From an optimization exercise on the open Yosys and OpenROAD flow, aimed at small area and a short achievable clock period; shortcuts taken in it are not production practice.
Function was checked by simulation only, so behaviour that the tests miss may differ from the original.
The series may have gaps, and a smaller design here may also do less where the tests do not look.
Power is estimated from default activity; no workload was simulated.

**flow/config.mk**
```make
export PLATFORM = sky130hd
export DESIGN_NAME = mcu_single_cycle
export DESIGN_NICKNAME = mcu_single_cycle
export VERILOG_FILES = /design/flow/design.v
export SDC_FILE = /design/flow/constraint.sdc
export NUM_CORES = 4
export LEC_CHECK = 0
export CAP_MARGIN = 20
export CORE_MARGIN = 2
export CORE_UTILIZATION = 40
export PLACE_DENSITY = 0.6
export SETUP_SLACK_MARGIN = 1.5
export SLEW_MARGIN = 20
```
**flow/constraint.sdc**
```tcl
create_clock -name core_clock -period 16.0 [get_ports {clk}]
set_input_delay 3.2000 -clock core_clock [delete_from_list [all_inputs] [get_ports {clk}]]
set_output_delay 3.2000 -clock core_clock [all_outputs]
set_load 0.01 [all_outputs]
```
**flow/design.v**
```verilog
`timescale 1ns / 1ps
module full_adder(a,b,cin,cout,s);
input a;
input b;
input cin;
output cout;
output s;
xor xor1(x1, a, b);
xor xor2(s, x1, cin);
and and1(a1, x1, cin);
and and2(a2, a, b);
or or1(cout, a1, a2);
endmodule
`timescale 1ns / 1ps
module unsigned_add(OUT, Cout, A, B, Cin);
	input [15:0] A, B;
	input Cin;
	output [15:0] OUT;
	output Cout;
	wire [14:0] carry;
	full_adder 	fa1 				(A[0], 		B[0], 		Cin, 				carry[0], 		OUT[0]);
	full_adder 	fa_	[1:14] 	(A[14:1], 	B[14:1], 	carry[13:0], 	carry[14:1], 	OUT[14:1]);
	full_adder 	fa16 				(A[15], 		B[15], 		carry[14], 		Cout, 			OUT[15]);
endmodule
`timescale 1ns / 1ps
module twos_comp(OUT, Cout, overflow, A, B, sub_en);
	input [15:0] A, B;
	input sub_en;
	output [15:0] OUT;
	output Cout, overflow;
	wire [15:0] w;
	wire [14:0] c;
	assign w[15:0] = {16{sub_en}} ^ B[15:0];
	full_adder	FADD15 			(A[15],   w[15],   c[14],   Cout_buf,    OUT[15]);
	full_adder  FADD_	 [14:1] 	(A[14:1], w[14:1], c[13:0], c[14:1], OUT[14:1]);
	full_adder	FADD0				(A[0],    w[0],    sub_en,  c[0],    OUT[0]);
	xor	(overflow_buf, Cout, c[14]);
	xor   (Cout, Cout_buf, sub_en);
	xor 	(overflow, overflow_buf, sub_en);
endmodule
`timescale 1ns / 1ps
module comparator(IN, lt, gt, eq);
	input [15:0] IN; 
	output lt, gt, eq;
	nor nor1(eq, IN[0],IN[1],IN[2],IN[3],IN[4],IN[5],IN[6],IN[7],IN[8],IN[9],IN[10],IN[11],IN[12],IN[13],IN[14],IN[15]);
	not n1 (in_msb_not, IN[15]);
	not n2 (lt, in_msb_not);
	not n3 (noteq, eq);
	and a1 (gt, noteq, in_msb_not);
endmodule
`timescale 1ns / 1ps
module and_16bit(OUT, A, B);
	input  [15:0] A, B;
	output [15:0] OUT;
	assign OUT = A & B;
endmodule
`timescale 1ns / 1ps
module or_16bit(OUT, A, B);
	input  [15:0] A, B;
	output [15:0] OUT;
	assign OUT = A | B;
endmodule
`timescale 1ns / 1ps
module mux2_1bit(A, B, sel, OUT);
	input A, B, sel;
	output OUT;
	wire c, d;
	not 	NOT1 	(sel_n, sel);
	nand 	NA1	(c, A, sel_n);
	nand 	NA2	(d, B, sel);
	nand 	NA3	(OUT, c, d);
endmodule
`timescale 1ns / 1ps
module mux2_4bit (A, B, sel, OUT);
	input [3:0] A, B;
	input sel;
	output [3:0] OUT;
	mux2_1bit	MUX2_ 	[3:0] (A[3:0], B[3:0], sel, OUT[3:0]);
endmodule
`timescale 1ns / 1ps
module mux2_16bit(A, B, sel, OUT);
	input [15:0] A;
	input [15:0] B;
	input sel;
	output [15:0] OUT;
	mux2_1bit	mux1 	(A[0],	B[0],		sel,	OUT[0]);
	mux2_1bit 	mux2 	(A[1],	B[1],		sel, 	OUT[1]);
	mux2_1bit 	mux3 	(A[2],	B[2],		sel, 	OUT[2]);
	mux2_1bit 	mux4 	(A[3],	B[3],		sel, 	OUT[3]);
	mux2_1bit 	mux5 	(A[4],	B[4],		sel, 	OUT[4]);
	mux2_1bit 	mux6 	(A[5],	B[5],		sel, 	OUT[5]);
	mux2_1bit 	mux7 	(A[6],	B[6],		sel, 	OUT[6]);
	mux2_1bit 	mux8 	(A[7],	B[7],		sel, 	OUT[7]);
	mux2_1bit 	mux9 	(A[8],	B[8],		sel, 	OUT[8]);
	mux2_1bit 	mux10	(A[9],	B[9],		sel, 	OUT[9]);
	mux2_1bit 	mux11	(A[10],	B[10],	sel, 	OUT[10]);
	mux2_1bit 	mux12	(A[11],	B[11],	sel, 	OUT[11]);
	mux2_1bit 	mux13	(A[12],	B[12],	sel, 	OUT[12]);
	mux2_1bit 	mux14	(A[13],	B[13],	sel, 	OUT[13]);
	mux2_1bit 	mux15	(A[14],	B[14],	sel, 	OUT[14]);
	mux2_1bit 	mux16	(A[15],	B[15],	sel, 	OUT[15]);
endmodule
`timescale 1ns / 1ps
module mux8_1bit(in, sel, out);
	input [7:0] in;
	input [2:0] sel;
	output out;
	wire [5:0] temp;
	mux2_1bit mux1 (in[7],   in[6],   sel[0], temp[5]);
	mux2_1bit mux2 (in[5],   in[4],   sel[0], temp[4]);
	mux2_1bit mux3 (in[3],   in[2],   sel[0], temp[3]);
	mux2_1bit mux4 (in[1],   in[0],   sel[0], temp[2]);
	mux2_1bit mux5 (temp[5], temp[4], sel[1], temp[1]);
	mux2_1bit mux6 (temp[3], temp[2], sel[1], temp[0]);
	mux2_1bit mux7 (temp[1], temp[0], sel[2], out);
endmodule
`timescale 1ns / 1ps
module mux8_16bit(A, B, C, D, E, F, G, H, sel, out);
	input [15:0] A, B, C, D, E, F, G, H;
	input [2:0] sel;
	wire [15:0] i, j, k, l, m, n;
	output [15:0] out;
	mux2_16bit mux16_1 (A, B, sel[0], i);
	mux2_16bit mux16_2 (C, D, sel[0], j);
	mux2_16bit mux16_3 (E, F, sel[0], k);
	mux2_16bit mux16_4 (G, H, sel[0], l);
	mux2_16bit mux16_5 (i, j, sel[1], m);
	mux2_16bit mux16_6 (k, l, sel[1], n);
	mux2_16bit mux16_7 (m, n, sel[2], out);
endmodule
`timescale 1ns / 1ps
module mux16_16bit(OUT, SEL, A, B, C, D, E, F, G, H, I, J, K ,L, M, N, O, P);
	input [15:0] A, B, C, D, E, F, G, H, I, J, K, L, M, N, O, P;
	input [3:0]  SEL;
	output [15:0] OUT;
	wire [15:0] w0, w1;
	mux8_16bit	MUX1 	(A, B, C, D, E, F, G, H, SEL[2:0], w0);
	mux8_16bit 	MUX2	(I, J, K, L, M, N, O, P, SEL[2:0], w1);
	mux2_16bit	MUX3	(w0, w1, SEL[3], OUT);
endmodule
`timescale 1ns / 1ps
module demux16_1bit(s,out);
	input [3:0] s;
	output [15:0] out;
	not not1 (ns0, s[0]);
	not not2 (ns1, s[1]);
	not not3 (ns2, s[2]);
	not not4 (ns3, s[3]);
	and and0  (out[15], s[0], s[1], s[2], s[3]);
	and and1  (out[14], ns0,  s[1], s[2], s[3]);
	and and2  (out[13], s[0], ns1,  s[2], s[3]);
	and and3  (out[12], ns0,  ns1,  s[2], s[3]);
	and and4  (out[11], s[0], s[1], ns2,  s[3]);
	and and5  (out[10], ns0,  s[1], ns2,  s[3]);
	and and6  (out[9],  s[0], ns1,  ns2,  s[3]);
	and and7  (out[8],  ns0,  ns1,  ns2,  s[3]);
	and and8  (out[7],  s[0], s[1], s[2], ns3);
	and and9  (out[6],  ns0,  s[1], s[2], ns3);
	and and10 (out[5],  s[0], ns1,  s[2], ns3);
	and and11 (out[4],  ns0,  ns1,  s[2], ns3);
	and and12 (out[3],  s[0], s[1], ns2,  ns3);
	and and13 (out[2],  ns0,  s[1], ns2,  ns3);
	and and14 (out[1],  s[0], ns1,  ns2,  ns3);
	and and15 (out[0],  ns0,  ns1,  ns2,  ns3);
endmodule
`timescale 1ns / 1ps
module d_ff_beh (clk, D, Q, nClear);
	input clk, D, nClear;
	output reg Q;
	always @(posedge clk or negedge nClear)
	begin
		if (~nClear) 
			Q<=0; 
		else 
			Q<=D;
	end
endmodule
`timescale 1ns / 1ps
module reg_16bit(clk, IN, OUT, nClear);
	input clk, nClear;
	input [15:0] IN;
	output [15:0] OUT;
	d_ff_beh dff_ [15:0](clk, IN[15:0], OUT[15:0], nClear);
endmodule
`timescale 1ns / 1ps
module prog_count(PC, PC_next, clk, nClear);
	input 			clk, nClear;
	input  [15:0] 	PC_next;
	output [15:0] 	PC;
	d_ff_beh 		DFF		[15:0]	(clk, PC_next[15:0], PC[15:0], nClear);	
endmodule
`timescale 1ns / 1ps
module sign_extend(IN, OUT);
	input [3:0] IN;
	output [15:0] OUT;
	assign OUT[15:4] = {12{IN[3]}};
	assign OUT[3:0] = IN[3:0];
endmodule
`timescale 1ns / 1ps
module control (opcode,RegDst,Jump,Branch,MemRead,MemToReg,ALUop,MemWrite,ALUsrc,RegWrite);
	input [3:0] opcode;
	output reg RegDst, Jump, Branch, MemRead, MemToReg,
			MemWrite, ALUsrc, RegWrite;
	output reg [2:0] ALUop;
	always @(opcode) begin
		case (opcode)
			4'h2: begin  
					RegDst<=1;
					Jump<=0;
					Branch<=0;
					MemRead<=0;
					MemToReg<=0;
					ALUop<=3'b011;
					MemWrite<=0;
					ALUsrc<=0;
					RegWrite<=1;
			end
			4'h3: begin  
					RegDst<=0;
					Jump<=0;
					Branch<=0;
					MemRead<=0;
					MemToReg<=0;
					ALUop<=3'b011;
					MemWrite<=0;
					ALUsrc<=1;
					RegWrite<=1;
			end
			4'h6: begin  
					RegDst<=1;
					Jump<=0;
					Branch<=0;
					MemRead<=0;
					MemToReg<=0;
					ALUop<=3'b100;
					MemWrite<=0;
					ALUsrc<=0;
					RegWrite<=1;
			end
			4'h0: begin  
					RegDst<=1;
					Jump<=0;
					Branch<=0;
					MemRead<=0;
					MemToReg<=0;
					ALUop<=3'b000;
					MemWrite<=0;
					ALUsrc<=0;
					RegWrite<=1;
			end
			4'h1: begin  
					RegDst<=1;
					Jump<=0;
					Branch<=0;
					MemRead<=0;
					MemToReg<=0;
					ALUop<=3'b001;
					MemWrite<=0;
					ALUsrc<=0;
					RegWrite<=1;
			end
			4'h7: begin  
					RegDst<=1;
					Jump<=0;
					Branch<=0;
					MemRead<=0;
					MemToReg<=0;
					ALUop<=3'b101;
					MemWrite<=0;
					ALUsrc<=0;
					RegWrite<=1;
			end
			4'h8: begin  
					RegDst<=0;
					Jump<=0;
					Branch<=0;
					MemRead<=1;
					MemToReg<=1;
					ALUop<=3'b011;
					MemWrite<=0;
					ALUsrc<=1;
					RegWrite<=1;
			end
			4'hA: begin  
					RegDst<=0;
					Jump<=0;
					Branch<=0;
					MemRead<=0;
					MemToReg<=0;
					ALUop<=3'b011;
					MemWrite<=1;
					ALUsrc<=1;
					RegWrite<=0;
			end
			4'hE: begin  
					RegDst<=0;
					Jump<=0;
					Branch<=1;
					MemRead<=0;
					MemToReg<=0;
					ALUop<=3'b000;
					MemWrite<=0;
					ALUsrc<=0;
					RegWrite<=0;
			end
			4'hF: begin  
					RegDst<=0;
					Jump<=1;
					Branch<=0;
					MemRead<=0;
					MemToReg<=0;
					ALUop<=3'b000;
					MemWrite<=0;
					ALUsrc<=0;
					RegWrite<=0;
			end
			default: begin
					RegDst<=0;
					Jump<=0;
					Branch<=0;
					MemRead<=0;
					MemToReg<=0;
					ALUop<=3'b000;
					MemWrite<=0;
					ALUsrc<=0;
					RegWrite<=0;
			end
		endcase
	end
endmodule
`timescale 1ns / 1ps
module alu(A, B, Cin, opcod, OUT, Cout, overflow, lt, gt, eq);
	input [15:0] A, B;
	input [2:0] opcod;
	input Cin;
	output [15:0] OUT;
	output Cout, overflow, lt, gt, eq;
	wire [15:0] and_out, or_out, u_add_out, s_add_out, s_sub_out;
	wire nul=0;
	wire hi =1;
	wire [15:0] zero16 = 0;
	and_16bit 		AND 	(and_out, A, B);
	or_16bit			OR 	(or_out,  A, B);
	unsigned_add	UADD 	(u_add_out, Cout_1, A, B, Cin);
	twos_comp		TCadd	(s_add_out, Cout_2, overflow_2, A, B, nul);
	twos_comp		TCsub	(s_sub_out, Cout_3, overflow_3, A, B, hi);
	comparator		COMP 	(s_sub_out, lt, gt, eq);
	mux8_16bit		MUX1 	(and_out, or_out, u_add_out, s_add_out, s_sub_out, {15'b0, lt}, zero16, zero16, 	opcod, OUT);
	mux8_1bit		MUX2 	({nul,    nul,    Cout_1,    Cout_2,    Cout_3,    nul,  nul, 	nul}, 	opcod, Cout);
	mux8_1bit 		MUX3	({nul,    nul,    nul,       overflow_2,overflow_3,nul,  nul,  nul},  	opcod, overflow);
endmodule
`timescale 1ns / 1ps
module reg_file_struct(A, B, Aaddr, Baddr, Caddr, C, load, nClear, clk);
	input  [3:0] 	Aaddr, Baddr, Caddr;
	input  [15:0] 	C;
	input 			load, nClear, clk;
	output [15:0]	A, B;
	wire [15:0] demux_out;
	wire [15:0] load_out;
	wire [15:0] load_mux_out1,  load_mux_out2,  load_mux_out3,  load_mux_out4,
					load_mux_out5,  load_mux_out6,  load_mux_out7,  load_mux_out8,
					load_mux_out9,  load_mux_out10, load_mux_out11, load_mux_out12,
					load_mux_out13, load_mux_out14, load_mux_out15, load_mux_out16;
	wire [15:0] reg1_out,  reg2_out,  reg3_out,  reg4_out,  reg5_out,  reg6_out,
					reg7_out,  reg8_out,  reg9_out,  reg10_out, reg11_out, reg12_out,
					reg13_out, reg14_out, reg15_out, reg16_out;
	wire [15:0] reg1_in,   reg2_in,   reg3_in,   reg4_in,   reg5_in,  reg6_in,
					reg7_in,   reg8_in,   reg9_in,   reg10_in,  reg11_in, reg12_in,
					reg13_in,  reg14_in,  reg15_in,  reg16_in;
	demux16_1bit	DEMUX					(Caddr, demux_out);
	assign load_out[15:0] = {16{load}} & demux_out[15:0];
	mux2_16bit		MUX_LOAD1	(reg1_out,  C, load_out[0],  load_mux_out1),
						MUX_LOAD2	(reg2_out,  C, load_out[1],  load_mux_out2),
						MUX_LOAD3	(reg3_out,  C, load_out[2],  load_mux_out3),
						MUX_LOAD4	(reg4_out,  C, load_out[3],  load_mux_out4),
						MUX_LOAD5	(reg5_out,  C, load_out[4],  load_mux_out5),
						MUX_LOAD6	(reg6_out,  C, load_out[5],  load_mux_out6),
						MUX_LOAD7	(reg7_out,  C, load_out[6],  load_mux_out7),
						MUX_LOAD8	(reg8_out,  C, load_out[7],  load_mux_out8),
						MUX_LOAD9	(reg9_out,  C, load_out[8],  load_mux_out9),
						MUX_LOAD10	(reg10_out, C, load_out[9],  load_mux_out10),
						MUX_LOAD11	(reg11_out, C, load_out[10], load_mux_out11),
						MUX_LOAD12	(reg12_out, C, load_out[11], load_mux_out12),
						MUX_LOAD13	(reg13_out, C, load_out[12], load_mux_out13),
						MUX_LOAD14	(reg14_out, C, load_out[13], load_mux_out14),
						MUX_LOAD15	(reg15_out, C, load_out[14], load_mux_out15),
						MUX_LOAD16	(reg16_out, C, load_out[15], load_mux_out16);
	and_16bit		AND1		(reg1_in,  {16{nClear}}, load_mux_out1),
						AND2		(reg2_in,  {16{nClear}}, load_mux_out2),
						AND3		(reg3_in,  {16{nClear}}, load_mux_out3),
						AND4		(reg4_in,  {16{nClear}}, load_mux_out4),
						AND5		(reg5_in,  {16{nClear}}, load_mux_out5),
						AND6		(reg6_in,  {16{nClear}}, load_mux_out6),
						AND7		(reg7_in,  {16{nClear}}, load_mux_out7),
						AND8		(reg8_in,  {16{nClear}}, load_mux_out8),
						AND9		(reg9_in,  {16{nClear}}, load_mux_out9),
						AND10		(reg10_in, {16{nClear}}, load_mux_out10),
						AND11		(reg11_in, {16{nClear}}, load_mux_out11),
						AND12		(reg12_in, {16{nClear}}, load_mux_out12),
						AND13		(reg13_in, {16{nClear}}, load_mux_out13),
						AND14		(reg14_in, {16{nClear}}, load_mux_out14),
						AND15		(reg15_in, {16{nClear}}, load_mux_out15),
						AND16		(reg16_in, {16{nClear}}, load_mux_out16);
	reg_16bit		REG1		(clk, reg1_in,  reg1_out,  nClear),
						REG2		(clk, reg2_in,  reg2_out,  nClear),
						REG3		(clk, reg3_in,  reg3_out,  nClear),
						REG4		(clk, reg4_in,  reg4_out,  nClear),
						REG5		(clk, reg5_in,  reg5_out,  nClear),
						REG6		(clk, reg6_in,  reg6_out,  nClear),
						REG7		(clk, reg7_in,  reg7_out,  nClear),
						REG8		(clk, reg8_in,  reg8_out,  nClear),
						REG9		(clk, reg9_in,  reg9_out,  nClear),
						REG10		(clk, reg10_in, reg10_out, nClear),
						REG11		(clk, reg11_in, reg11_out, nClear),
						REG12		(clk, reg12_in, reg12_out, nClear),
						REG13		(clk, reg13_in, reg13_out, nClear),
						REG14		(clk, reg14_in, reg14_out, nClear),
						REG15		(clk, reg15_in, reg15_out, nClear),
						REG16		(clk, reg16_in, reg16_out, nClear);
	mux16_16bit		MUXA		(A, Aaddr, reg1_out, reg2_out, reg3_out, reg4_out, reg5_out, reg6_out, reg7_out, reg8_out, reg9_out, reg10_out, reg11_out, reg12_out, reg13_out, reg14_out, reg15_out, reg16_out);
	mux16_16bit		MUXB		(B, Baddr, reg1_out, reg2_out, reg3_out, reg4_out, reg5_out, reg6_out, reg7_out, reg8_out, reg9_out, reg10_out, reg11_out, reg12_out, reg13_out, reg14_out, reg15_out, reg16_out);
endmodule
`timescale 1ns / 1ps
module reg_data_mem (data_out, addr, data_in, MemWrite, MemRead, clk);
	input  [15:0] 	addr;
	input  [15:0] 	data_in;
	input 			MemWrite, MemRead, clk;
	output [15:0]	data_out;
	wire [15:0] demux_out, load_out, A;
	wire [15:0] reg1_out,  reg2_out,  reg3_out,  reg4_out,  reg5_out,  reg6_out,
					reg7_out,  reg8_out,  reg9_out,  reg10_out, reg11_out, reg12_out,
					reg13_out, reg14_out, reg15_out, reg16_out;
	wire [15:0] reg1_in,   reg2_in,   reg3_in,   reg4_in,   reg5_in,  reg6_in,
					reg7_in,   reg8_in,   reg9_in,   reg10_in,  reg11_in, reg12_in,
					reg13_in,  reg14_in,  reg15_in,  reg16_in;
	wire hi=1;
	demux16_1bit	DEMUX					(addr[3:0], demux_out);
	assign load_out[15:0] = {16{MemWrite}} & demux_out[15:0];
	mux2_16bit		MUX_LOAD1	(reg1_out,  data_in, load_out[0],  reg1_in),
						MUX_LOAD2	(reg2_out,  data_in, load_out[1],  reg2_in),
						MUX_LOAD3	(reg3_out,  data_in, load_out[2],  reg3_in),
						MUX_LOAD4	(reg4_out,  data_in, load_out[3],  reg4_in),
						MUX_LOAD5	(reg5_out,  data_in, load_out[4],  reg5_in),
						MUX_LOAD6	(reg6_out,  data_in, load_out[5],  reg6_in),
						MUX_LOAD7	(reg7_out,  data_in, load_out[6],  reg7_in),
						MUX_LOAD8	(reg8_out,  data_in, load_out[7],  reg8_in),
						MUX_LOAD9	(reg9_out,  data_in, load_out[8],  reg9_in),
						MUX_LOAD10	(reg10_out, data_in, load_out[9],  reg10_in),
						MUX_LOAD11	(reg11_out, data_in, load_out[10], reg11_in),
						MUX_LOAD12	(reg12_out, data_in, load_out[11], reg12_in),
						MUX_LOAD13	(reg13_out, data_in, load_out[12], reg13_in),
						MUX_LOAD14	(reg14_out, data_in, load_out[13], reg14_in),
						MUX_LOAD15	(reg15_out, data_in, load_out[14], reg15_in),
						MUX_LOAD16	(reg16_out, data_in, load_out[15], reg16_in);
	reg_16bit		DREG1		(clk, reg1_in,  reg1_out,  hi),
						DREG2		(clk, reg2_in,  reg2_out,  hi),
						DREG3		(clk, reg3_in,  reg3_out,  hi),
						DREG4		(clk, reg4_in,  reg4_out,  hi),
						DREG5		(clk, reg5_in,  reg5_out,  hi),
						DREG6		(clk, reg6_in,  reg6_out,  hi),
						DREG7		(clk, reg7_in,  reg7_out,  hi),
						DREG8		(clk, reg8_in,  reg8_out,  hi),
						DREG9		(clk, reg9_in,  reg9_out,  hi),
						DREG10	(clk, reg10_in, reg10_out, hi),
						DREG11	(clk, reg11_in, reg11_out, hi),
						DREG12	(clk, reg12_in, reg12_out, hi),
						DREG13	(clk, reg13_in, reg13_out, hi),
						DREG14	(clk, reg14_in, reg14_out, hi),
						DREG15	(clk, reg15_in, reg15_out, hi),
						DREG16	(clk, reg16_in, reg16_out, hi);
	mux16_16bit		MUX_OUT	(A, addr[3:0], reg1_out, reg2_out, reg3_out, reg4_out, reg5_out, reg6_out, reg7_out, reg8_out, reg9_out, reg10_out, reg11_out, reg12_out, reg13_out, reg14_out, reg15_out, reg16_out);
	and_16bit 		AND_OUT	(data_out, {16{MemRead}}, A);
endmodule
`timescale 1ns / 1ps
module mcu_single_cycle(clk, nClear, instr_in, pc_out, write_back_data);
	input clk, nClear;
	input [15:0] instr_in;
	output [15:0] pc_out;
	output [15:0] write_back_data;
	wire [15:0] INSTR, PC, PC_next, PC_plus1;
	wire [15:0] b_mux_out, alu_mux_out;
	wire [3:0]  reg_mux_out;
	wire [15:0] sign_ext_out, branch_addr;
	wire [15:0] data1, data2, write_back_data;
	wire [15:0] alu_out;
	wire [2:0]  ALUop;
	wire [15:0] data_out;
	wire nul=0;
	wire Cin=0;
	prog_count				PCount	(PC, PC_next, clk, nClear);
	unsigned_add			PCadd		(PC_plus1, , 16'b1, PC, nul);
	assign INSTR = instr_in;
	assign pc_out = PC;
	control 					CNTRL		(INSTR[15:12],RegDst,Jump,Branch,MemRead,MemToReg,ALUop,MemWrite,ALUsrc,RegWrite);
	sign_extend				SE			(INSTR[3:0], sign_ext_out);
	unsigned_add			TCadd		(branch_addr, , PC_plus1, sign_ext_out, nul);
	and									(b_mux_sel, Branch, ~E);
	mux2_16bit				B_mux		(PC_plus1, branch_addr, b_mux_sel, b_mux_out);
	mux2_16bit				J_mux		(b_mux_out, {PC_plus1[15:12], INSTR[11:0]}, Jump, PC_next);
	mux2_4bit				MUX_REG	(INSTR[7:4], INSTR[3:0], RegDst, reg_mux_out);
	reg_file_struct 		REG		(data1, data2, INSTR[11:8], INSTR[7:4], reg_mux_out, write_back_data, RegWrite, nClear, clk);
	mux2_16bit				MUX_ALU	(data2, sign_ext_out, ALUsrc, alu_mux_out);
	alu						ALU		(data1, alu_mux_out, Cin, ALUop, alu_out, Cout, V, L, G, E);
	reg_data_mem			DMem		(data_out, alu_out, data2, MemWrite, MemRead, clk);
	mux2_16bit				DOutMux	(alu_out, data_out, MemToReg, write_back_data);
endmodule
```
**flow/run.sh**
```bash
#!/bin/bash
# synth_recipe.tcl (not shown) runs the flow's synth.tcl, then flattens the netlist and writes it again
# the make line also repeats each setting of config.mk as NAME=value (left out here)
make -C /OpenROAD-flow-scripts/flow DESIGN_CONFIG=/design/flow/config.mk WORK_HOME=/design/flow/orfs CLKGATE_MAP_FILE= SYNTH_SCRIPT=/design/flow/synth_recipe.tcl finish
```
Run 1, metal 1:
Supply wires on this layer in grey.
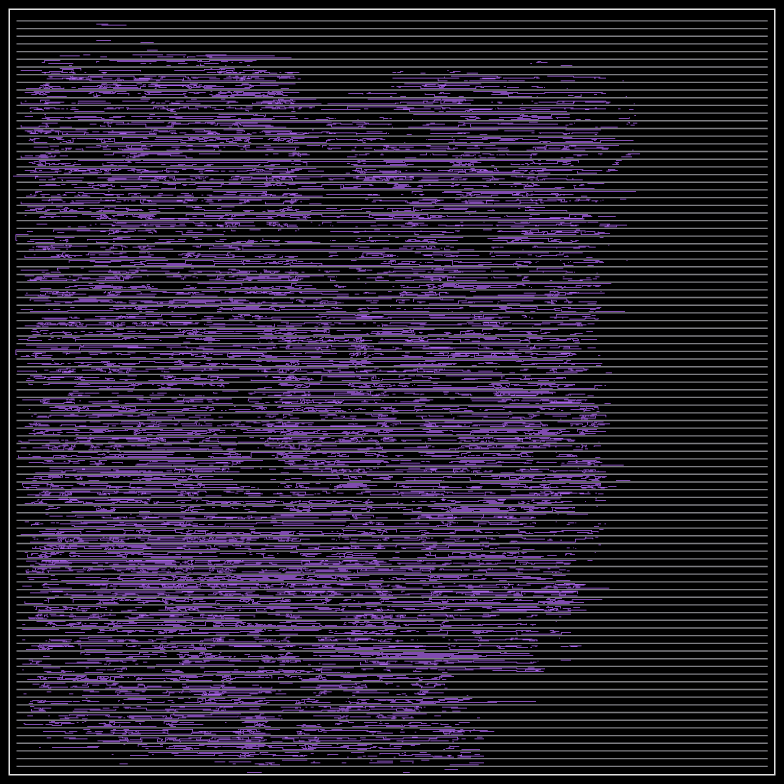
The layer carries 35.0 mm of wire. The longest straight run is 60.7 um.

Run 1, the metal 2 layer:
Cells faint in the background.
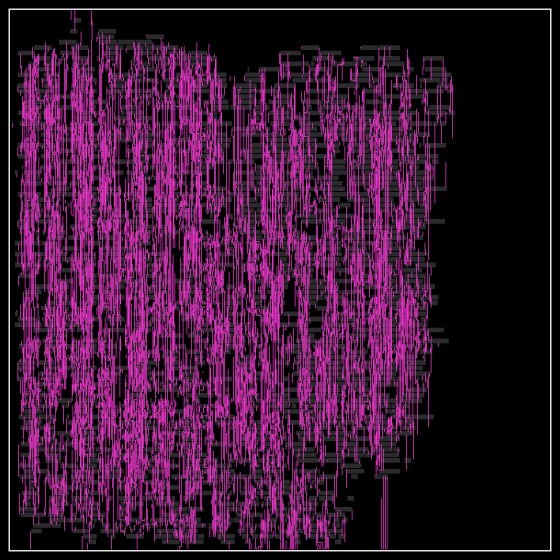
The layer holds 48% of the routed length. 2,082 nets have wire on it. The longest straight run is 96.4 um.
Vias: 21,010
met2 Usage GRT: 39.8%
WL final: 89,500 um

Run 1, signal wires on met3:
The bar under the picture is 100 um long.
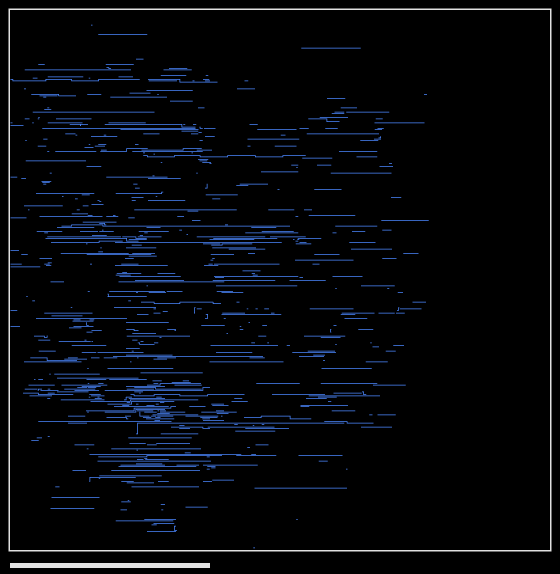
The layer carries 6,850 um of wire. 274 nets have wire on it. The layer holds 7.6% of the routed length.
routing usage on met3: 4.05%

Run 1, met4 routing:
Supply wires on this layer in grey. Cells faint in the background.
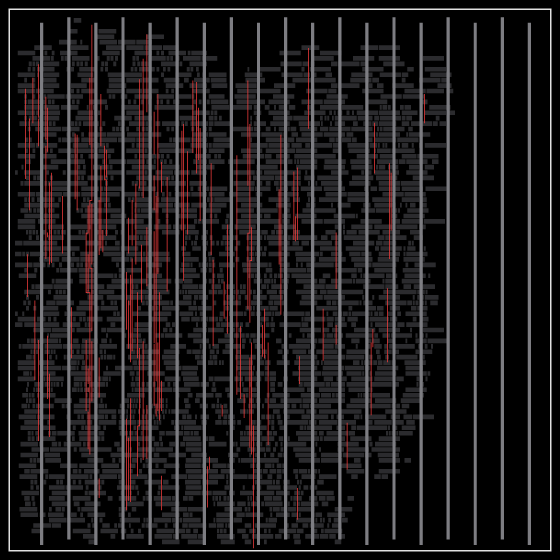
The longest straight run is 120 um. The layer holds 4.8% of the routed length. The layer carries 4,250 um of wire. 66 nets have wire on it. The wires run mostly vertical.

==> notes.md, run 1 <==
Synth area leaders edfxtp_1, dfrtp_1, mux4_2; worst path arrival time roughly 12 ns; DR DRC count 0; Critical Path End Type primary output; status complete, no violations; Starting Density between 40% and 50%; die height 270 um; die area 73,100 um2; fill count 6,290; # Max-Cap Violations 0; final hold violation count 0; maximum VDD drop between 0.08 and 0.09 mV; skew final about 0.030 ns; type of origin of the critical path input port; Post-Syn Area 28,400 um2; GR Layer Usage met1 between 30% and 40%; max-slew violations 0; post-DP HPWL 57,100 um; Yosys warnings 33; CP Buf/Inv Count 8; power density over the cells 101 nW/um2; Placeable Area 70,100 um2; Total Routing Usage GR 24.3%; GRT overflow 0; Worst Max-Slew Pin Slew 1.20 ns; area leader, netlist edfxtp_1; Post-Synthesis Cells between 2,000 and 2,500; clock period minus final worst setup slack 15.02 ns; synthesis-to-finish area growth 16.3%; global-route wire length before repair 135,000 um; final setup vio count 0; initial DRC count approximately 2,300; Slew HR between 10% and 20%; vias in the first global route around 21,000; Die W 270 um; H-tree levels 2; Most common cell on crit path fa_2; Crit Path Category input port to primary output; hold slack final around 0.53 ns; clock tree buffer depth 3; EDFF count, synth 256; antenna-violating nets left 0; WL per Instance 26.6 um; final instance area 33,000 um2
==> run 1: cells in the mapped netlist (all sizes together), types with 4 or more instances <==
| library cell | number |
|---|---|
| edfxtp | 256 |
| a221oi | 25 |
| o22ai | 26 |
| dfrtp | 272 |
| a211oi | 15 |
| o2bb2ai | 7 |
| nand2 | 178 |
| nor2b | 4 |
| and3 | 16 |
| buf | 111 |
| fa | 42 |
| inv | 71 |
| o21a | 4 |
| mux2i | 75 |
| or3 | 5 |
| o221ai | 35 |
| a221o | 8 |
| nor3 | 10 |
| o211ai | 7 |
| nand4b | 4 |
| or3b | 4 |
| o31ai | 16 |
| clkbuf | 115 |
| a311oi | 12 |
| nand4 | 4 |
| and3b | 4 |
| nand2b | 6 |
| nand3 | 242 |
| or2 | 10 |
| o22a | 5 |
| nor2 | 125 |
| mux4 | 160 |
| mux2 | 6 |
| a21oi | 79 |
| o21ai | 260 |
| ha | 48 |
| a2111oi | 5 |
| a31oi | 29 |
==> run 1: final timing paths <==
check,from,end,slack [ns],cells past startpoint
max,instr_in[4],write_back_data[11],0.98,33
min,REG.REG15.dff_[13].Q,REG.REG15.dff_[13].Q,0.53,2
max reg2reg,REG.REG3.dff_[0].Q,flip-flop,6.67,27
min reg2reg,REG.REG15.dff_[13].Q,REG.REG15.dff_[13].Q,0.53,2
max in group asynchronous,nClear,REG.REG12.dff_[10].Q,11.97,3
min in group asynchronous,nClear,REG.REG15.dff_[3].Q,2.52,1
==> run 1: repair_timing <==
item	4_1_cts	5_1_grt
resized for setup	144	72
pin swaps	35	39
cloned	4	1
buffers inserted	46	18
endpoints found under the setup margin	16	16
==> run 1: stage by stage <==
stage	power, uW	setup slack, ns	std cells
finish	3330	0.976	3361
detailed placement	2020	0.198	3187
CTS	3310	0.876	3337
global route	3450	0.785	3361
floorplan	1860	1.07	2344
global placement	2000	0.225	3186
==> run 1: cell families (layout without fill, tap and decap cells) <==
| logic type | after synthesis | count (layout) | share of synthesized area (%) |
|---|---|---|---|
| other | 0 | 1 | 0 |
| adders and majority gates | 90 | 90 | 5.08 |
| buffers and inverters | 297 | 371 | 4.93 |
| and+or+nand+nor | 620 | 620 | 10.2 |
| xor gates and xnor gates | 5 | 5 | 0.154 |
| DFF | 528 | 528 | 51.1 |
| AOI/OAI and AO/OA | 563 | 565 | 13.0 |
| muxes | 241 | 241 | 15.6 |
==> run 1: metal layers <==
| metal | part of all wire [%] | wire (um) | up-vias |
|---|---|---|---|
| met4 | 4.7 | 4250 | 0 |
| met1 | 39 | 35000 | 10790 |
| met5 | 0 | 0 | - |
| met2 | 48 | 43400 | 1013 |
| met3 | 7.6 | 6850 | 265 |
| li1 | - | - | 8942 |
==> run 1: worst register-to-register path, cell delays in order, from the launching register on <==
cell      delay [ns]
dfrtp_1         0.42
mux4_2          0.49
mux4_2          0.51
mux2i_2         0.21
inv_1           0.10
ha_2            0.20
fa_2            0.36
fa_2            0.35
fa_2            0.35
fa_2            0.34
fa_2            0.34
fa_2            0.34
fa_2            0.36
fa_2            0.35
fa_2            0.35
fa_2            0.35
fa_2            0.37
fa_2            0.36
fa_2            0.35
fa_2            0.38
xor2_2          0.18
o2bb2a_4        0.18
o21a_4          0.16
buf_12          0.14
buf_12          0.12
buf_8           0.10
nand3_1         0.23
nor2_2          0.95
==> run 1: cell type report <==
| class | instances | area [um2] | share of cell area (%) |
|---|---|---|---|
| multi-input cells | 1521 | 13400 | 40.4 |
| well taps | 940 | 1180 | 3.56 |
| diodes | 1 | 2.50 | 0.00758 |
| inverters | 71 | 267 | 0.807 |
| clock buffers | 73 | 1470 | 4.46 |
| clock inverters | 27 | 278 | 0.841 |
| flip-flops and latches | 528 | 14500 | 43.9 |
| repair buffers | 200 | 1980 | 5.99 |
==> run 1: report_power, final <==
group	switching [uW]	internal, uW
clock network	560	714
registers	19.3	1450
logic	346	240
Run 1, final layout:
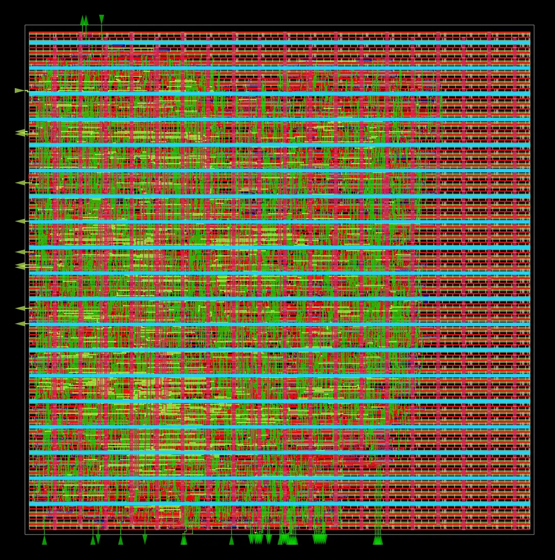

==> run 2: a larger rewrite; changed files in full <==
==> flow/design.v <==
`timescale 1ns / 1ps
module mcu_single_cycle(clk, nClear, instr_in, pc_out, write_back_data);
	input clk, nClear;
	input [15:0] instr_in;
	output [15:0] pc_out;
	output [15:0] write_back_data;
	wire [3:0] op = instr_in[15:12];
	wire [3:0] fa = instr_in[11:8];
	wire [3:0] fb = instr_in[7:4];
	wire [3:0] fc = instr_in[3:0];
	wire [15:0] imm = {{12{fc[3]}}, fc};
	wire is_and  = (op == 4'h0);
	wire is_or   = (op == 4'h1);
	wire is_add  = (op == 4'h2);
	wire is_addi = (op == 4'h3);
	wire is_sub  = (op == 4'h6);
	wire is_slt  = (op == 4'h7);
	wire is_lw   = (op == 4'h8);
	wire is_sw   = (op == 4'hA);
	wire is_bne  = (op == 4'hE);
	wire is_jmp  = (op == 4'hF);
	wire reg_write = is_and | is_or | is_add | is_addi | is_sub | is_slt | is_lw;
	wire [3:0] dst = (is_addi | is_lw) ? fb : fc;
	reg [15:0] pc;
	wire [15:0] pc1 = pc + 16'd1;
	wire [15:0] pc_br = pc1 + imm;
	reg [15:0] rf [0:15];
	reg [15:0] valid;
	wire [15:0] ra = valid[fa] ? rf[fa] : 16'd0;
	wire [15:0] rb = valid[fb] ? rf[fb] : 16'd0;
	wire sub = is_sub | is_slt;
	wire [15:0] opb = is_addi ? imm : (sub ? ~rb : rb);
	wire [15:0] sum = ra + opb + {15'd0, sub};
	reg [15:0] dm [0:15];
	wire [3:0] maddr = ra[3:0] + fc;
	wire [15:0] mdata = dm[maddr];
	reg [15:0] wb;
	always @(*) begin
		if (is_lw)       wb = mdata;
		else if (is_and) wb = ra & rb;
		else if (is_or)  wb = ra | rb;
		else if (is_slt) wb = {15'd0, sum[15]};
		else             wb = sum;
	end
	assign write_back_data = wb;
	assign pc_out = pc;
	wire taken = is_bne & (ra != rb);
	wire [15:0] pc_next = is_jmp ? {pc1[15:12], instr_in[11:0]} : (taken ? pc_br : pc1);
	always @(posedge clk or negedge nClear)
		if (!nClear) pc <= 16'd0;
		else pc <= pc_next;
	always @(posedge clk or negedge nClear)
		if (!nClear) valid <= 16'd0;
		else if (reg_write) valid[dst] <= 1'b1;
	always @(posedge clk)
		if (reg_write) rf[dst] <= wb;
	always @(posedge clk)
		if (is_sw) dm[maddr] <= rb;
endmodule
==> flow/config.mk <==
export PLATFORM = sky130hd
export DESIGN_NAME = mcu_single_cycle
export DESIGN_NICKNAME = mcu_single_cycle
export VERILOG_FILES = /design/flow/design.v
export SDC_FILE = /design/flow/constraint.sdc
export NUM_CORES = 4
export LEC_CHECK = 0
export CAP_MARGIN = 20
export CORE_MARGIN = 2
export CORE_UTILIZATION = 40
export PLACE_DENSITY = 0.6
export SETUP_SLACK_MARGIN = 5
export SLEW_MARGIN = 20
Run 2, final layout:
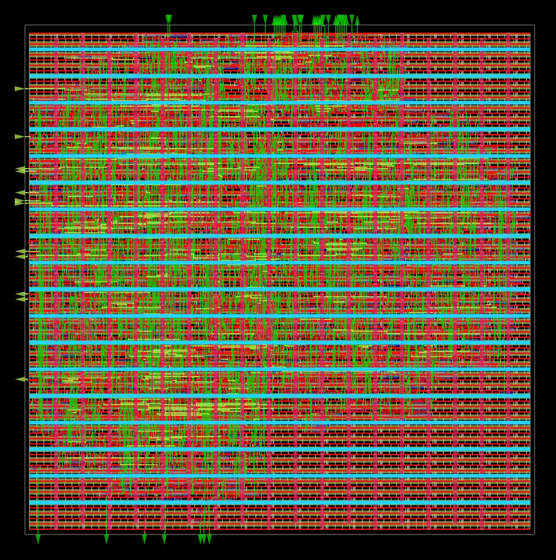
die area: 67,600 um2
Die W: 260 um

Run 2, metal 1:
Supply wires on this layer in grey.
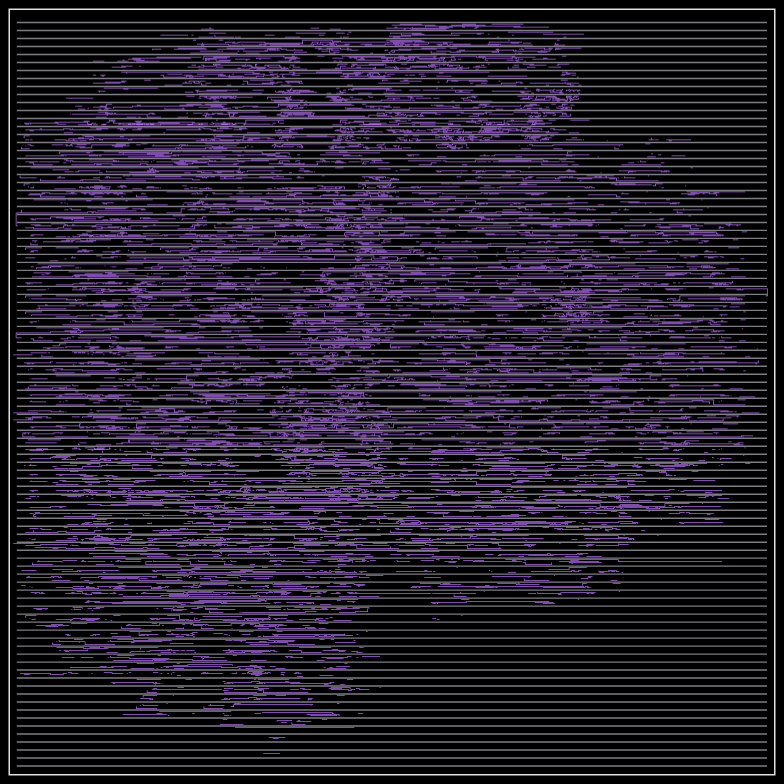
The longest straight run is 81.4 um. 1,644 nets have wire on it.

Run 2, the metal 2 layer:
Cells faint in the background.
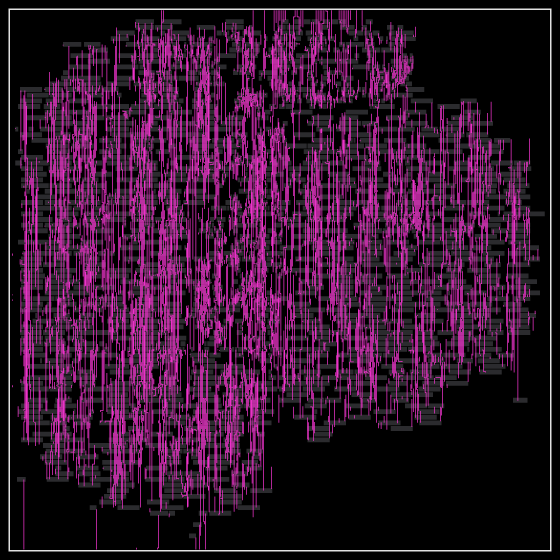
1,532 nets have wire on it. The longest straight run is 114 um. The layer holds 50% of the routed length. The wires run mostly vertical. The layer carries 33.7 mm of wire.
met2 Usage GRT: 34.1%
WL final: 68,100 um

==> run 2 against run 1 <==
Non-clock buffer count shrank 59. Highest routed layer unchanged. First-iteration DRC count is 44% lower. Cell count down 25%. Still clean. Wire length is 24% lower. Combinational power grew to 3.4 times the previous value. Maximum frequency is 37% higher. Setup slack better by 4.0 ns. Largest power group is now combinational cells. Hold slack worse by 0.049 ns. Clock power grew 3%. Clock-buffer cell count decreased by 3. Register-to-register slack improved by 4.5 ns.
==> notes.md, run 2 <==
worst path arrival time 7.78 ns (-4.04 ns); maximum VDD drop 0.122 mV (+43%); share of layout cells above drive strength 1 30.2%; GPL Wtd Cong 0.915; Yosys warnings 1 (-97%); I/O Buffers 49; Worst Max-Slew Pin Slew 0.938 ns (-0.264 ns); final hold violation count 0 (unchanged); critical path's top delay family buffers and inverters; DR DRC count 0 (unchanged); diode count 0 (-1); Post-Synthesis Cells 1,519 (-35%); top cells by count, synth edfxtp_1, mux4_2, nor2_1; share of the synthesized area in the top cell type roughly three fifths; clock period minus final worst setup slack 10.98 ns (-4.05 ns); Crit Path Max Fanout 17; Min-Delay Endpoint valid[4]; CTS Buf Count 58; library cells used by synthesis 55; TritonCTS clock tree yes; worst slack, placed 3.23 ns (+3.04 ns); Synth area leaders edfxtp_1, mux4_2, ha_1; FFs w/ async S/R, synth 5.88%; Slew HR 37.3% (+18 points); R2R Path Start valid[12]; Starting Density 40.6% (+0.11 points); power density over the cells 171 nW/um2 (+69%); type of origin of the critical path input port; status complete, no violations; R2R depth 17 (-37%); Crit Path Category input port to primary output; Vias 14,844 (-29%); H-tree levels 2 (unchanged); critical-path cell list clkdlybuf4s50_1 -> nor2b_2 -> nand2_4 -> xnor2_1 -> a21oi_1 -> fa_2 -> fa_1 -> a21o_1 -> a211oi_2 -> o211ai_1 -> nand2_1 -> o2111a_1 -> xnor2_1 -> a21oi_1 -> nor2_4 -> clkdlybuf4s50_1; vias in the first global route 15,535 (-25%); startpoint of the worst hold path valid[4]; global-route wire length before repair 102,000 um (-24%); final worst setup slack 5.02 ns (+4.05 ns); Hold Path Stages 1 (-1); EDFF count, synth 512 (+100%); Total Routing Usage GR 20.5% (-3.7 points); Post-synth top flop edfxtp_1; CP Buf/Inv Count 2 (-6); skew final 0.0415 ns (+0.0115 ns); antenna violations before repair 0; top-count cell post-synth edfxtp_1; Clock Tree Root clkbuf_16; fin crit share about two thirds; r2r endpoint rf[1][12]; clk sinks 544; initial DRC count 1,270 (-44%); synthesis-to-finish area growth 17.3%; area leader, netlist edfxtp_1; Placeable Area 64,600 um2 (-7.9%); # Max-Cap Violations 0 (unchanged); Critical Path End Type primary output; max-slew violations 0 (unchanged); R2R Setup Slk 11.16 ns (+4.49 ns); WL per Instance 26.8 um (+0.75%); antenna-violating nets left 0 (unchanged); GRT overflow 0 (unchanged); hold slack final 0.486 ns (-0.0489 ns); register area share after synthesis 61.7%; Layout Utilization between 40% and 50%; final setup vio count 0 (unchanged); Post-Syn Area 26,200 um2 (-7.7%); clock tree buffer depth 3 (unchanged); post-DP HPWL 40,900 um (-28%)
run 2: per-stage QoR:
stage	cell area (um2)	power [uW]	cells
5_1_grt	30700	5490	2537
6_report	30700	5240	2537
2_1_floorplan	26200	3110	1519
4_1_cts	30500	5200	2519
3_5_place_dp	27900	3750	2384
3_3_place_gp	27900	3710	2384
run 2: report_power, final:
group,switching [uW],internal [uW]
sequential,59.4,1890
clock,565,750
combinational,1100,875
run 2: final cells by class:
cell class / instances / area [um2]
Tap cell: 855 / 1070
Fill cell: 5398 / 33800
Timing Repair Buffer: 141 / 1650
Multi-Input combinational cell: 840 / 9810
Inverter: 48 / 180
Clock inverter: 39 / 362
Sequential cell: 544 / 16200
Clock buffer: 70 / 1500
run 2: layer usage:
metal / track usage (%) / up-vias / share of wire, % / routed length [um]
met5: 0 / - / 0 / 0
met4: 7.02 / 0 / 3.1 / 2130
met3: 3.95 / 138 / 6.2 / 4240
met2: 34.1 / 509 / 50 / 33700
met1: 27.2 / 7753 / 41 / 28000
li1: - / 6444 / - / -
run 2: worst max path at each step:
stage / start / endpoint / slack (ns) / depth (start not counted)
detailed placement: instr_in[5] / write_back_data[12] / 3.23 / 18
floorplan: instr_in[5] / write_back_data[12] / 4.96 / 18
CTS: instr_in[9] / write_back_data[13] / 4.99 / 15
global route: instr_in[14] / write_back_data[6] / 4.82 / 17
global placement: instr_in[5] / write_back_data[12] / 3.29 / 18
finish: instr_in[14] / write_back_data[14] / 5.02 / 16
run 2: what timing repair did:
item	4_1_cts	5_1_grt
setup buffers	17	17
pin swaps	10	7
gates cloned	9	0
endpoints found under the setup margin	16	15
resized for setup	71	26
run 2: logic make-up (layout without fill, tap and decap cells):
kind of cell / count (synthesis) / after routing / synth area share (%)
flip-flops: 544 / 544 / 61.7
AND/OR/NAND/NOR: 246 / 246 / 4.27
multiplexers: 269 / 269 / 21.6
XOR/XNOR: 56 / 56 / 1.87
buffers and inverters: 135 / 298 / 2.04
AO/OA/AOI/OAI: 196 / 196 / 4.93
adder cells (fa/ha/maj): 73 / 73 / 3.60
Run 2, signal wires on met3:
The bar under the picture is 100 um long.
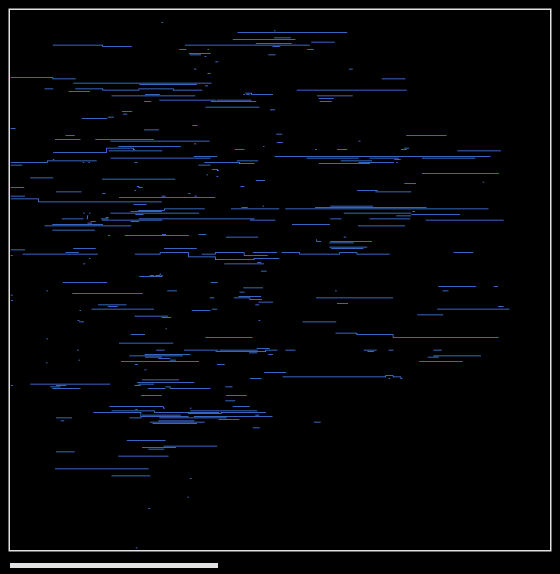

## Run 3: what changed since run 2
--- a/flow/config.mk
+++ b/flow/config.mk
@@ -10,4 +10,4 @@
 export CORE_UTILIZATION = 40
 export PLACE_DENSITY = 0.6
-export SETUP_SLACK_MARGIN = 5
+export SETUP_SLACK_MARGIN = 1.5
 export SLEW_MARGIN = 20
Run 3, signal wires on met3:
The bar under the picture is 100 um long.
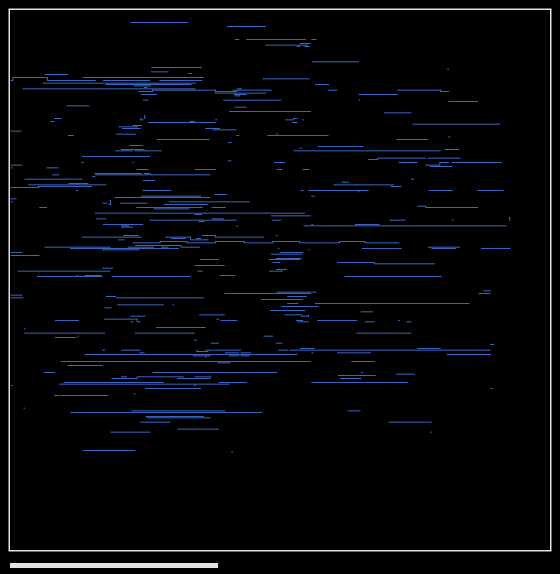
The wires run mostly horizontal. 158 nets have wire on it. The layer holds 7.1% of the routed length.

Run 3, met4 routing:
Supply wires on this layer in grey. Cells faint in the background.
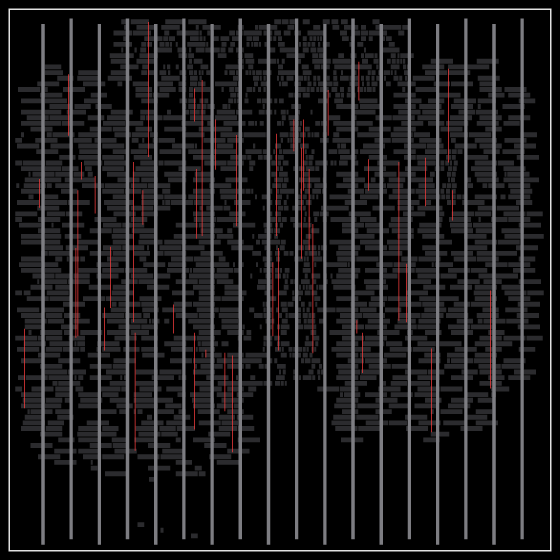
23 nets have wire on it. The layer carries 1,500 um of wire. The wires run mostly vertical. The layer holds 2.2% of the routed length.
Vias: 14,703
WL final: 67,000 um

==> run 3 against run 2 <==
Setup slack worse by 1.8 ns. Die area did not move. Clock skew fell by 0.019 ns. Total power shrank 2.7%. Sequential share of layout area grew 1.5 points. Maximum frequency is 14% lower. Highest routed layer unchanged.
==> notes.md, run 3 <==
Layout Utilization 46.3% (-1.3 points); clock period minus final worst setup slack 12.75 ns (+1.77 ns); fin cells 2,497 (-1.6%); final setup vio count 0 (unchanged); final hold violation count 0 (unchanged); library cells used by synthesis 55 (unchanged); vias in the first global route 15,249 (-1.8%); Final Net Count around 1,700; CP Data Required Time 12.80 ns; GPL Wtd Cong 0.822 (-10%); register area share after synthesis 61.7% (unchanged); RSZ-0062 raised after global routing no; TNS Setup 0 ns; worst slack, placed 2.86 ns (-0.371 ns); critical path's top delay family buffers and inverters; DP Cell Count 2,391 (+0.29%); Worst Max-Slew Pin Slew 1.03 ns (+0.0925 ns); CTS Buf Count 57 (-1.7%); clock tree buffer depth 3 (unchanged); Synth area leaders edfxtp_1, mux4_2, ha_1; die area 67,600 um2 (unchanged); Crit Path Category input port to primary output; r2r endpoint rf[5][13]; area leader, netlist edfxtp_1; global-route wire length before repair 99,800 um (-2.0%); skew final 0.0227 ns (-0.0189 ns); Placeable Area 64,600 um2 (unchanged); GRT overflow 0 (unchanged); max-slew violations 0 (unchanged); R2R Setup Slk 10.12 ns (-1.04 ns); Critical Path End write_back_data[13]; Total Routing Usage GR 20.0% (-0.51 points); Crit Path Max Fanout 47 (+30); sequential standard cell area 16,200 um2 (unchanged); Yosys warnings 1 (unchanged); power density over the cells 171 nW/um2 (about the same); highest-count cells in the layout ignoring fill and taps edfxtp_1, mux4_2, nand2_1; critical-path cell list buf_4 -> buf_4 -> mux4_2 -> mux2_2 -> o211ai_1 -> inv_1 -> ha_4 -> fa_2 -> buf_4 -> mux4_2 -> mux4_2 -> a22o_1 -> clkdlybuf4s50_1; postcts setup bufs 0 (-17); diode count 0 (unchanged); antenna-violating nets left 0 (unchanged); EDFF count, synth 512 (unchanged); Post-Synthesis Cells 1,519 (unchanged); Die W 260 um (unchanged); Crit path depth 13 (-3); R2R depth 10 (-7); top cells by count, synth edfxtp_1, mux4_2, nor2_1; pin count of the biggest net entering global routing 48; fin crit share 79.7% (+11 points); final worst setup slack 3.25 ns (-1.77 ns); CP Buf/Inv Count 5 (+3); share of the synthesized area in the top cell type 58.7% (unchanged); maximum VDD drop 0.0886 mV (-27%); antenna violations before repair 0 (unchanged); Worst Setup SP instr_in[8]; #FFs+latches synth 544; placed cell areas 28,000 um2 (+0.13%); H-tree levels 2 (unchanged); Post-synth top flop edfxtp_1; I/O Buffers 49 (unchanged); WL per Instance 26.8 um (about the same); clk sinks 544 (unchanged); top-count cell post-synth edfxtp_1; type of origin of the critical path input port; synthesis-to-finish area growth 14.1%; startpoint of the worst hold path valid[6]; CTS resizes 0 (-100%); TritonCTS clock tree yes; fill count 5,466 (+1.3%); Starting Density 40.6% (unchanged); final instance area 29,900 um2 (-2.7%); post-DP HPWL 41,000 um (+0.37%); Post-Syn Area 26,200 um2 (unchanged); Clock Tree Root clkbuf_16; share of layout cells above drive strength 1 27.5% (-2.7 points); Slew HR 31.0% (-6.3 points); # Max-Cap Violations 0 (unchanged); post-DR vias/cell 5.89; FFs w/ async S/R, synth 5.88% (unchanged); status complete, no violations; initial DRC count 1,374 (+8.2%); DR DRC count 0 (unchanged); Critical Path End Type primary output; worst path arrival time 9.55 ns (+1.77 ns); R2R Path Start valid[11]; Multi-input gate area 9670 um2 (-1.4%)
Run 3, metal 1:
Supply wires on this layer in grey.
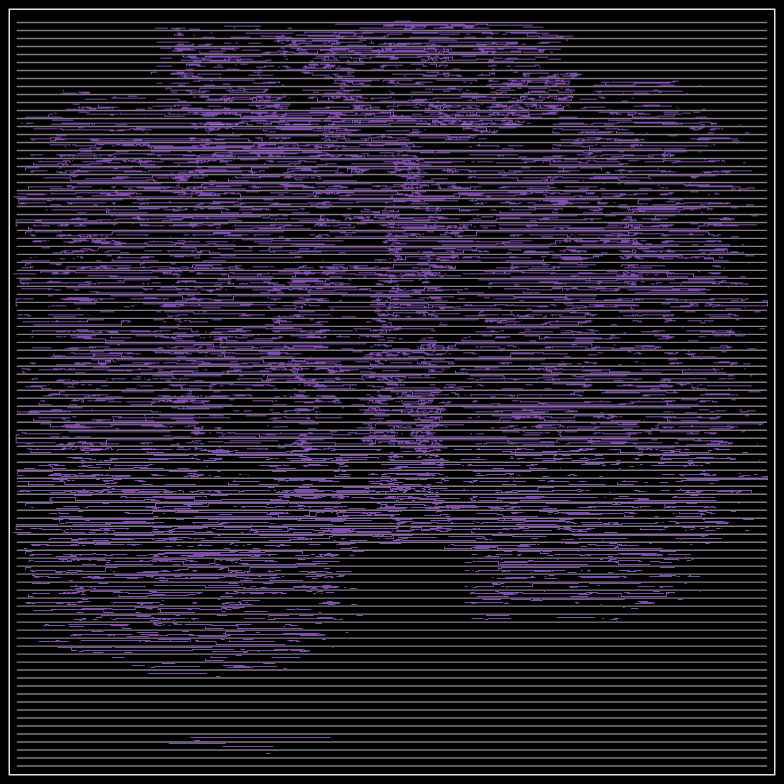
The longest straight run is 77.3 um. The wires run mostly horizontal.
GR Layer Usage met1: 27.5%

-- run 3: cell counts after synthesis --
Identical to the previous run, type by type.
-- run 3: cell families (layout without fill, tap and decap cells) --
group	after synthesis	in the layout	synth area share [%]
xor+xnor	56	56	1.87
fa+ha+maj	73	73	3.60
compound gates	196	196	4.93
simple gates	246	246	4.27
buf+inv	135	258	2.04
flops	544	544	61.7
mux	269	269	21.6
-- run 3: where the power goes --
part | internal, uW | total (uW) | switching (uW) | leakage (uW)
Clock | 801 | 1360 | 564 | 0.000933
Sequential | 1890 | 1950 | 62.0 | 0.00502
Combinational | 741 | 1780 | 1040 | 0.00415
Total | 3430 | 5100 | 1670 | 0.0101
-- run 3: layout make-up --
type,instances,share of cell area (%)
Clock inverter,41,1.57
Timing Repair Buffer,104,2.93
Inverter,48,0.603
Clock buffer,65,4.87
Sequential cell,544,54.1
Tap cell,855,3.58
Multi-Input combinational cell,840,32.3
-- run 3: worst min-delay path by stage --
stage                endpoint  slack, ns  depth (start not counted)
floorplan           valid[14]       0.44                          1
global placement    valid[14]       0.47                          1
detailed placement   valid[6]       0.47                          1
CTS                  valid[6]       0.48                          1
global route         valid[6]       0.51                          1
finish               valid[6]       0.48                          1
-- run 3: layer usage --
layer	wire length (um)	track usage, %	vias up
met2	32400	32.9	539
met3	4760	3.80	106
met1	28300	27.5	7687
met4	1500	5.25	0
li1	-	-	6371
met5	0	0	-
-- run 3: per-stage QoR --
stage / hold slack, ns / total power [uW]
after global placement: 0.470 / 3740
final: 0.478 / 5100
after detailed placement: 0.469 / 3770
after CTS: 0.481 / 5130
after floorplan: 0.439 / 3100
after global routing: 0.513 / 5350
Run 3, final layout:
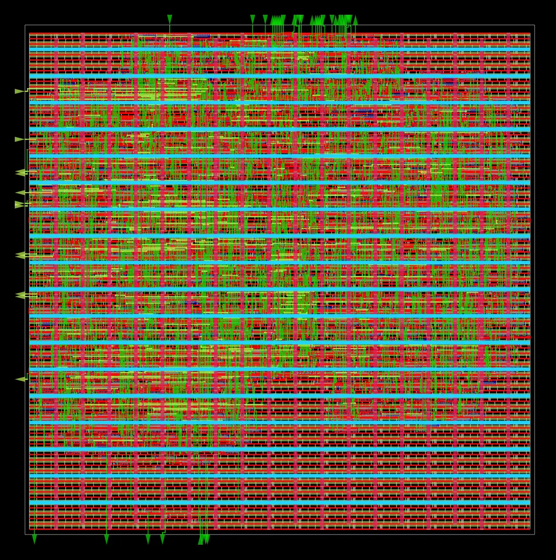

## Run 4: what changed since run 3
--- a/flow/design.v
+++ b/flow/design.v
@@ -27,6 +27,16 @@
 	reg [15:0] rf [0:15];
 	reg [15:0] valid;
-	wire [15:0] ra = valid[fa] ? rf[fa] : 16'd0;
-	wire [15:0] rb = valid[fb] ? rf[fb] : 16'd0;
+	wire [15:0] sel_a = valid & (16'd1 << fa);
+	wire [15:0] sel_b = valid & (16'd1 << fb);
+	reg [15:0] ra, rb;
+	integer i;
+	always @(*) begin
+		ra = 16'd0;
+		rb = 16'd0;
+		for (i = 0; i < 16; i = i + 1) begin
+			ra = ra | ({16{sel_a[i]}} & rf[i]);
+			rb = rb | ({16{sel_b[i]}} & rf[i]);
+		end
+	end
 	wire sub = is_sub | is_slt;
 	wire [15:0] opb = is_addi ? imm : (sub ? ~rb : rb);
@@ -34,5 +44,12 @@
 	reg [15:0] dm [0:15];
 	wire [3:0] maddr = ra[3:0] + fc;
-	wire [15:0] mdata = dm[maddr];
+	wire [15:0] sel_m = 16'd1 << maddr;
+	reg [15:0] mdata;
+	integer j;
+	always @(*) begin
+		mdata = 16'd0;
+		for (j = 0; j < 16; j = j + 1)
+			mdata = mdata | ({16{sel_m[j]}} & dm[j]);
+	end
 	reg [15:0] wb;
 	always @(*) begin
Run 4, final layout:
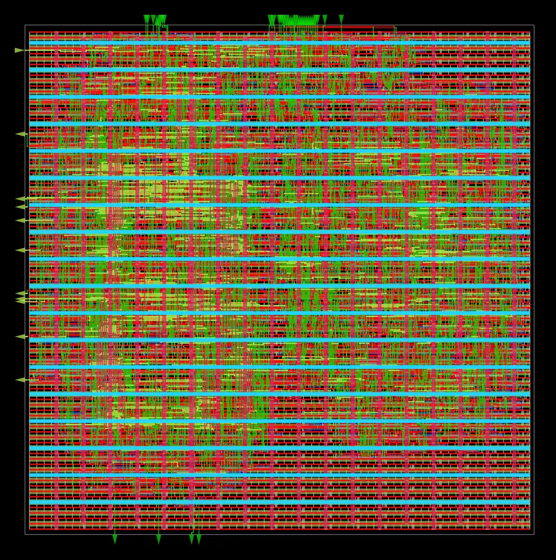
row count: 92
die height: 257 um
fin cells: 2,900
Layout Utilization: 46.6%
die area: 65,800 um2

Run 4, signal wires on met3:
The bar under the picture is 100 um long.
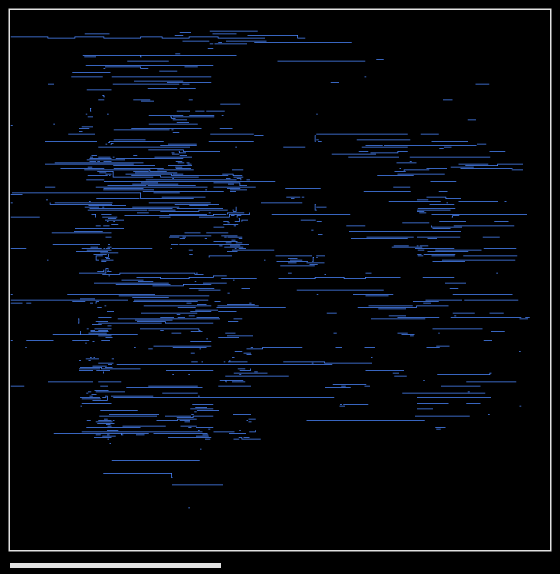
The layer holds 8.7% of the routed length. The layer carries 7,650 um of wire. The wires run mostly horizontal. The longest straight run is 105 um.

Run 4, the metal 2 layer:
Cells faint in the background.
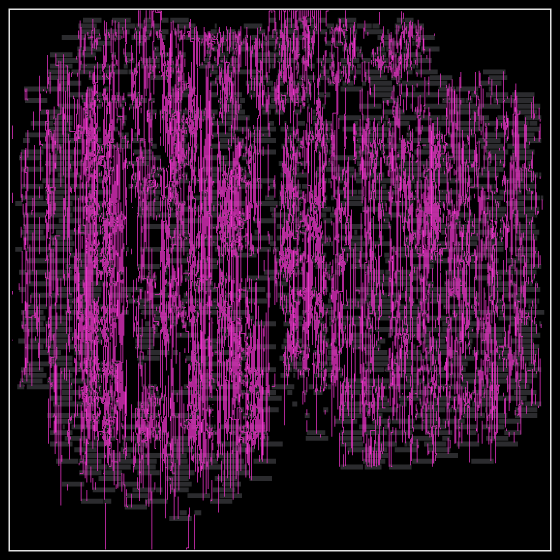
The longest straight run is 146 um. The layer carries 39.7 mm of wire. The wires run mostly vertical. 1,755 nets have wire on it.
WL final: 87,500 um
Vias: 18,515
met2 Usage GRT: 41.0%

==> run 4 against run 3 <==
Synthesized area is 2.7% lower. Maximum frequency is 6.1% lower. Total power is 6.5% lower. Sequential power is 4% lower.
==> notes.md, run 4 <==
status complete, no violations; Slew HR 21.3% (-9.8 points); share of layout cells above drive strength 1 12.2% (-15 points); max-slew violations 0 (unchanged); register area share after synthesis 63.4% (+1.7 points); CTS Buf Count 58 (+1.8%); postcts setup bufs 0 (unchanged); Post-Syn Area 25,500 um2 (-2.7%); Clock Pin Slew Worst Setup and Hold Paths 0.06 ns; final instance area 29,400 um2 (-1.6%); placed cell areas 27,300 um2 (-2.3%); Mapped Avg Cell Area 13.1 um2; Synth area leaders edfxtp_1, a22oi_1, ha_1; Multi-input gate area 8910 um2 (-7.9%); sequential standard cell area 16,200 um2 (unchanged); I/O Buffers 49 (unchanged); Leakage around 0.010 uW; initial DRC count 2,433 (+77%); leading cell type in the layout, fill and taps excluded edfxtp_1; Post-Synthesis Cells 1,950 (+28%); WL per Instance 30.2 um (+13%); global-route wire length before repair 126,000 um (+26%); Crit Path Category input port to primary output; Die W 257 um (-1.3%); fill count 5,639 (+3.2%); power density over the cells 162 nW/um2 (-5.0%); CTS resizes 0 (unchanged); TNS Setup 0 ns (unchanged); largest registers dm x256, rf x256; DR DRC count 0 (unchanged); fin crit share 84.8% (+5.2 points); post-DR vias/cell 6.38 (+8.4%); top cells by count, synth edfxtp_1, a22oi_1, nand2_1; Critical Path End Type primary output; GRT overflow 0 (unchanged); RSZ-0062 raised after global routing no; latest clock arrival within the worst-skew pair 0.63 ns; Worst Max-Slew Pin Slew 1.18 ns (+0.151 ns); Crit Path Max Fanout 17 (-64%); final setup vio count 0 (unchanged); Final Net Count 2,096 (+24%); synthesized net count 2,041; highest-count cells in the layout ignoring fill and taps edfxtp_1, a22oi_1, nand2_1; library cells used by synthesis 79 (+44%); antenna-violating nets left 0 (unchanged); area leader, netlist edfxtp_1; vias in the first global route 18,101 (+19%); post-DP HPWL 54,200 um (+32%); GPL Wtd Cong 0.903 (+9.9%); clock period minus final worst setup slack 13.58 ns (+0.826 ns); clk sinks 544 (unchanged); # Max-Cap Violations 0 (unchanged); skew final 0.0176 ns (-0.00504 ns); #FFs+latches synth 544 (unchanged); type of origin of the critical path input port; f_max 0.0737 GHz; top-count cell post-synth edfxtp_1; synthesis-to-finish area growth 15.3%; CP Data Required Time 12.80 ns (about the same); Clock Tree Root clkbuf_16; Starting Density 40.4% (-0.15 points); diode count 0 (unchanged); maximum VDD drop 0.141 mV (+59%); Total Routing Usage GR 26.0% (+5.9 points); EDFF count, synth 512 (unchanged); worst path arrival time 10.38 ns (+0.83 ns); I/O Pins 50; Detailed Routing Iterations Pass 1 9; worst hold path type flip-flop to flip-flop; clock tree buffer depth 3 (unchanged); cts hold-fix bufs 0; TritonCTS clock tree yes; share of the synthesized area in the top cell type 60.3% (+1.6 points); pin count of the biggest net entering global routing 42 (-13%); Placeable Area 63,100 um2 (-2.3%); Post-synth top flop edfxtp_1; antenna violations before repair 0 (unchanged); H-tree levels 2 (unchanged); Yosys warnings 1 (unchanged); FFs w/ async S/R, synth 5.88% (unchanged); final hold violation count 0 (unchanged)
==> run 4: cell count changes after synthesis, sizes merged, moves of 17 or more <==
cell | previous run | this run
nand4 | 8 | 27
and3 | 11 | 47
clkbuf | 58 | 113
and4 | 0 | 24
o21ai | 34 | 76
nand2 | 73 | 154
a21oi | 51 | 68
mux4 | 235 | 12
nand3 | 18 | 40
a22oi | 0 | 226
a221oi | 0 | 34
==> run 4: layout make-up <==
type,count,share of cell area [%]
Inverter,45,0.574
Multi-Input combinational cell,1234,30.3
Sequential cell,544,55.0
Tap cell,846,3.60
Clock inverter,42,1.88
Timing Repair Buffer,122,3.54
Clock buffer,67,5.12
==> run 4: kinds of logic (layout without fill, tap and decap cells) <==
family | after synthesis | after routing | synth area share, %
compound gates | 549 | 549 | 15.4
flops | 544 | 544 | 63.4
simple gates | 497 | 497 | 9.97
buf+inv | 172 | 276 | 2.65
fa+ha+maj | 73 | 73 | 3.70
xor+xnor | 62 | 62 | 2.13
mux | 53 | 53 | 2.74
==> run 4: worst paths after layout <==
check	startpoint	end	slack, ns	cells past startpoint
setup / recovery	instr_in[6]	write_back_data[0]	2.42	20
hold / removal	valid[11]	valid[11]	0.59	1
setup reg to reg	valid[5]	rf[9][8]	9.74	15
hold reg to reg	valid[11]	valid[11]	0.59	1
max in group asynchronous	nClear	valid[8]	12.68	2
min in group asynchronous	nClear	pc[8]	3.00	2
==> run 4: through the flow <==
stage | util (%) | instances | power [uW] | setup slack [ns] | hold WS [ns]
floorplan | - | 1950 | 2720 | 4.98 | 0.455
global placement | 43.3 | 2789 | 3290 | 2.54 | 0.551
detailed placement | 43.3 | 2790 | 3300 | 2.64 | 0.574
CTS | 46.6 | 2899 | 4760 | 2.60 | 0.589
global route | 46.6 | 2900 | 4960 | 1.97 | 0.596
finish | 46.6 | 2900 | 4770 | 2.42 | 0.594
==> run 4: report_power, final <==
| part | leakage (uW) | internal (uW) | switching (uW) |
|---|---|---|---|
| sequential | 0.00503 | 1800 | 89.3 |
| clock | 0.00100 | 884 | 575 |
| combinational | 0.00425 | 512 | 914 |
| total | 0.0103 | 3190 | 1580 |
==> run 4: worst max-delay path: stages <==
cell,delay (ns)
clkdlybuf4s50_1,0.83
nor2b_1,0.20
and3_1,0.45
buf_4,0.31
a22oi_1,0.20
nand2_1,0.08
nor4_1,0.80
xnor2_1,0.20
nor2_1,0.08
a21o_1,0.20
ha_1,0.31
a211oi_1,0.32
o21ai_0,0.21
a211o_1,0.34
o311ai_0,0.54
a21boi_0,0.33
o21ai_0,0.22
nor3b_1,0.22
o32a_1,0.55
clkdlybuf4s50_1,0.76
==> run 4: layer usage <==
layer	track usage [%]	up-vias	share of wire [%]
li1	-	7828	-
met1	35.8	9249	41
met2	41.0	1162	45
met3	4.34	276	8.7
met4	10.4	0	4.4
met5	0	-	0
Run 4, met4 routing:
Supply wires on this layer in grey. Cells faint in the background.
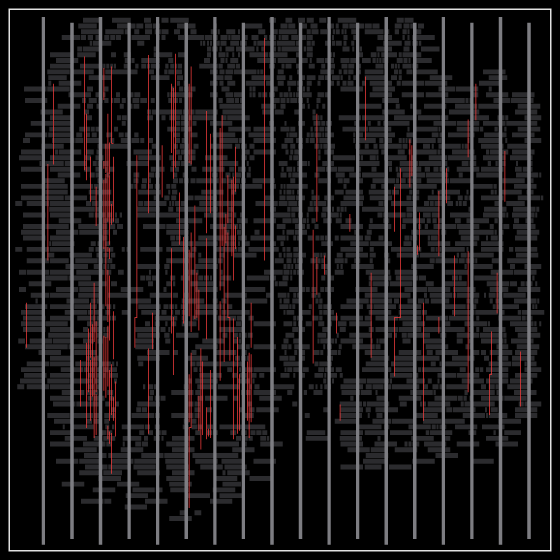

## Run 5: what changed since run 4
--- a/flow/design.v
+++ b/flow/design.v
@@ -22,7 +22,4 @@
 	wire reg_write = is_and | is_or | is_add | is_addi | is_sub | is_slt | is_lw;
 	wire [3:0] dst = (is_addi | is_lw) ? fb : fc;
-	reg [15:0] pc;
-	wire [15:0] pc1 = pc + 16'd1;
-	wire [15:0] pc_br = pc1 + imm;
 	reg [15:0] rf [0:15];
 	reg [15:0] valid;
@@ -39,12 +36,14 @@
 		end
 	end
-	wire sub = is_sub | is_slt;
-	wire [15:0] opb = is_addi ? imm : (sub ? ~rb : rb);
-	wire [15:0] sum = ra + opb + {15'd0, sub};
 	reg [15:0] dm [0:15];
-	wire [3:0] maddr = ra[3:0] + fc;
-	wire [15:0] sel_m = 16'd1 << maddr;
+	reg [15:0] sel_m;
+	reg [3:0] t;
+	integer j;
+	always @(*)
+		for (j = 0; j < 16; j = j + 1) begin
+			t = j[3:0] - fc;
+			sel_m[j] = (ra[3:0] == t);
+		end
 	reg [15:0] mdata;
-	integer j;
 	always @(*) begin
 		mdata = 16'd0;
@@ -52,16 +51,23 @@
 			mdata = mdata | ({16{sel_m[j]}} & dm[j]);
 	end
-	reg [15:0] wb;
-	always @(*) begin
-		if (is_lw)       wb = mdata;
-		else if (is_and) wb = ra & rb;
-		else if (is_or)  wb = ra | rb;
-		else if (is_slt) wb = {15'd0, sum[15]};
-		else             wb = sum;
-	end
+	wire sub = is_sub | is_slt;
+	wire [15:0] opb = is_addi ? imm : (sub ? ~rb : rb);
+	wire [15:0] sum = ra + opb + {15'd0, sub};
+	wire [15:0] wb = ({16{is_lw}} & mdata)
+	               | ({16{is_and}} & (ra & rb))
+	               | ({16{is_or}} & (ra | rb))
+	               | ({16{is_slt}} & {15'd0, sum[15]})
+	               | ({16{is_add | is_addi | is_sub}} & sum);
 	assign write_back_data = wb;
+	reg [15:0] pc;
 	assign pc_out = pc;
 	wire taken = is_bne & (ra != rb);
-	wire [15:0] pc_next = is_jmp ? {pc1[15:12], instr_in[11:0]} : (taken ? pc_br : pc1);
+	wire [4:0] k = taken ? ({fc[3], fc} + 5'd1) : 5'd1;
+	wire [5:0] lo = {1'b0, pc[4:0]} + {1'b0, k};
+	wire [10:0] hi_inc = pc[15:5] + 11'd1;
+	wire [10:0] hi_dec = pc[15:5] - 11'd1;
+	wire [10:0] hi = (lo[5] & ~k[4]) ? hi_inc : ((~lo[5] & k[4]) ? hi_dec : pc[15:5]);
+	wire [15:0] pc_add = {hi, lo[4:0]};
+	wire [15:0] pc_next = is_jmp ? {pc_add[15:12], instr_in[11:0]} : pc_add;
 	always @(posedge clk or negedge nClear)
 		if (!nClear) pc <= 16'd0;
@@ -72,5 +78,7 @@
 	always @(posedge clk)
 		if (reg_write) rf[dst] <= wb;
+	integer w;
 	always @(posedge clk)
-		if (is_sw) dm[maddr] <= rb;
+		for (w = 0; w < 16; w = w + 1)
+			if (is_sw & sel_m[w]) dm[w] <= rb;
 endmodule
==> flow/flow/run.sh (new file) <==
#!/bin/bash
# Standard layout with a larger setup-repair target; the log is kept in flow.log.
bash standard.sh SETUP_SLACK_MARGIN=8 finish > flow.log 2>&1
==> flow/standard.sh (new file) <==
#!/bin/bash
# synth_recipe.tcl (not shown) runs the flow's synth.tcl, then flattens the netlist and writes it again
# the make line also repeats each setting of config.mk as NAME=value (left out here)
make -C /OpenROAD-flow-scripts/flow DESIGN_CONFIG=/design/flow/config.mk WORK_HOME=/design/flow/orfs CLKGATE_MAP_FILE= SYNTH_SCRIPT=/design/flow/synth_recipe.tcl "${@:-finish}"
--- a/flow/config.mk
+++ b/flow/config.mk
@@ -10,4 +10,4 @@
 export CORE_UTILIZATION = 40
 export PLACE_DENSITY = 0.6
-export SETUP_SLACK_MARGIN = 1.5
+export SETUP_SLACK_MARGIN = 5
 export SLEW_MARGIN = 20
removed: flow/run.sh
Run 5, met4 routing:
Supply wires on this layer in grey. Cells faint in the background.
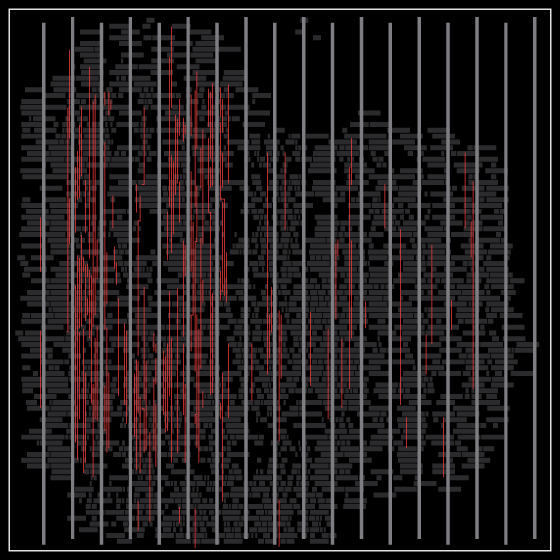
The layer holds 6.2% of the routed length. The layer carries 5,300 um of wire. The wires run mostly vertical. 89 nets have wire on it. The longest straight run is 105 um.
Vias: 18,597
WL final: 85,800 um

Run 5, signal wires on met3:
The bar under the picture is 100 um long.
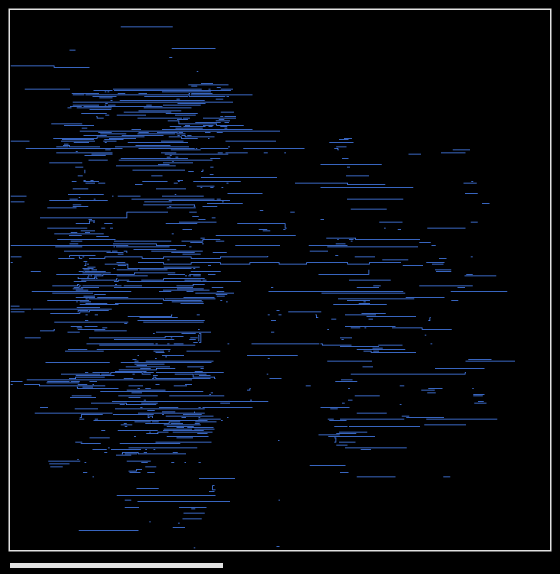
The layer holds 9.4% of the routed length. The longest straight run is 93.8 um. The wires run mostly horizontal. The layer carries 8,080 um of wire.

==> run 5 against run 4 <==
Register-to-register slack got worse by 0.30 ns. Critical path depth rose by 2. Critical path type unchanged. Largest cell class unchanged. Hold slack got worse by 0.12 ns. Cell count rose by 3.4%. Still clean on timing, DRC and antenna. Critical endpoint unchanged.
==> notes.md, run 5 <==
GPL Wtd Cong 0.977 (+8.2%); TNS Setup 0 ns (unchanged); Synth area leaders edfxtp_1, a22oi_1, ha_1; Post-Syn Area 24,900 um2 (-2.2%); CTS Buf Count 56 (-3.4%); max-slew violations 0 (unchanged); Placeable Area 61,700 um2 (-2.2%); DR DRC count 0 (unchanged); Yosys warnings 2 (+1); largest registers dm x256, rf x256; R2R Path Start valid[4]; antenna violations before repair 0 (unchanged); Hold Path Stages 1 (unchanged); Clock Pin Slew Worst Setup and Hold Paths 0.06 ns (about the same); diode count 0 (unchanged); GRT overflow 0 (unchanged); Leakage 0.0115 uW (+12%); worst hold path type flip-flop to flip-flop; I/O Buffers 49 (unchanged); Detailed Routing Iterations Pass 1 7 (-2); Most common cell on crit path buf_6; post-DP HPWL 50,700 um (-6.5%); clk sinks 544 (unchanged); status complete, no violations; vias in the first global route 18,276 (+0.97%); share of the synthesized area in the top cell type 61.6% (+1.3 points); Starting Density 40.4% (about the same); critical path's top delay family compound AO/OA/AOI/OAI gates; final setup vio count 0 (unchanged); Total Power 4210 uW (-12%); top-count cell post-synth edfxtp_1; clock period minus final worst setup slack 10.66 ns (-2.91 ns); global-route wire length before repair 123,000 um (-1.8%); R2R Setup Slk 9.44 ns (-0.30 ns); CP Buf/Inv Count 4 (+1); Die W 254 um (-1.1%); final hold violation count 0 (unchanged); critical-path cell list buf_6 -> nor2b_1 -> and3_1 -> buf_6 -> a22o_1 -> a221oi_1 -> nand3_1 -> nor2_4 -> xnor2_1 -> o21ai_0 -> ha_1 -> a21boi_2 -> nor4_4 -> o311ai_2 -> a21o_1 -> a21oi_2 -> o21ai_2 -> a31oi_4 -> xnor2_2 -> o311ai_2 -> buf_6 -> buf_6; Mapped Avg Cell Area 13.6 um2 (+4.4%); placed cell areas 26,800 um2 (-2.1%); Final Net Count 2,212 (+5.5%); initial DRC count 2,425 (-0.33%); latest clock arrival within the worst-skew pair 0.63 ns (about the same); Total Routing Usage GR 26.4% (+0.44 points); RSZ-0062 raised after global routing yes; post-DR vias/cell 6.20 (-2.8%); top cells by count, synth edfxtp_1, a22oi_1, nand2_1; FFs w/ async S/R, synth 5.88% (unchanged); pin count of the biggest net entering global routing 33 (-21%); leading cell type in the layout, fill and taps excluded edfxtp_1
Run 5, final layout:
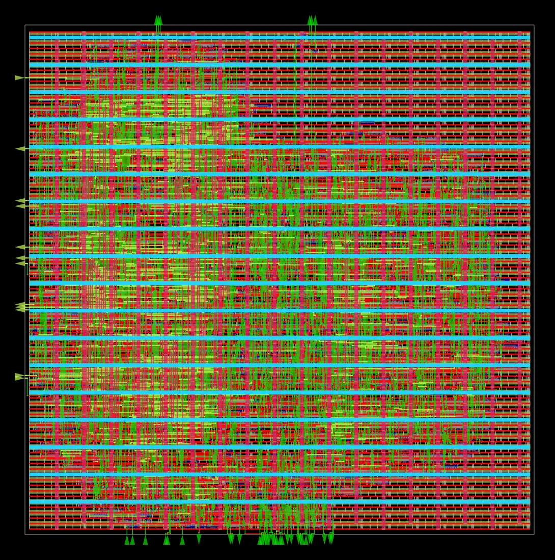
I/O Pins: 50
die height: 254 um

run 5: area by class of cell:
class                      count  area, um2
sequential                   544      16200
inverter                      75        303
clock inverter                33        248
multi-input combinational   1113       9280
fill                        5165      30100
clock buffer                  70       1470
tap                          837       1050
timing repair buffer         326       3130
run 5: logic make-up (layout without fill, tap and decap cells):
logic type,after synthesis,count (layout),synth area share [%]
buf+inv,171,504,3.01
flops,544,544,64.8
mux,13,13,0.567
simple gates,445,445,9.47
compound gates,510,510,15.3
fa+ha+maj,78,78,4.03
xor+xnor,67,67,2.74
run 5: repair_timing:
item / 4_1_cts / 5_1_grt
gates resized for setup: 348 / 75
gates cloned: 0 / 1
endpoints found under the setup margin: 315 / 27
setup buffers: 176 / 38
pin swaps: 100 / 64
run 5: per-stage QoR:
step / hold slack, ns / std cells / setup slack [ns]
2_1_floorplan: 0.433 / 1828 / 5.39
3_3_place_gp: 0.461 / 2678 / 3.62
3_5_place_dp: 0.468 / 2679 / 3.52
4_1_cts: 0.479 / 2958 / 5.40
5_1_grt: 0.490 / 2998 / 5.09
6_report: 0.474 / 2998 / 5.34
run 5: how the worst max path moves through the flow:
| stage | slack [ns] | depth (start not counted) | to | startpoint |
|---|---|---|---|---|
| 2_1_floorplan | 5.39 | 25 | write_back_data[14] | instr_in[6] |
| 3_3_place_gp | 3.62 | 15 | write_back_data[1] | instr_in[10] |
| 4_1_cts | 5.40 | 26 | write_back_data[14] | instr_in[4] |
| 3_5_place_dp | 3.52 | 19 | write_back_data[0] | instr_in[10] |
| 5_1_grt | 5.09 | 26 | write_back_data[14] | instr_in[4] |
| 6_report | 5.34 | 22 | write_back_data[0] | instr_in[7] |
run 5: power by group:
group | internal, uW | total [uW] | switching (uW)
combinational | 558 | 1230 | 677
clock | 699 | 1240 | 541
sequential | 1680 | 1740 | 54.6
total | 2940 | 4210 | 1270
run 5: routing by layer:
metal	up-vias	wire length (um)	global-route usage, %
met1	9201	32300	33.6
met5	-	0	0
li1	7831	-	-
met2	1231	40100	42.8
met3	334	8080	4.79
met4	0	5300	14.6
Run 5, the metal 2 layer:
Cells faint in the background.
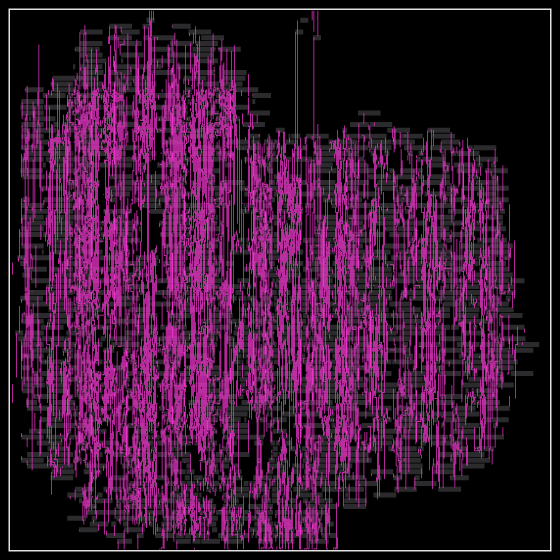

## Run 6: what changed since run 5
==> flow/run.sh (new file) <==
#!/bin/bash
# synth_recipe.tcl (not shown) runs the flow's synth.tcl, then flattens the netlist and writes it again
# the make line also repeats each setting of config.mk as NAME=value (left out here)
make -C /OpenROAD-flow-scripts/flow DESIGN_CONFIG=/design/flow/config.mk WORK_HOME=/design/flow/orfs CLKGATE_MAP_FILE= SYNTH_SCRIPT=/design/flow/synth_recipe.tcl finish
--- a/flow/config.mk
+++ b/flow/config.mk
@@ -8,6 +8,6 @@
 export CAP_MARGIN = 20
 export CORE_MARGIN = 2
-export CORE_UTILIZATION = 40
-export PLACE_DENSITY = 0.6
+export CORE_UTILIZATION = 65
+export PLACE_DENSITY = 0.75
 export SETUP_SLACK_MARGIN = 5
 export SLEW_MARGIN = 20
removed: flow/flow/run.sh
removed: flow/standard.sh
Run 6, the metal 2 layer:
Cells faint in the background.
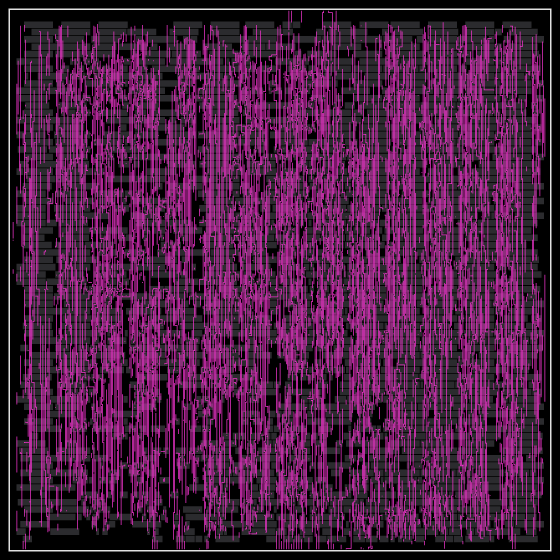
The wires run mostly vertical. The layer carries 38.1 mm of wire. The layer holds 45% of the routed length.
Vias: 18,547
WL final: 83,700 um
met2 Usage GRT: 65.5%

Run 6, signal wires on met3:
The bar under the picture is 50 um long.
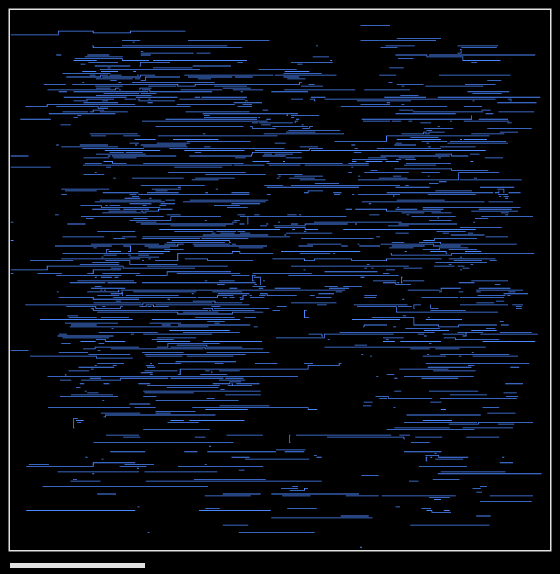
The longest straight run is 92.5 um. The wires run mostly horizontal.

Run 6, metal 1:
Supply wires on this layer in grey.
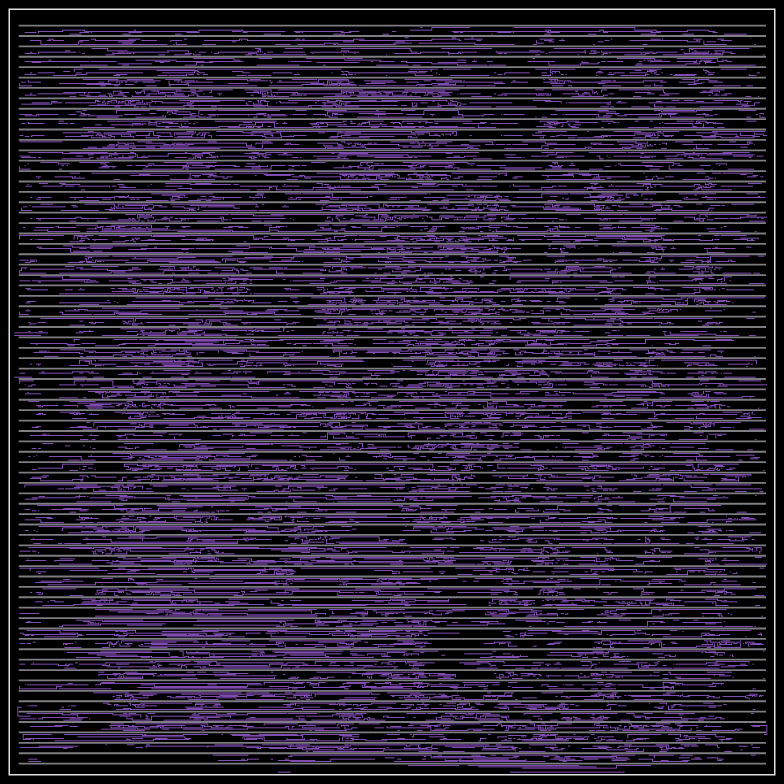
The layer carries 28.7 mm of wire. The wires run mostly horizontal. The longest straight run is 66.7 um. 1,962 nets have wire on it.

==> run 6 against run 5 <==
Clock power hardly changed. Wire length decreased by 2.4%. Setup slack worse by 0.37 ns. Total power shrank 6.2%. Still clean. First-iteration DRC count increased by 24%.
==> notes.md, run 6 <==
status complete, no violations; clock power share 31.1% (+1.7 points); Most common cell on crit path buf_6; Synth area leaders edfxtp_1, a22oi_1, ha_1; largest registers dm x256, rf x256; top cells by count, synth edfxtp_1, a22oi_1, nand2_1; Worst Max-Slew Pin Slew 1.05 ns; Total Routing Usage GR 42.1% (+16 points); Post-synth top flop edfxtp_1; fin crit share 68.9%; type of origin of the critical path input port; FFs w/ async S/R, synth 5.88% (unchanged); worst hold path type flip-flop to flip-flop; post-DP HPWL 49,900 um (-1.5%); share of the synthesized area in the top cell type 61.6% (unchanged); power density over the cells 136 nW/um2; Seq pwr share 44.0% (+2.8 points); Max stage delay on crit path 0.44 ns; die area 40,000 um2; WL per Instance between 30 and 40 um; skew final 0.0316 ns; RSZ-0062 raised after global routing yes; Placeable Area 37,800 um2 (-39%); Die W 200 um (-21%); cts hold-fix bufs 0; antenna violations before repair 0 (unchanged); Starting Density 66.1% (+26 points); placed cell areas 26,300 um2 (-1.9%); DR DRC count 0 (unchanged); Post-Syn Area 24,900 um2 (unchanged); initial DRC count 3,016 (+24%); Slew HR between 20 and 30%; final instance area between 20,000 and 30,000 um2; Crit Path Category input port to primary output; top-count cell post-synth edfxtp_1; diode count 0 (unchanged); post-DR vias/cell 7.33 (+18%); Post-Synthesis Cells 1,828; maximum VDD drop 0.124 mV; Yosys warnings 2 (unchanged); clock period minus final worst setup slack 11.03 ns (+0.366 ns); CTS Buf Count 52 (-7.1%); f_max about 0.091 GHz; final setup vio count 0 (unchanged); Leakage 0.0104 uW (-8.9%); leading cell type in the layout, fill and taps excluded edfxtp_1; max-slew violations 0 (unchanged); share of layout cells above drive strength 1 18.2%; Critical Path End Type primary output; register area share after synthesis between 60% and 70%; vias in the first global route 17,868 (-2.2%); TritonCTS clock tree yes; Psw 1210 uW (-5.3%); H-tree levels 2; Clock Tree Root clkbuf_16; critical path's top delay family compound AO/OA/AOI/OAI gates; Mapped Avg Cell Area 13.6 um2 (unchanged); # Max-Cap Violations 0; global-route wire length before repair 119,000 um (-3.5%); area leader, netlist edfxtp_1; pin count of the biggest net entering global routing 33 (unchanged); TNS Setup 0 ns (unchanged); row count a little over 70; library cells used by synthesis slightly below 80; worst path arrival time 7.83 ns; I/O Pins 50 (unchanged); die height 200 um (-21%); antenna-violating nets left 0; latest clock arrival within the worst-skew pair 0.61 ns (-0.02 ns); final hold violation count 0 (unchanged); Crit Path Max Fanout 16; synthesis-to-finish area growth 16.1%; internal cell power 2740 uW (-6.6%); clock tree buffer depth 3; GRT overflow 0 (unchanged); CP max stage cell fa_2; CP Buf/Inv Count 5 (+1); highest-count cells in the layout ignoring fill and taps edfxtp_1, a22oi_1, buf_4; #FFs+latches synth around 540; switching portion of total power 30.5% (+0.31 points); Comb power frac 24.9% (-4.4 points); I/O Buffers 49 (unchanged); GPL Wtd Cong 0.986 (+0.93%); CP Data Required Time 12.80 ns; synthesized net count 1,924; Final Net Count 2,072 (-6.3%); clk sinks 544 (unchanged); Detailed Routing Iterations Pass 1 6 (-1); Clock Pin Slew Worst Setup and Hold Paths 0.06 ns (about the same); EDFF count, synth a little over 500
## run 6: cell counts after synthesis
No cell type changed its count.
## run 6: stage by stage
| step | hold slack, ns | cells | util, % | worst slack (ns) | total power [uW] |
|---|---|---|---|---|---|
| 6_report | 0.481 | 2529 | 76.7 | 4.97 | 3950 |
| 5_1_grt | 0.496 | 2529 | 76.7 | 4.84 | 4060 |
| 4_1_cts | 0.478 | 2509 | 75.9 | 5.00 | 3870 |
| 3_5_place_dp | 0.468 | 2362 | 69.6 | 3.34 | 2600 |
| 3_3_place_gp | 0.456 | 2362 | 69.6 | 3.36 | 2570 |
| 2_1_floorplan | 0.433 | 1828 | - | 5.05 | 2270 |
## run 6: area by class of cell
class / count / area (um2)
sequential: 544 / 16200
fill: 2206 / 8790
multi-input combinational: 1115 / 8520
timing repair buffer: 188 / 1670
clock buffer: 58 / 1350
tap: 511 / 639
clock inverter: 38 / 335
inverter: 75 / 282
## run 6: logic make-up (layout without fill, tap and decap cells)
group	Yosys count	in the layout	share of synthesized area, %
muxes	13	13	0.567
buffers and inverters	171	359	3.01
and+or+nand+nor	445	446	9.47
DFF	544	544	64.8
AOI/OAI and AO/OA	510	510	15.3
adders and majority gates	78	78	4.03
xor gates and xnor gates	67	68	2.74
## run 6: path summary, 6_finish.rpt
| kind | start | slack (ns) | to | depth (start not counted) |
|---|---|---|---|---|
| worst max-delay path | instr_in[4] | 4.97 | write_back_data[14] | 26 |
| worst min-delay path | pc[15] | 0.48 | pc[15] | 1 |
| worst max register to register | valid[8] | 8.23 | pc[15] | 32 |
| worst min register to register | pc[15] | 0.48 | pc[15] | 1 |
| max in group asynchronous | nClear | 12.68 | pc[14] | 2 |
| min in group asynchronous | nClear | 3.00 | valid[14] | 2 |
## run 6: per-layer routing
layer | track usage, % | vias up | wire, um
li1 | - | 7535 | -
met4 | 22.3 | 0 | 5580
met2 | 65.5 | 1679 | 38100
met3 | 9.80 | 373 | 11400
met5 | 0 | - | 0
met1 | 55.7 | 8960 | 28700
## run 6: power by group through the flow
stage | sequential (uW) | clock (uW) | combinational [uW]
after floorplan | 1750 | 0 | 518
after global placement | 1760 | 0 | 809
after detailed placement | 1760 | 0 | 835
after CTS | 1740 | 1220 | 913
after global routing | 1740 | 1280 | 1040
final | 1740 | 1230 | 983
## run 6: timing repair
action | CTS | global route
endpoints found under the hold margin | 0 | 0
setup buffers | 51 | 18
endpoints found under the setup margin | 16 | 16
pin swaps | 28 | 38
gates resized for setup | 128 | 48
cloned | 0 | 2
Run 6, final layout:
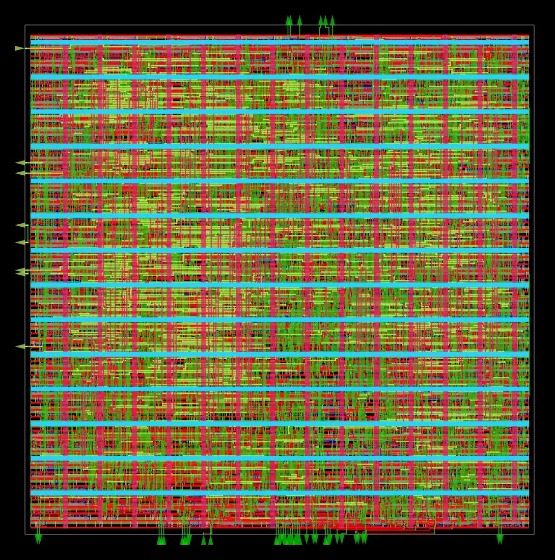

## Run 7: what changed since run 6
==> flow/flow/run.sh (new file) <==
#!/bin/bash
# Standard layout with smaller clock-tree buffers and no dummy clock loads; the log is kept in flow.log.
bash standard.sh "CTS_ARGS=-sink_clustering_enable -repair_clock_nets -dont_use_dummy_load -buf_list {sky130_fd_sc_hd__clkbuf_4 sky130_fd_sc_hd__clkbuf_8}" finish > flow.log 2>&1
==> flow/standard.sh (new file) <==
#!/bin/bash
# synth_recipe.tcl (not shown) runs the flow's synth.tcl, then flattens the netlist and writes it again
# the make line also repeats each setting of config.mk as NAME=value (left out here)
make -C /OpenROAD-flow-scripts/flow DESIGN_CONFIG=/design/flow/config.mk WORK_HOME=/design/flow/orfs CLKGATE_MAP_FILE= SYNTH_SCRIPT=/design/flow/synth_recipe.tcl "${@:-finish}"
--- a/flow/config.mk
+++ b/flow/config.mk
@@ -8,6 +8,6 @@
 export CAP_MARGIN = 20
 export CORE_MARGIN = 2
-export CORE_UTILIZATION = 65
-export PLACE_DENSITY = 0.75
+export CORE_UTILIZATION = 40
+export PLACE_DENSITY = 0.6
 export SETUP_SLACK_MARGIN = 5
 export SLEW_MARGIN = 20
removed: flow/run.sh
Run 7, final layout:
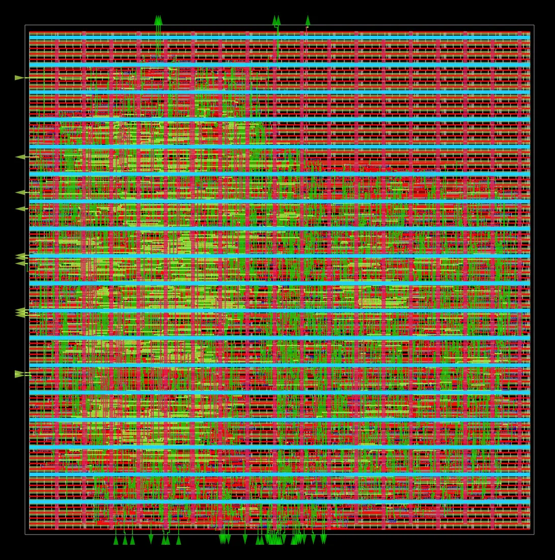
final instance area: 29,300 um2
Layout Utilization: 47.5%
die area: 64,400 um2
WL final: 85,000 um
Die W: 254 um

Run 7, the metal 2 layer:
Cells faint in the background.
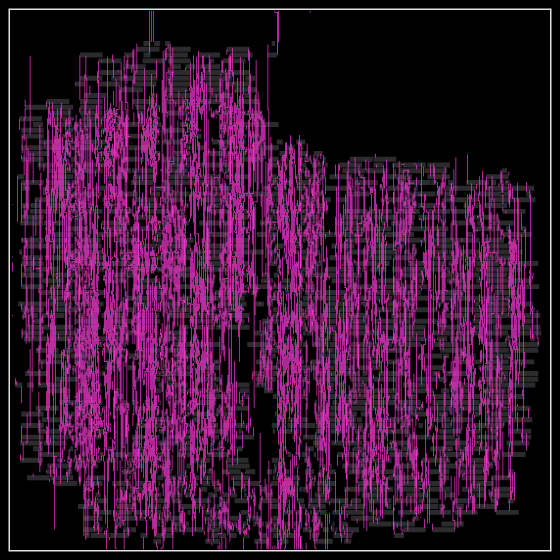
The wires run mostly vertical. The layer holds 45% of the routed length.

Run 7, metal 1:
Supply wires on this layer in grey.
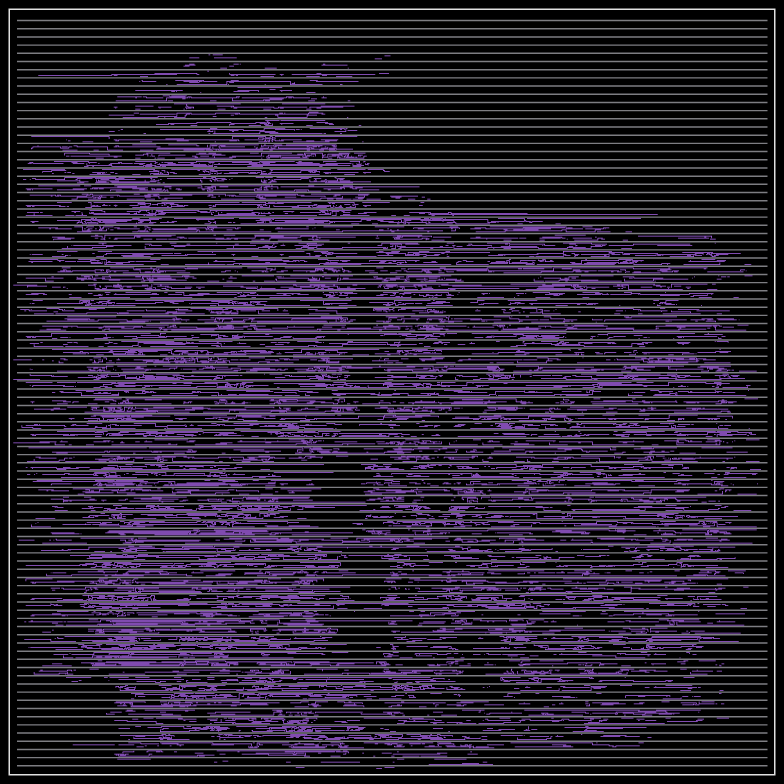
2,006 nets have wire on it. The longest straight run is 98.0 um.
Vias: 17,978
GR Layer Usage met1: 34.7%

==> run 7 against run 6 <==
Still clean on timing, DRC and antenna. Sequential power about the same. Clock power down about 20%. Combinational power down 0.8%. Clock skew up 0.049 ns. First-iteration DRC count down 23%. Critical path type unchanged. Largest power group unchanged. Highest routed layer unchanged.
==> notes.md, run 7 <==
status complete, no violations; internal cell power 2560 uW (-6.9%); diode count 0 (unchanged); share of layout cells above drive strength 1 20.2% (+2.0 points); Seq pwr share 47.1% (+3.1 points); synthesis-to-finish area growth 17.4%; TritonCTS clock tree yes; DR DRC count 0 (unchanged); Comb power frac 26.4% (+1.5 points); Final Net Count 2,127 (+2.7%); switching portion of total power 30.8% (+0.31 points); Crit Path Category input port to primary output; Yosys warnings 2 (unchanged); clock power share 26.5% (-4.6 points); max-slew violations 0 (unchanged); clk sinks 544 (unchanged); Post-Syn Area 24,900 um2 (unchanged); latest clock arrival within the worst-skew pair 0.69 ns (+0.08 ns); GPL Wtd Cong 0.917 (-7.0%); Worst Max-Slew Pin Slew 1.01 ns (-0.0448 ns); f_max 0.0917 GHz (+1.1%); largest registers dm x256, rf x256; Total Power 3700 uW (-6.5%); clock tree buffer depth 3 (unchanged); FFs w/ async S/R, synth 5.88% (unchanged); area leader, netlist edfxtp_1; antenna violations before repair 0 (unchanged); final setup vio count 0 (unchanged); cts hold-fix bufs 0 (unchanged); met3 wire length 8930 um (-22%); synthesized net count 1,924 (unchanged); Slew HR 32.8% (+3.0 points); EDFF count, synth 512 (unchanged); Placeable Area 61,700 um2 (+63%); H-tree levels 3 (+1); maximum VDD drop 0.0759 mV (-39%); top-count cell post-synth edfxtp_1; #FFs+latches synth 544 (unchanged); Crit Path Max Fanout 9 (-7); worst hold path type flip-flop to flip-flop; global-route wire length before repair 121,000 um (+1.9%); Synth area leaders edfxtp_1, a22oi_1, ha_1; pin count of the biggest net entering global routing 33 (unchanged); routed wl met2 38,500 um (+1.2%); # Max-Cap Violations 0 (unchanged); CTS Buf Count 88 (+69%); Mapped Avg Cell Area 13.6 um2 (unchanged); post-DR vias/cell 6.27 (-14%); library cells used by synthesis 77 (unchanged); RSZ-0062 raised after global routing yes; worst path arrival time 7.71 ns (-0.12 ns); register area share after synthesis 64.8% (unchanged); initial DRC count 2,309 (-23%); row count 91 (+28%); Critical Path End Type primary output; clock period minus final worst setup slack 10.91 ns (-0.121 ns); type of origin of the critical path input port; antenna-violating nets left 0 (unchanged); Starting Density 40.4% (-26 points); I/O Pins 50 (unchanged); share of the synthesized area in the top cell type 61.6% (unchanged); Psw 1140 uW (-5.5%); post-DP HPWL 50,800 um (+1.8%); TNS Setup 0 ns (unchanged); GRT overflow 0 (unchanged); Post-synth top flop edfxtp_1; final worst setup slack 5.09 ns (+0.121 ns); power density over the cells 126 nW/um2 (-7.5%); Leakage 0.0105 uW (+0.13%); worst slack, placed 3.01 ns (-0.335 ns); I/O Buffers 49 (unchanged); top cells by count, synth edfxtp_1, a22oi_1, nand2_1; leading cell type in the layout, fill and taps excluded edfxtp_1; WL per Instance 29.7 um (-10%); fin crit share 68.2% (-0.76 points); Detailed Routing Iterations Pass 1 6 (unchanged); met1 wire length 33,500 um (+17%)
run 7: area by class of cell:
type / instances / area [um2]
Multi-Input combinational cell: 1113 / 8610
Inverter: 75 / 282
Timing Repair Buffer: 209 / 1960
Sequential cell: 544 / 16200
Fill cell: 5454 / 32400
Clock buffer: 88 / 1210
Tap cell: 837 / 1050
run 7: cell families after synthesis:
group                    after synthesis  synth area share, %
AO/OA/AOI/OAI                        510                 15.3
XOR/XNOR                              67                 2.74
adder cells (fa/ha/maj)               78                 4.03
buffers and inverters                171                 3.01
flip-flops                           544                 64.8
multiplexers                          13                0.567
AND/OR/NAND/NOR                      445                 9.47
run 7: per-layer routing:
metal,up-vias,global-route usage (%)
met5,-,0
met4,0,11.9
met3,269,5.60
met2,1141,41.5
met1,8973,34.7
li1,7595,-
run 7: worst max-delay path, cell delays in order:
cell	delay (ns)
buf_6	0.12
nor2b_2	0.17
and3_4	0.26
buf_6	0.19
a221oi_2	0.30
nand3_2	0.14
nor2_4	0.18
xnor2_1	0.10
nor2_1	0.14
a21oi_2	0.06
fa_2	0.45
fa_2	0.41
nor2b_4	0.15
o21ai_2	0.07
nand2b_1	0.10
a21o_1	0.16
a21oi_4	0.07
o21ai_2	0.17
buf_4	0.14
a21oi_2	0.06
xor2_1	0.15
o211ai_1	0.19
buf_6	0.18
clkdlybuf4s50_1	0.55
run 7: repair_timing:
action	CTS	global route
gates cloned	2	1
pin swaps	38	36
setup buffers	77	18
gates resized for setup	128	72
setup endpoints to repair	16	16
run 7: final timing paths:
path / start / endpoint / slack [ns] / depth (start not counted)
min in group asynchronous: nClear / valid[6] / 2.91 / 2
worst min register to register: pc[15] / pc[15] / 0.47 / 1
worst max-delay path: instr_in[4] / write_back_data[8] / 5.09 / 24
worst min-delay path: pc[15] / pc[15] / 0.47 / 1
max in group asynchronous: nClear / pc[7] / 12.71 / 2
worst max register to register: valid[8] / pc[15] / 8.37 / 31
run 7: power by group through the flow:
stage,combinational (uW),clock [uW],sequential [uW]
floorplan,518,0,1750
global placement,823,0,1760
detailed placement,841,0,1770
CTS,940,994,1740
global route,1050,1050,1740
finish,975,980,1740
run 7: per-stage QoR:
stage | instances | instance area, um2
floorplan | 1828 | 25000
global placement | 2679 | 26700
detailed placement | 2679 | 26700
CTS | 2846 | 28900
global route | 2866 | 29300
finish | 2866 | 29300
Run 7, signal wires on met3:
The bar under the picture is 100 um long.
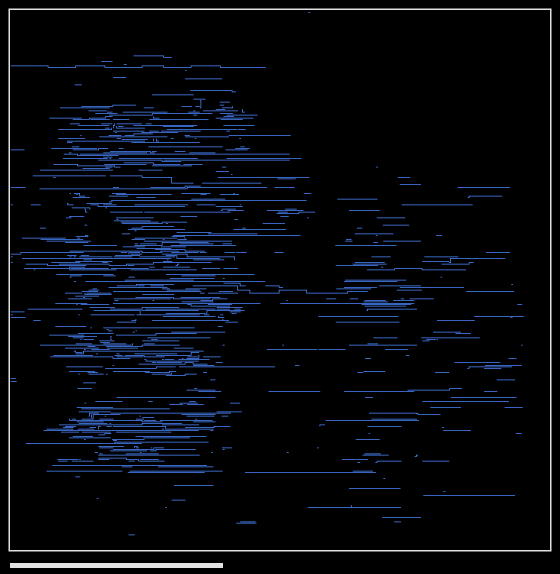

## Run 8: what changed since run 7
==> flow/flow/run.sh (replaced) <==
#!/bin/bash
# Standard layout without the adder-cell mapping (adders left to abc), with smaller clock-tree buffers and no dummy clock loads; the log is kept in flow.log.
bash standard.sh "ADDER_MAP_FILE=" "CTS_ARGS=-sink_clustering_enable -repair_clock_nets -dont_use_dummy_load -buf_list {sky130_fd_sc_hd__clkbuf_4 sky130_fd_sc_hd__clkbuf_8}" finish > flow.log 2>&1
Run 8, signal wires on met3:
The bar under the picture is 100 um long.
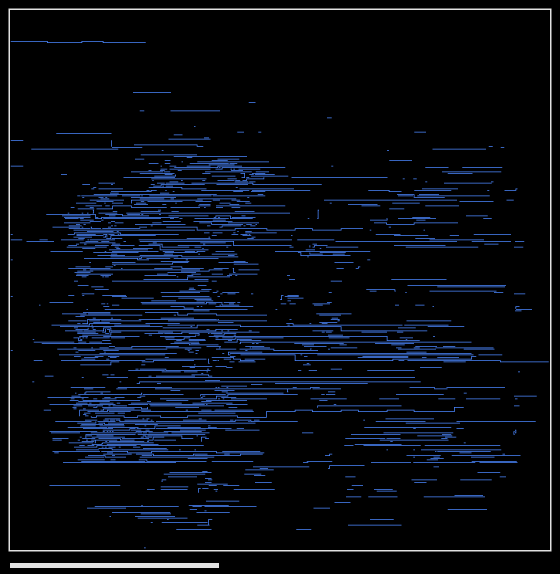
The longest straight run is 135 um. The layer carries 12,400 um of wire. 483 nets have wire on it. The layer holds 12% of the routed length. The wires run mostly horizontal.
routing usage on met3: 9.21%
Vias: 21,496

Run 8, metal 1:
Supply wires on this layer in grey.
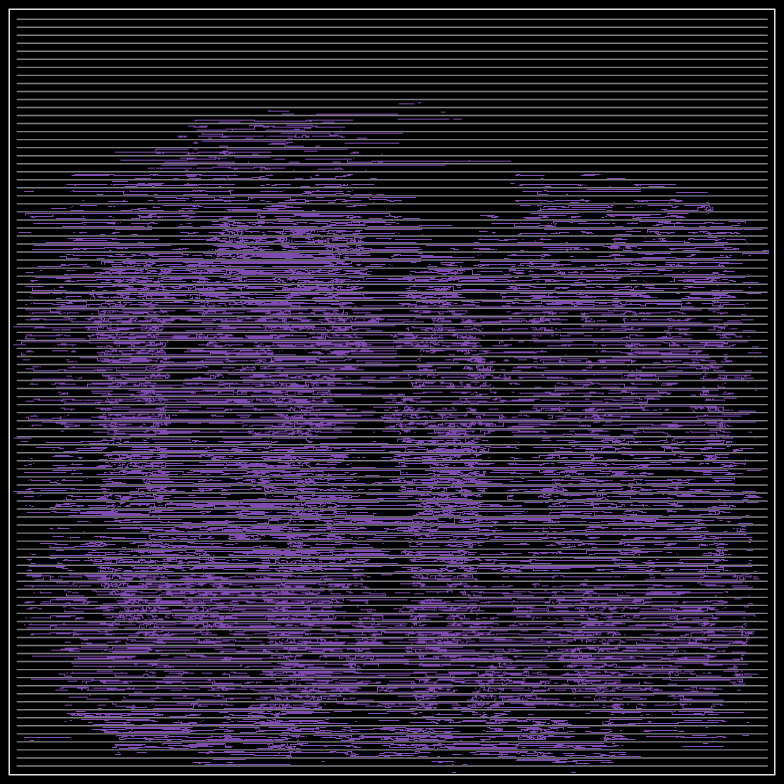
The layer carries 37.9 mm of wire. The longest straight run is 75.9 um. 2,230 nets have wire on it. The wires run mostly horizontal.

==> run 8 against run 7 <==
Highest routed layer is now met5. Combinational power rose by 9%. Wire length up 21%. Core utilization is 0.79 points higher. Synthesized cell count grew 16%. Synthesized area up 4.1%. First-iteration DRC count grew 87%.
==> notes.md, run 8 <==
Total Routing Usage GR a little under a third; Synth area leaders edfxtp_1, nand3_1, dfrtp_1; DR DRC count 0 (unchanged); Hold Path Stages 1 (unchanged); synthesis-to-finish area growth 19.6%; clock period minus final worst setup slack 11.10 ns (+0.195 ns); GRT overflow 0 (unchanged); Worst Max-Slew Pin Slew 1.05 ns (+0.0455 ns); antenna violations before repair 6 (+6); post-DR vias/cell 6.74 (+7.5%); R2R Setup Slk 10.60 ns (+2.23 ns); latest clock arrival within the worst-skew pair 0.70 ns (about the same); WL per Instance 32.3 um (+8.9%); post-DP HPWL 60,200 um (+18%); Clock Pin Slew Worst Setup and Hold Paths 0.05 ns; CP Data Required Time ~13 ns; RSZ-0062 raised after global routing yes; register area share after synthesis 62.3% (-2.5 points); Starting Density 40.4% (-0.074 points); Slew HR 29.2% (-3.6 points); Post-Synthesis Cells 2,112; share of the synthesized area in the top cell type 59.2% (-2.4 points); Final Net Count 2,348 (+10%); EDFF count, synth 512 (unchanged); power density over the cells 121 nW/um2 (-4.2%); adder-cell share of the synthesized area 0.732% (-3.3 points); Mapped Avg Cell Area 12.3 um2 (-9.9%); maximum VDD drop 0.0782 mV (+3.0%); Crit Path Max Fanout 19 (+10); pin count of the biggest net entering global routing 33 (unchanged); Psw 1220 uW (+7.2%); leading cell type in the layout, fill and taps excluded edfxtp_1; Critical Path End Type primary output; worst path arrival time 7.90 ns (+0.19 ns); Placeable Area 64,300 um2 (+4.3%); library cells used by synthesis 95 (+23%); global-route wire length before repair 145,000 um (+19%); f_max 0.0901 GHz (-1.8%); top-count cell post-synth edfxtp_1; I/O Pins 50 (unchanged); main combinational cell family by area after synthesis simple AND/OR/NAND/NOR gates; status complete, no violations; type of origin of the critical path input port; TNS Setup 0 ns (unchanged); Seq pwr share 45.6% (-1.5 points); highest-count cells in the layout ignoring fill and taps edfxtp_1, nand3_1, buf_4; Simple-Gate Fraction of Synth Area 18.9% (+9.4 points); skew final 0.0694 ns; clock power share 26.3% (-0.2 points); clk sinks 544 (unchanged); internal cell power 2530 uW (-0.93%); final hold violation count 0; largest registers dm x256, rf x256; antenna-violating nets left 0 (unchanged); top cells by count, synth edfxtp_1, nand3_1, nor2_1; Clock Tree Root clkbuf_8; TritonCTS clock tree yes; max-slew violations 0 (unchanged); Yosys warnings 2 (unchanged); worst hold path type flip-flop to flip-flop; Comb power frac 28.1% (+1.7 points); Post-Syn Area 26,000 um2 (+4.1%); Die W 259 um (+2.0%); mux share of post-synthesis cell area 1.38% (+0.81 points); Post-synth top flop edfxtp_1; CTS Buf Count 89 (+1.1%); vias in the first global route 20,572; synthesized net count 2,130 (+11%); #FFs+latches synth 544 (unchanged); die height 259 um; Leakage 0.0108 uW (+3.1%); I/O Buffers 49 (unchanged); XOR/XNOR Fraction of Synth Area 2.19% (-0.55 points); share of layout cells above drive strength 1 23.1% (+2.9 points); Detailed Routing Iterations Pass 1 10 (+4); GPL Wtd Cong 1.01 (+11%); area leader, netlist edfxtp_1; Synth Area in Compound Gates 11.4% (-4.0 points); FFs w/ async S/R, synth 5.88% (unchanged); Crit Path Category input port to primary output; fin crit share 69.4% (+1.2 points); Total Power 3750 uW (+1.6%); switching portion of total power 32.5% (+1.7 points); final setup vio count 0 (unchanged); R2R depth 17 (-45%); clock tree buffer depth 3 (unchanged); H-tree levels 3 (unchanged); initial DRC count 4,324 (+87%); # Max-Cap Violations 0 (unchanged)
Run 8, final layout:
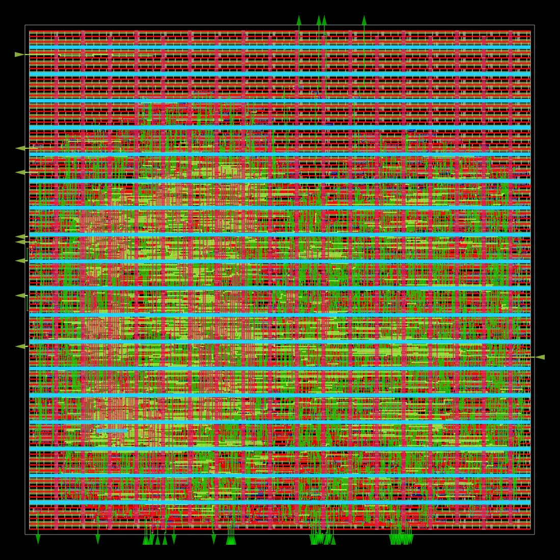
final instance area: 31,000 um2
die area: 67,000 um2
row count: 93
Layout Utilization: 48.2%
WL final: 103,000 um

## run 8: cell types whose count changed after synthesis, sizes merged, moves of 35 or more
cell   change
a22o      -42
a22oi    -160
and2      +35
and3      +54
ha        -74
inv       -40
nand3    +263
nand4     +56
## run 8: worst max-delay path, stage by stage
cell,delay (ns)
buf_4,0.19
buf_8,0.18
and2_2,0.28
buf_4,0.21
and3_1,0.20
a2111oi_2,0.35
nand4_1,0.15
buf_4,0.20
mux2i_1,0.15
a21oi_2,0.19
nor2_1,0.11
o31ai_4,0.33
buf_4,0.17
o21bai_2,0.11
a211oi_2,0.25
o221a_2,0.25
a41oi_2,0.06
or2_4,0.27
o211ai_1,0.28
buf_6,0.19
clkdlybuf4s50_1,0.54
## run 8: final cells by class
class,count,area [um2]
Fill cell,5633,33300
Sequential cell,544,16200
Multi-Input combinational cell,1393,10000
Timing Repair Buffer,265,2370
Clock buffer,89,1220
Tap cell,855,1070
Inverter,36,139
Antenna cell,4,10.0
Timing Repair inverter,1,5.00
## run 8: repair_timing
| action | 4_1_cts | 5_1_grt |
|---|---|---|
| setup endpoints to repair | 16 | 16 |
| resized for setup | 200 | 86 |
| buffers inserted | 57 | 43 |
| pin swaps | 43 | 34 |
| cloned | 6 | 2 |
| hold buffers | 0 | 0 |
## run 8: cell families after synthesis
group	Yosys count
mux	35
fa+ha+maj	19
buf+inv	178
xor+xnor	65
simple gates	884
flops	544
compound gates	387
## run 8: power by group through the flow
stage / Combinational [uW] / Sequential, uW / Clock, uW
after floorplan: 506 / 1730 / 0
after global placement: 860 / 1740 / 0
after detailed placement: 874 / 1740 / 0
after CTS: 958 / 1710 / 996
after global routing: 1090 / 1720 / 1050
final: 1060 / 1710 / 986
## run 8: per-layer routing
| layer | track usage (%) | up-vias | routed length, um |
|---|---|---|---|
| met5 | 0 | - | 13 |
| met4 | 14.9 | 2 | 6620 |
| met3 | 9.21 | 536 | 12400 |
| met2 | 46.8 | 1809 | 45900 |
| met1 | 38.1 | 10412 | 37900 |
| li1 | - | 8737 | - |
## run 8: worst paths after layout
| kind | from | to |
|---|---|---|
| setup / recovery | instr_in[4] | write_back_data[15] |
| hold / removal | pc[15] | pc[15] |
| setup reg to reg | valid[12] | pc[14] |
| hold reg to reg | pc[15] | pc[15] |
| max in group asynchronous | nClear | pc[10] |
| min in group asynchronous | nClear | valid[7] |
## run 8: metrics by stage
stage | instance area [um2] | instances | util [%] | hold slack (ns) | setup slack (ns)
2_1_floorplan | 26000 | 2112 | - | 0.469 | 5.53
3_3_place_gp | 28000 | 2985 | 43.4 | 0.455 | 2.93
3_5_place_dp | 28000 | 2985 | 43.4 | 0.461 | 2.69
4_1_cts | 30400 | 3137 | 47.2 | 0.480 | 4.82
5_1_grt | 31000 | 3186 | 48.2 | 0.523 | 4.77
6_report | 31000 | 3187 | 48.2 | 0.481 | 4.90
Run 8, the metal 2 layer:
Cells faint in the background.
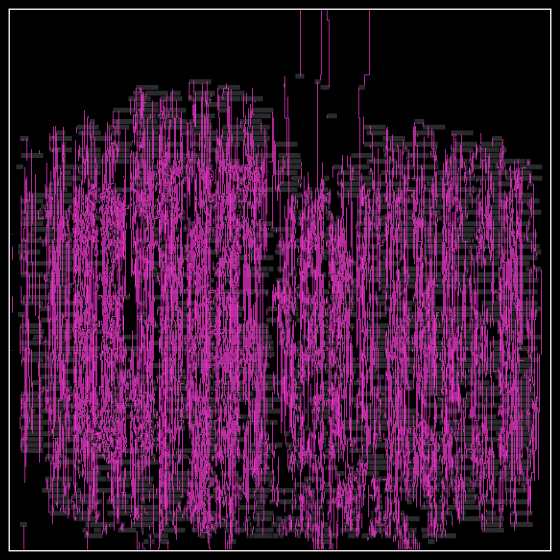

## Run 9: what changed since run 8
==> flow/flow/run.sh (replaced) <==
#!/bin/bash
# The standard layout (standard.sh, with its standard synthesis), with these changes:
# - clock tree: small clock buffers, no dummy clock loads
# - port buffers: a plain buffer cell, which the repair steps can resize
# Everything make prints goes to flow.log; ORFS keeps each step's own log under orfs/logs.
bash standard.sh \
  "CTS_ARGS=-sink_clustering_enable -repair_clock_nets -dont_use_dummy_load -sink_clustering_size 18 -sink_clustering_max_diameter 60 -buf_list {sky130_fd_sc_hd__clkbuf_4 sky130_fd_sc_hd__clkbuf_8}" \
  "BUFFER_PORTS_ARGS=-buffer_cell sky130_fd_sc_hd__buf_4" \
  "SETUP_SLACK_MARGIN=7" \
  finish > flow.log 2>&1
--- a/flow/config.mk
+++ b/flow/config.mk
@@ -8,6 +8,6 @@
 export CAP_MARGIN = 20
 export CORE_MARGIN = 2
-export CORE_UTILIZATION = 40
-export PLACE_DENSITY = 0.6
+export CORE_UTILIZATION = 65
+export PLACE_DENSITY = 0.75
 export SETUP_SLACK_MARGIN = 5
 export SLEW_MARGIN = 20
Run 9, the metal 2 layer:
Cells faint in the background.
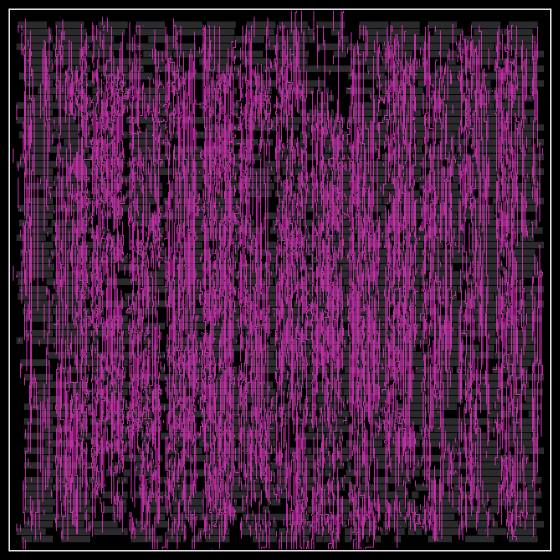
1,842 nets have wire on it. The longest straight run is 83.6 um. The layer holds 46% of the routed length.
WL final: 81,000 um
Vias: 18,591

Run 9, met4 routing:
Supply wires on this layer in grey. Cells faint in the background.
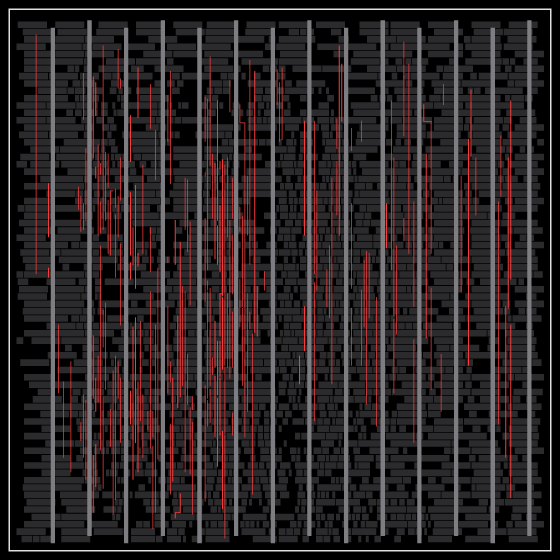
The wires run mostly vertical. The longest straight run is 116 um. The layer carries 5,710 um of wire.

Run 9, metal 1:
Supply wires on this layer in grey.
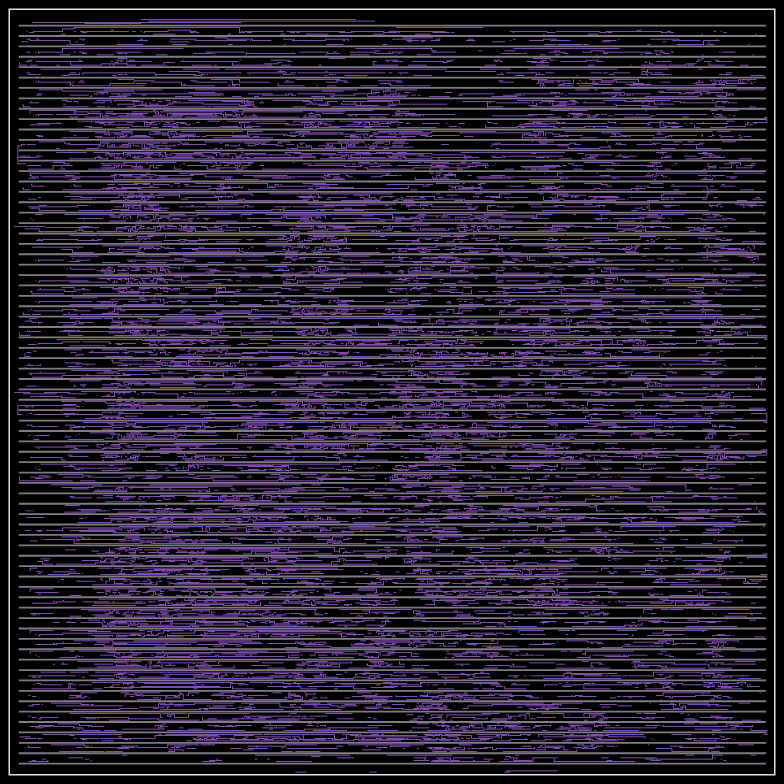
The layer holds 34% of the routed length. 1,999 nets have wire on it. The wires run mostly horizontal. The layer carries 27.8 mm of wire. The longest straight run is 59.8 um.
GR Layer Usage met1: 50.5%

==> run 9 against run 8 <==
Synthesized area decreased by 3.9%. Sequential cell count did not move. Setup slack better by 0.40 ns. Clock skew grew 0.012 ns. Total power fell by 8.1%. Hold slack better by 0.059 ns. Clock-buffer cell count decreased by 49. Synthesized cell count down 13%.
==> notes.md, run 9 <==
pin count of the biggest net entering global routing 33 (unchanged); share of the synthesized area in the top cell type 61.6% (+2.4 points); r2r endpoint pc[15]; synthesized net count 1,924 (-9.7%); Post-Syn Area 24,900 um2 (-3.9%); Layout Utilization 77.1% (+29 points); R2R Setup Slk 9.40 ns (-1.20 ns); post-DR vias/cell 7.30 (+8.3%); GPL Wtd Cong 1.06 (+4.7%); Synth area leaders edfxtp_1, a22oi_1, ha_1; final instance area 29,100 um2 (-6.2%); Mapped Avg Cell Area 13.6 um2 (+11%); final worst setup slack 5.30 ns (+0.399 ns); max-slew violations 0 (unchanged); status complete, no violations; Leakage 0.0105 uW (-2.5%); #FFs+latches synth 544 (unchanged); Critical Path End write_back_data[0]; Most common cell on crit path buf_12; R2R Path Start valid[5]; fin cells 2,546 (-20%); power density over the cells 118 nW/um2 (-2.0%); Worst Max-Slew Pin Slew 1.06 ns (+0.00612 ns); final setup vio count 0 (unchanged); library cells used by synthesis 77 (-19%); Worst Setup SP instr_in[6]; TNS Setup 0 ns (unchanged); CP Data Required Time 12.80 ns (about the same); Slew HR 29.4% (+0.18 points); die area 40,000 um2 (-40%); worst path arrival time 7.50 ns (-0.40 ns); FFs w/ async S/R, synth 5.88% (unchanged); Post-synth top flop edfxtp_1; antenna-violating nets left 0 (unchanged); I/O Pins 50 (unchanged); Die W 200 um (-23%); Clock Tree Root clkbuf_8; WL per Instance 31.8 um (-1.5%); maximum VDD drop 0.100 mV (+28%); Crit Path Category input port to primary output; top cells by count, synth edfxtp_1, a22oi_1, nand2_1; largest registers dm x256, rf x256
-- run 9: critical path: cells and delay by family --
family / cells / cell delay, ns
AOI/OAI and AO/OA: 11 / 1.87
and+or+nand+nor: 7 / 1.18
buffers and inverters: 5 / 0.63
xor gates and xnor gates: 2 / 0.32
adders and majority gates: 1 / 0.28
-- run 9: worst min path at each step --
stage                   from  endpoint  slack (ns)  cells past startpoint
floorplan           valid[0]  valid[0]        0.43                      1
global placement      pc[15]    pc[15]        0.47                      1
detailed placement  valid[7]  valid[7]        0.50                      2
CTS                 valid[7]  valid[7]        0.53                      2
global route          pc[15]    pc[15]        0.54                      1
finish              valid[7]  valid[7]        0.54                      2
-- run 9: timing repair --
action	in CTS	in global routing
endpoints found under the setup margin	24	21
cloned	0	1
pin swaps	86	75
setup buffers	121	28
gates resized for setup	188	69
-- run 9: cell type report --
cell class | instances | area (um2) | area share, %
flip-flops and latches | 544 | 16200 | 55.6
multi-input cells | 1114 | 9010 | 31.0
repair buffers | 261 | 2420 | 8.32
well taps | 511 | 639 | 2.20
clock buffers | 40 | 551 | 1.89
inverters | 75 | 308 | 1.06
diodes | 1 | 2.50 | 0.00860
-- run 9: cells by family (layout without fill, tap and decap cells) --
family,Yosys count,count (layout),synth area share [%]
compound gates,510,510,15.3
fa+ha+maj,78,78,4.03
mux,13,13,0.567
buf+inv,171,376,3.01
xor+xnor,67,67,2.74
other cells,0,1,0
simple gates,445,446,9.47
flops,544,544,64.8
-- run 9: routing by layer --
metal	vias up	GRT usage, %	wire, um
met3	431	10.7	10300
met2	1613	64.0	37200
li1	7597	-	-
met4	0	23.2	5710
met5	-	0.494	0
met1	8950	50.5	27800
-- run 9: power by group --
| group | internal (uW) | leakage (uW) | switching, uW |
|---|---|---|---|
| clock network | 225 | 0.000288 | 414 |
| logic | 440 | 0.00517 | 633 |
| registers | 1680 | 0.00505 | 56.4 |

==> layout pictures side by side <==
Met4 routing.
Supply wires on this layer in grey. Cells faint in the background.
(a)
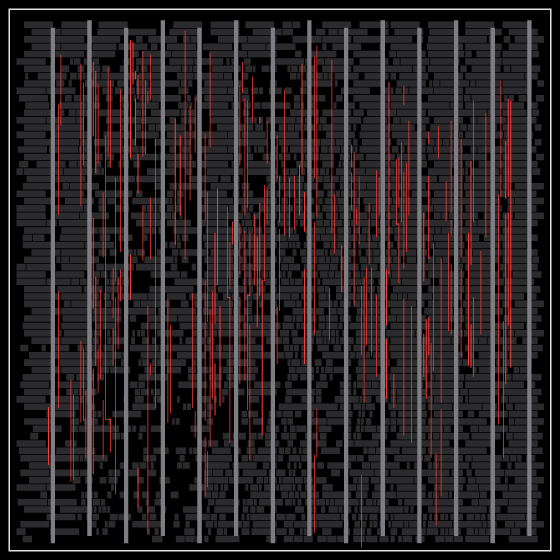
(b)
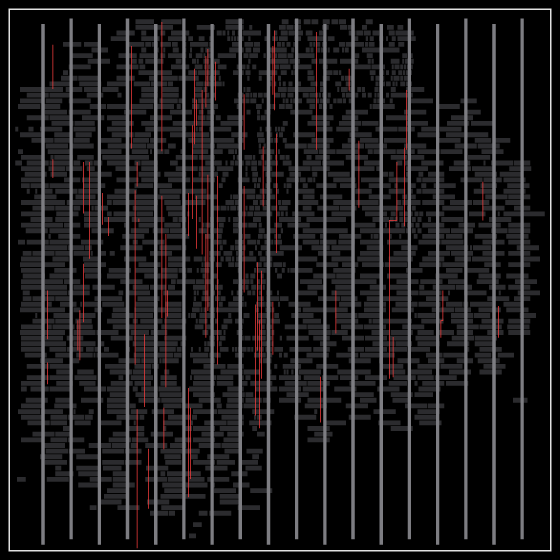
(c)
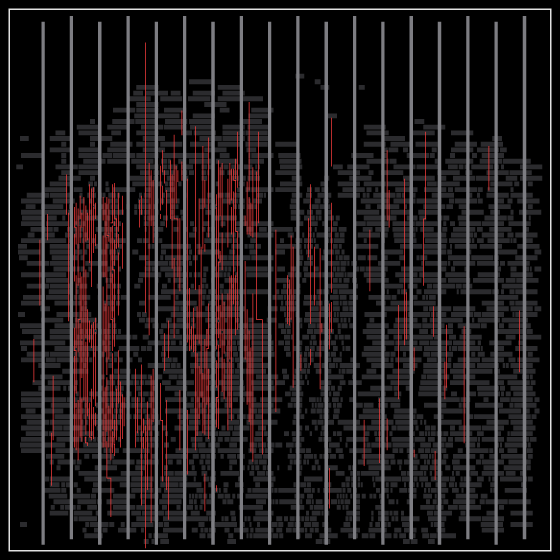
(d)
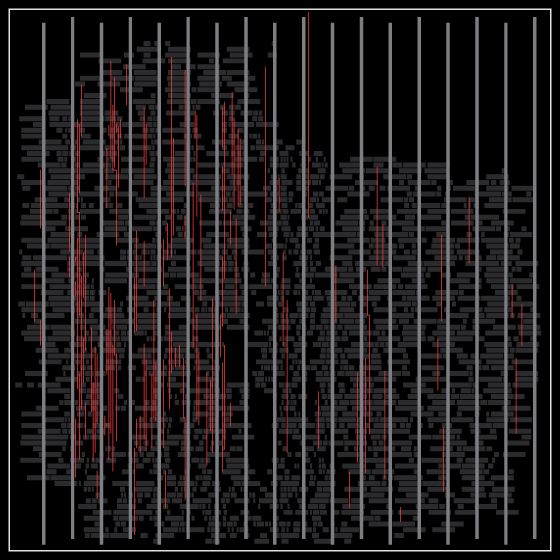
run 6: (a)
run 8: (c)
run 7: (d)
run 2: (b)

==> re-timing with driven ports <==
The flow's constraints put no driver on any port. The routed layouts listed below were extracted and timed again, unchanged, in two steps. Step 1 assumes that a clkbuf_16 drives the clock port and a buf_2 every other input. Step 2, shift: input delay + t, output delay - t, t = (earliest + latest rising clock arrival at the registers) / 2. This alone moves slack from input paths to output paths. Three values: ideal ports, drivers, drivers and shift; two values: the first two.
run | shift t [ns] | setup slack, ns | worst register clock-pin slew, ns | pins driven straight from the clock port
run 1 | 0.684 | 0.976 / 0.914 / 0.914 | 0.07 / 0.07 | 1
run 2 | 0.678 | 5.024 / 4.861 / 4.861 | 0.07 / 0.07 | 1
run 3 | 0.671 | 3.250 / 3.221 / 3.221 | 0.07 / 0.07 | 1
run 4 | 0.680 | 2.424 / 2.400 / 2.400 | 0.07 / 0.07 | 1
run 5 | 0.666 | 5.338 / 5.303 / 5.303 | 0.07 / 0.07 | 1
run 6 | 0.647 | 4.972 / 4.928 / 4.928 | 0.07 / 0.07 | 1
run 7 | 0.707 | 5.093 / 5.016 / 5.016 | 0.07 / 0.07 | 1
run 8 | 0.730 | 4.898 / 4.871 / 4.871 | 0.07 / 0.07 | 1
run 9 | 0.667 | 5.297 / 5.252 / 5.252 | 0.11 / 0.11 | 1
After both steps every run listed still meets setup and hold. For run 2, which loses most, drivers alone change the setup slack by -0.163 ns; drivers and shift together by -0.163 ns.
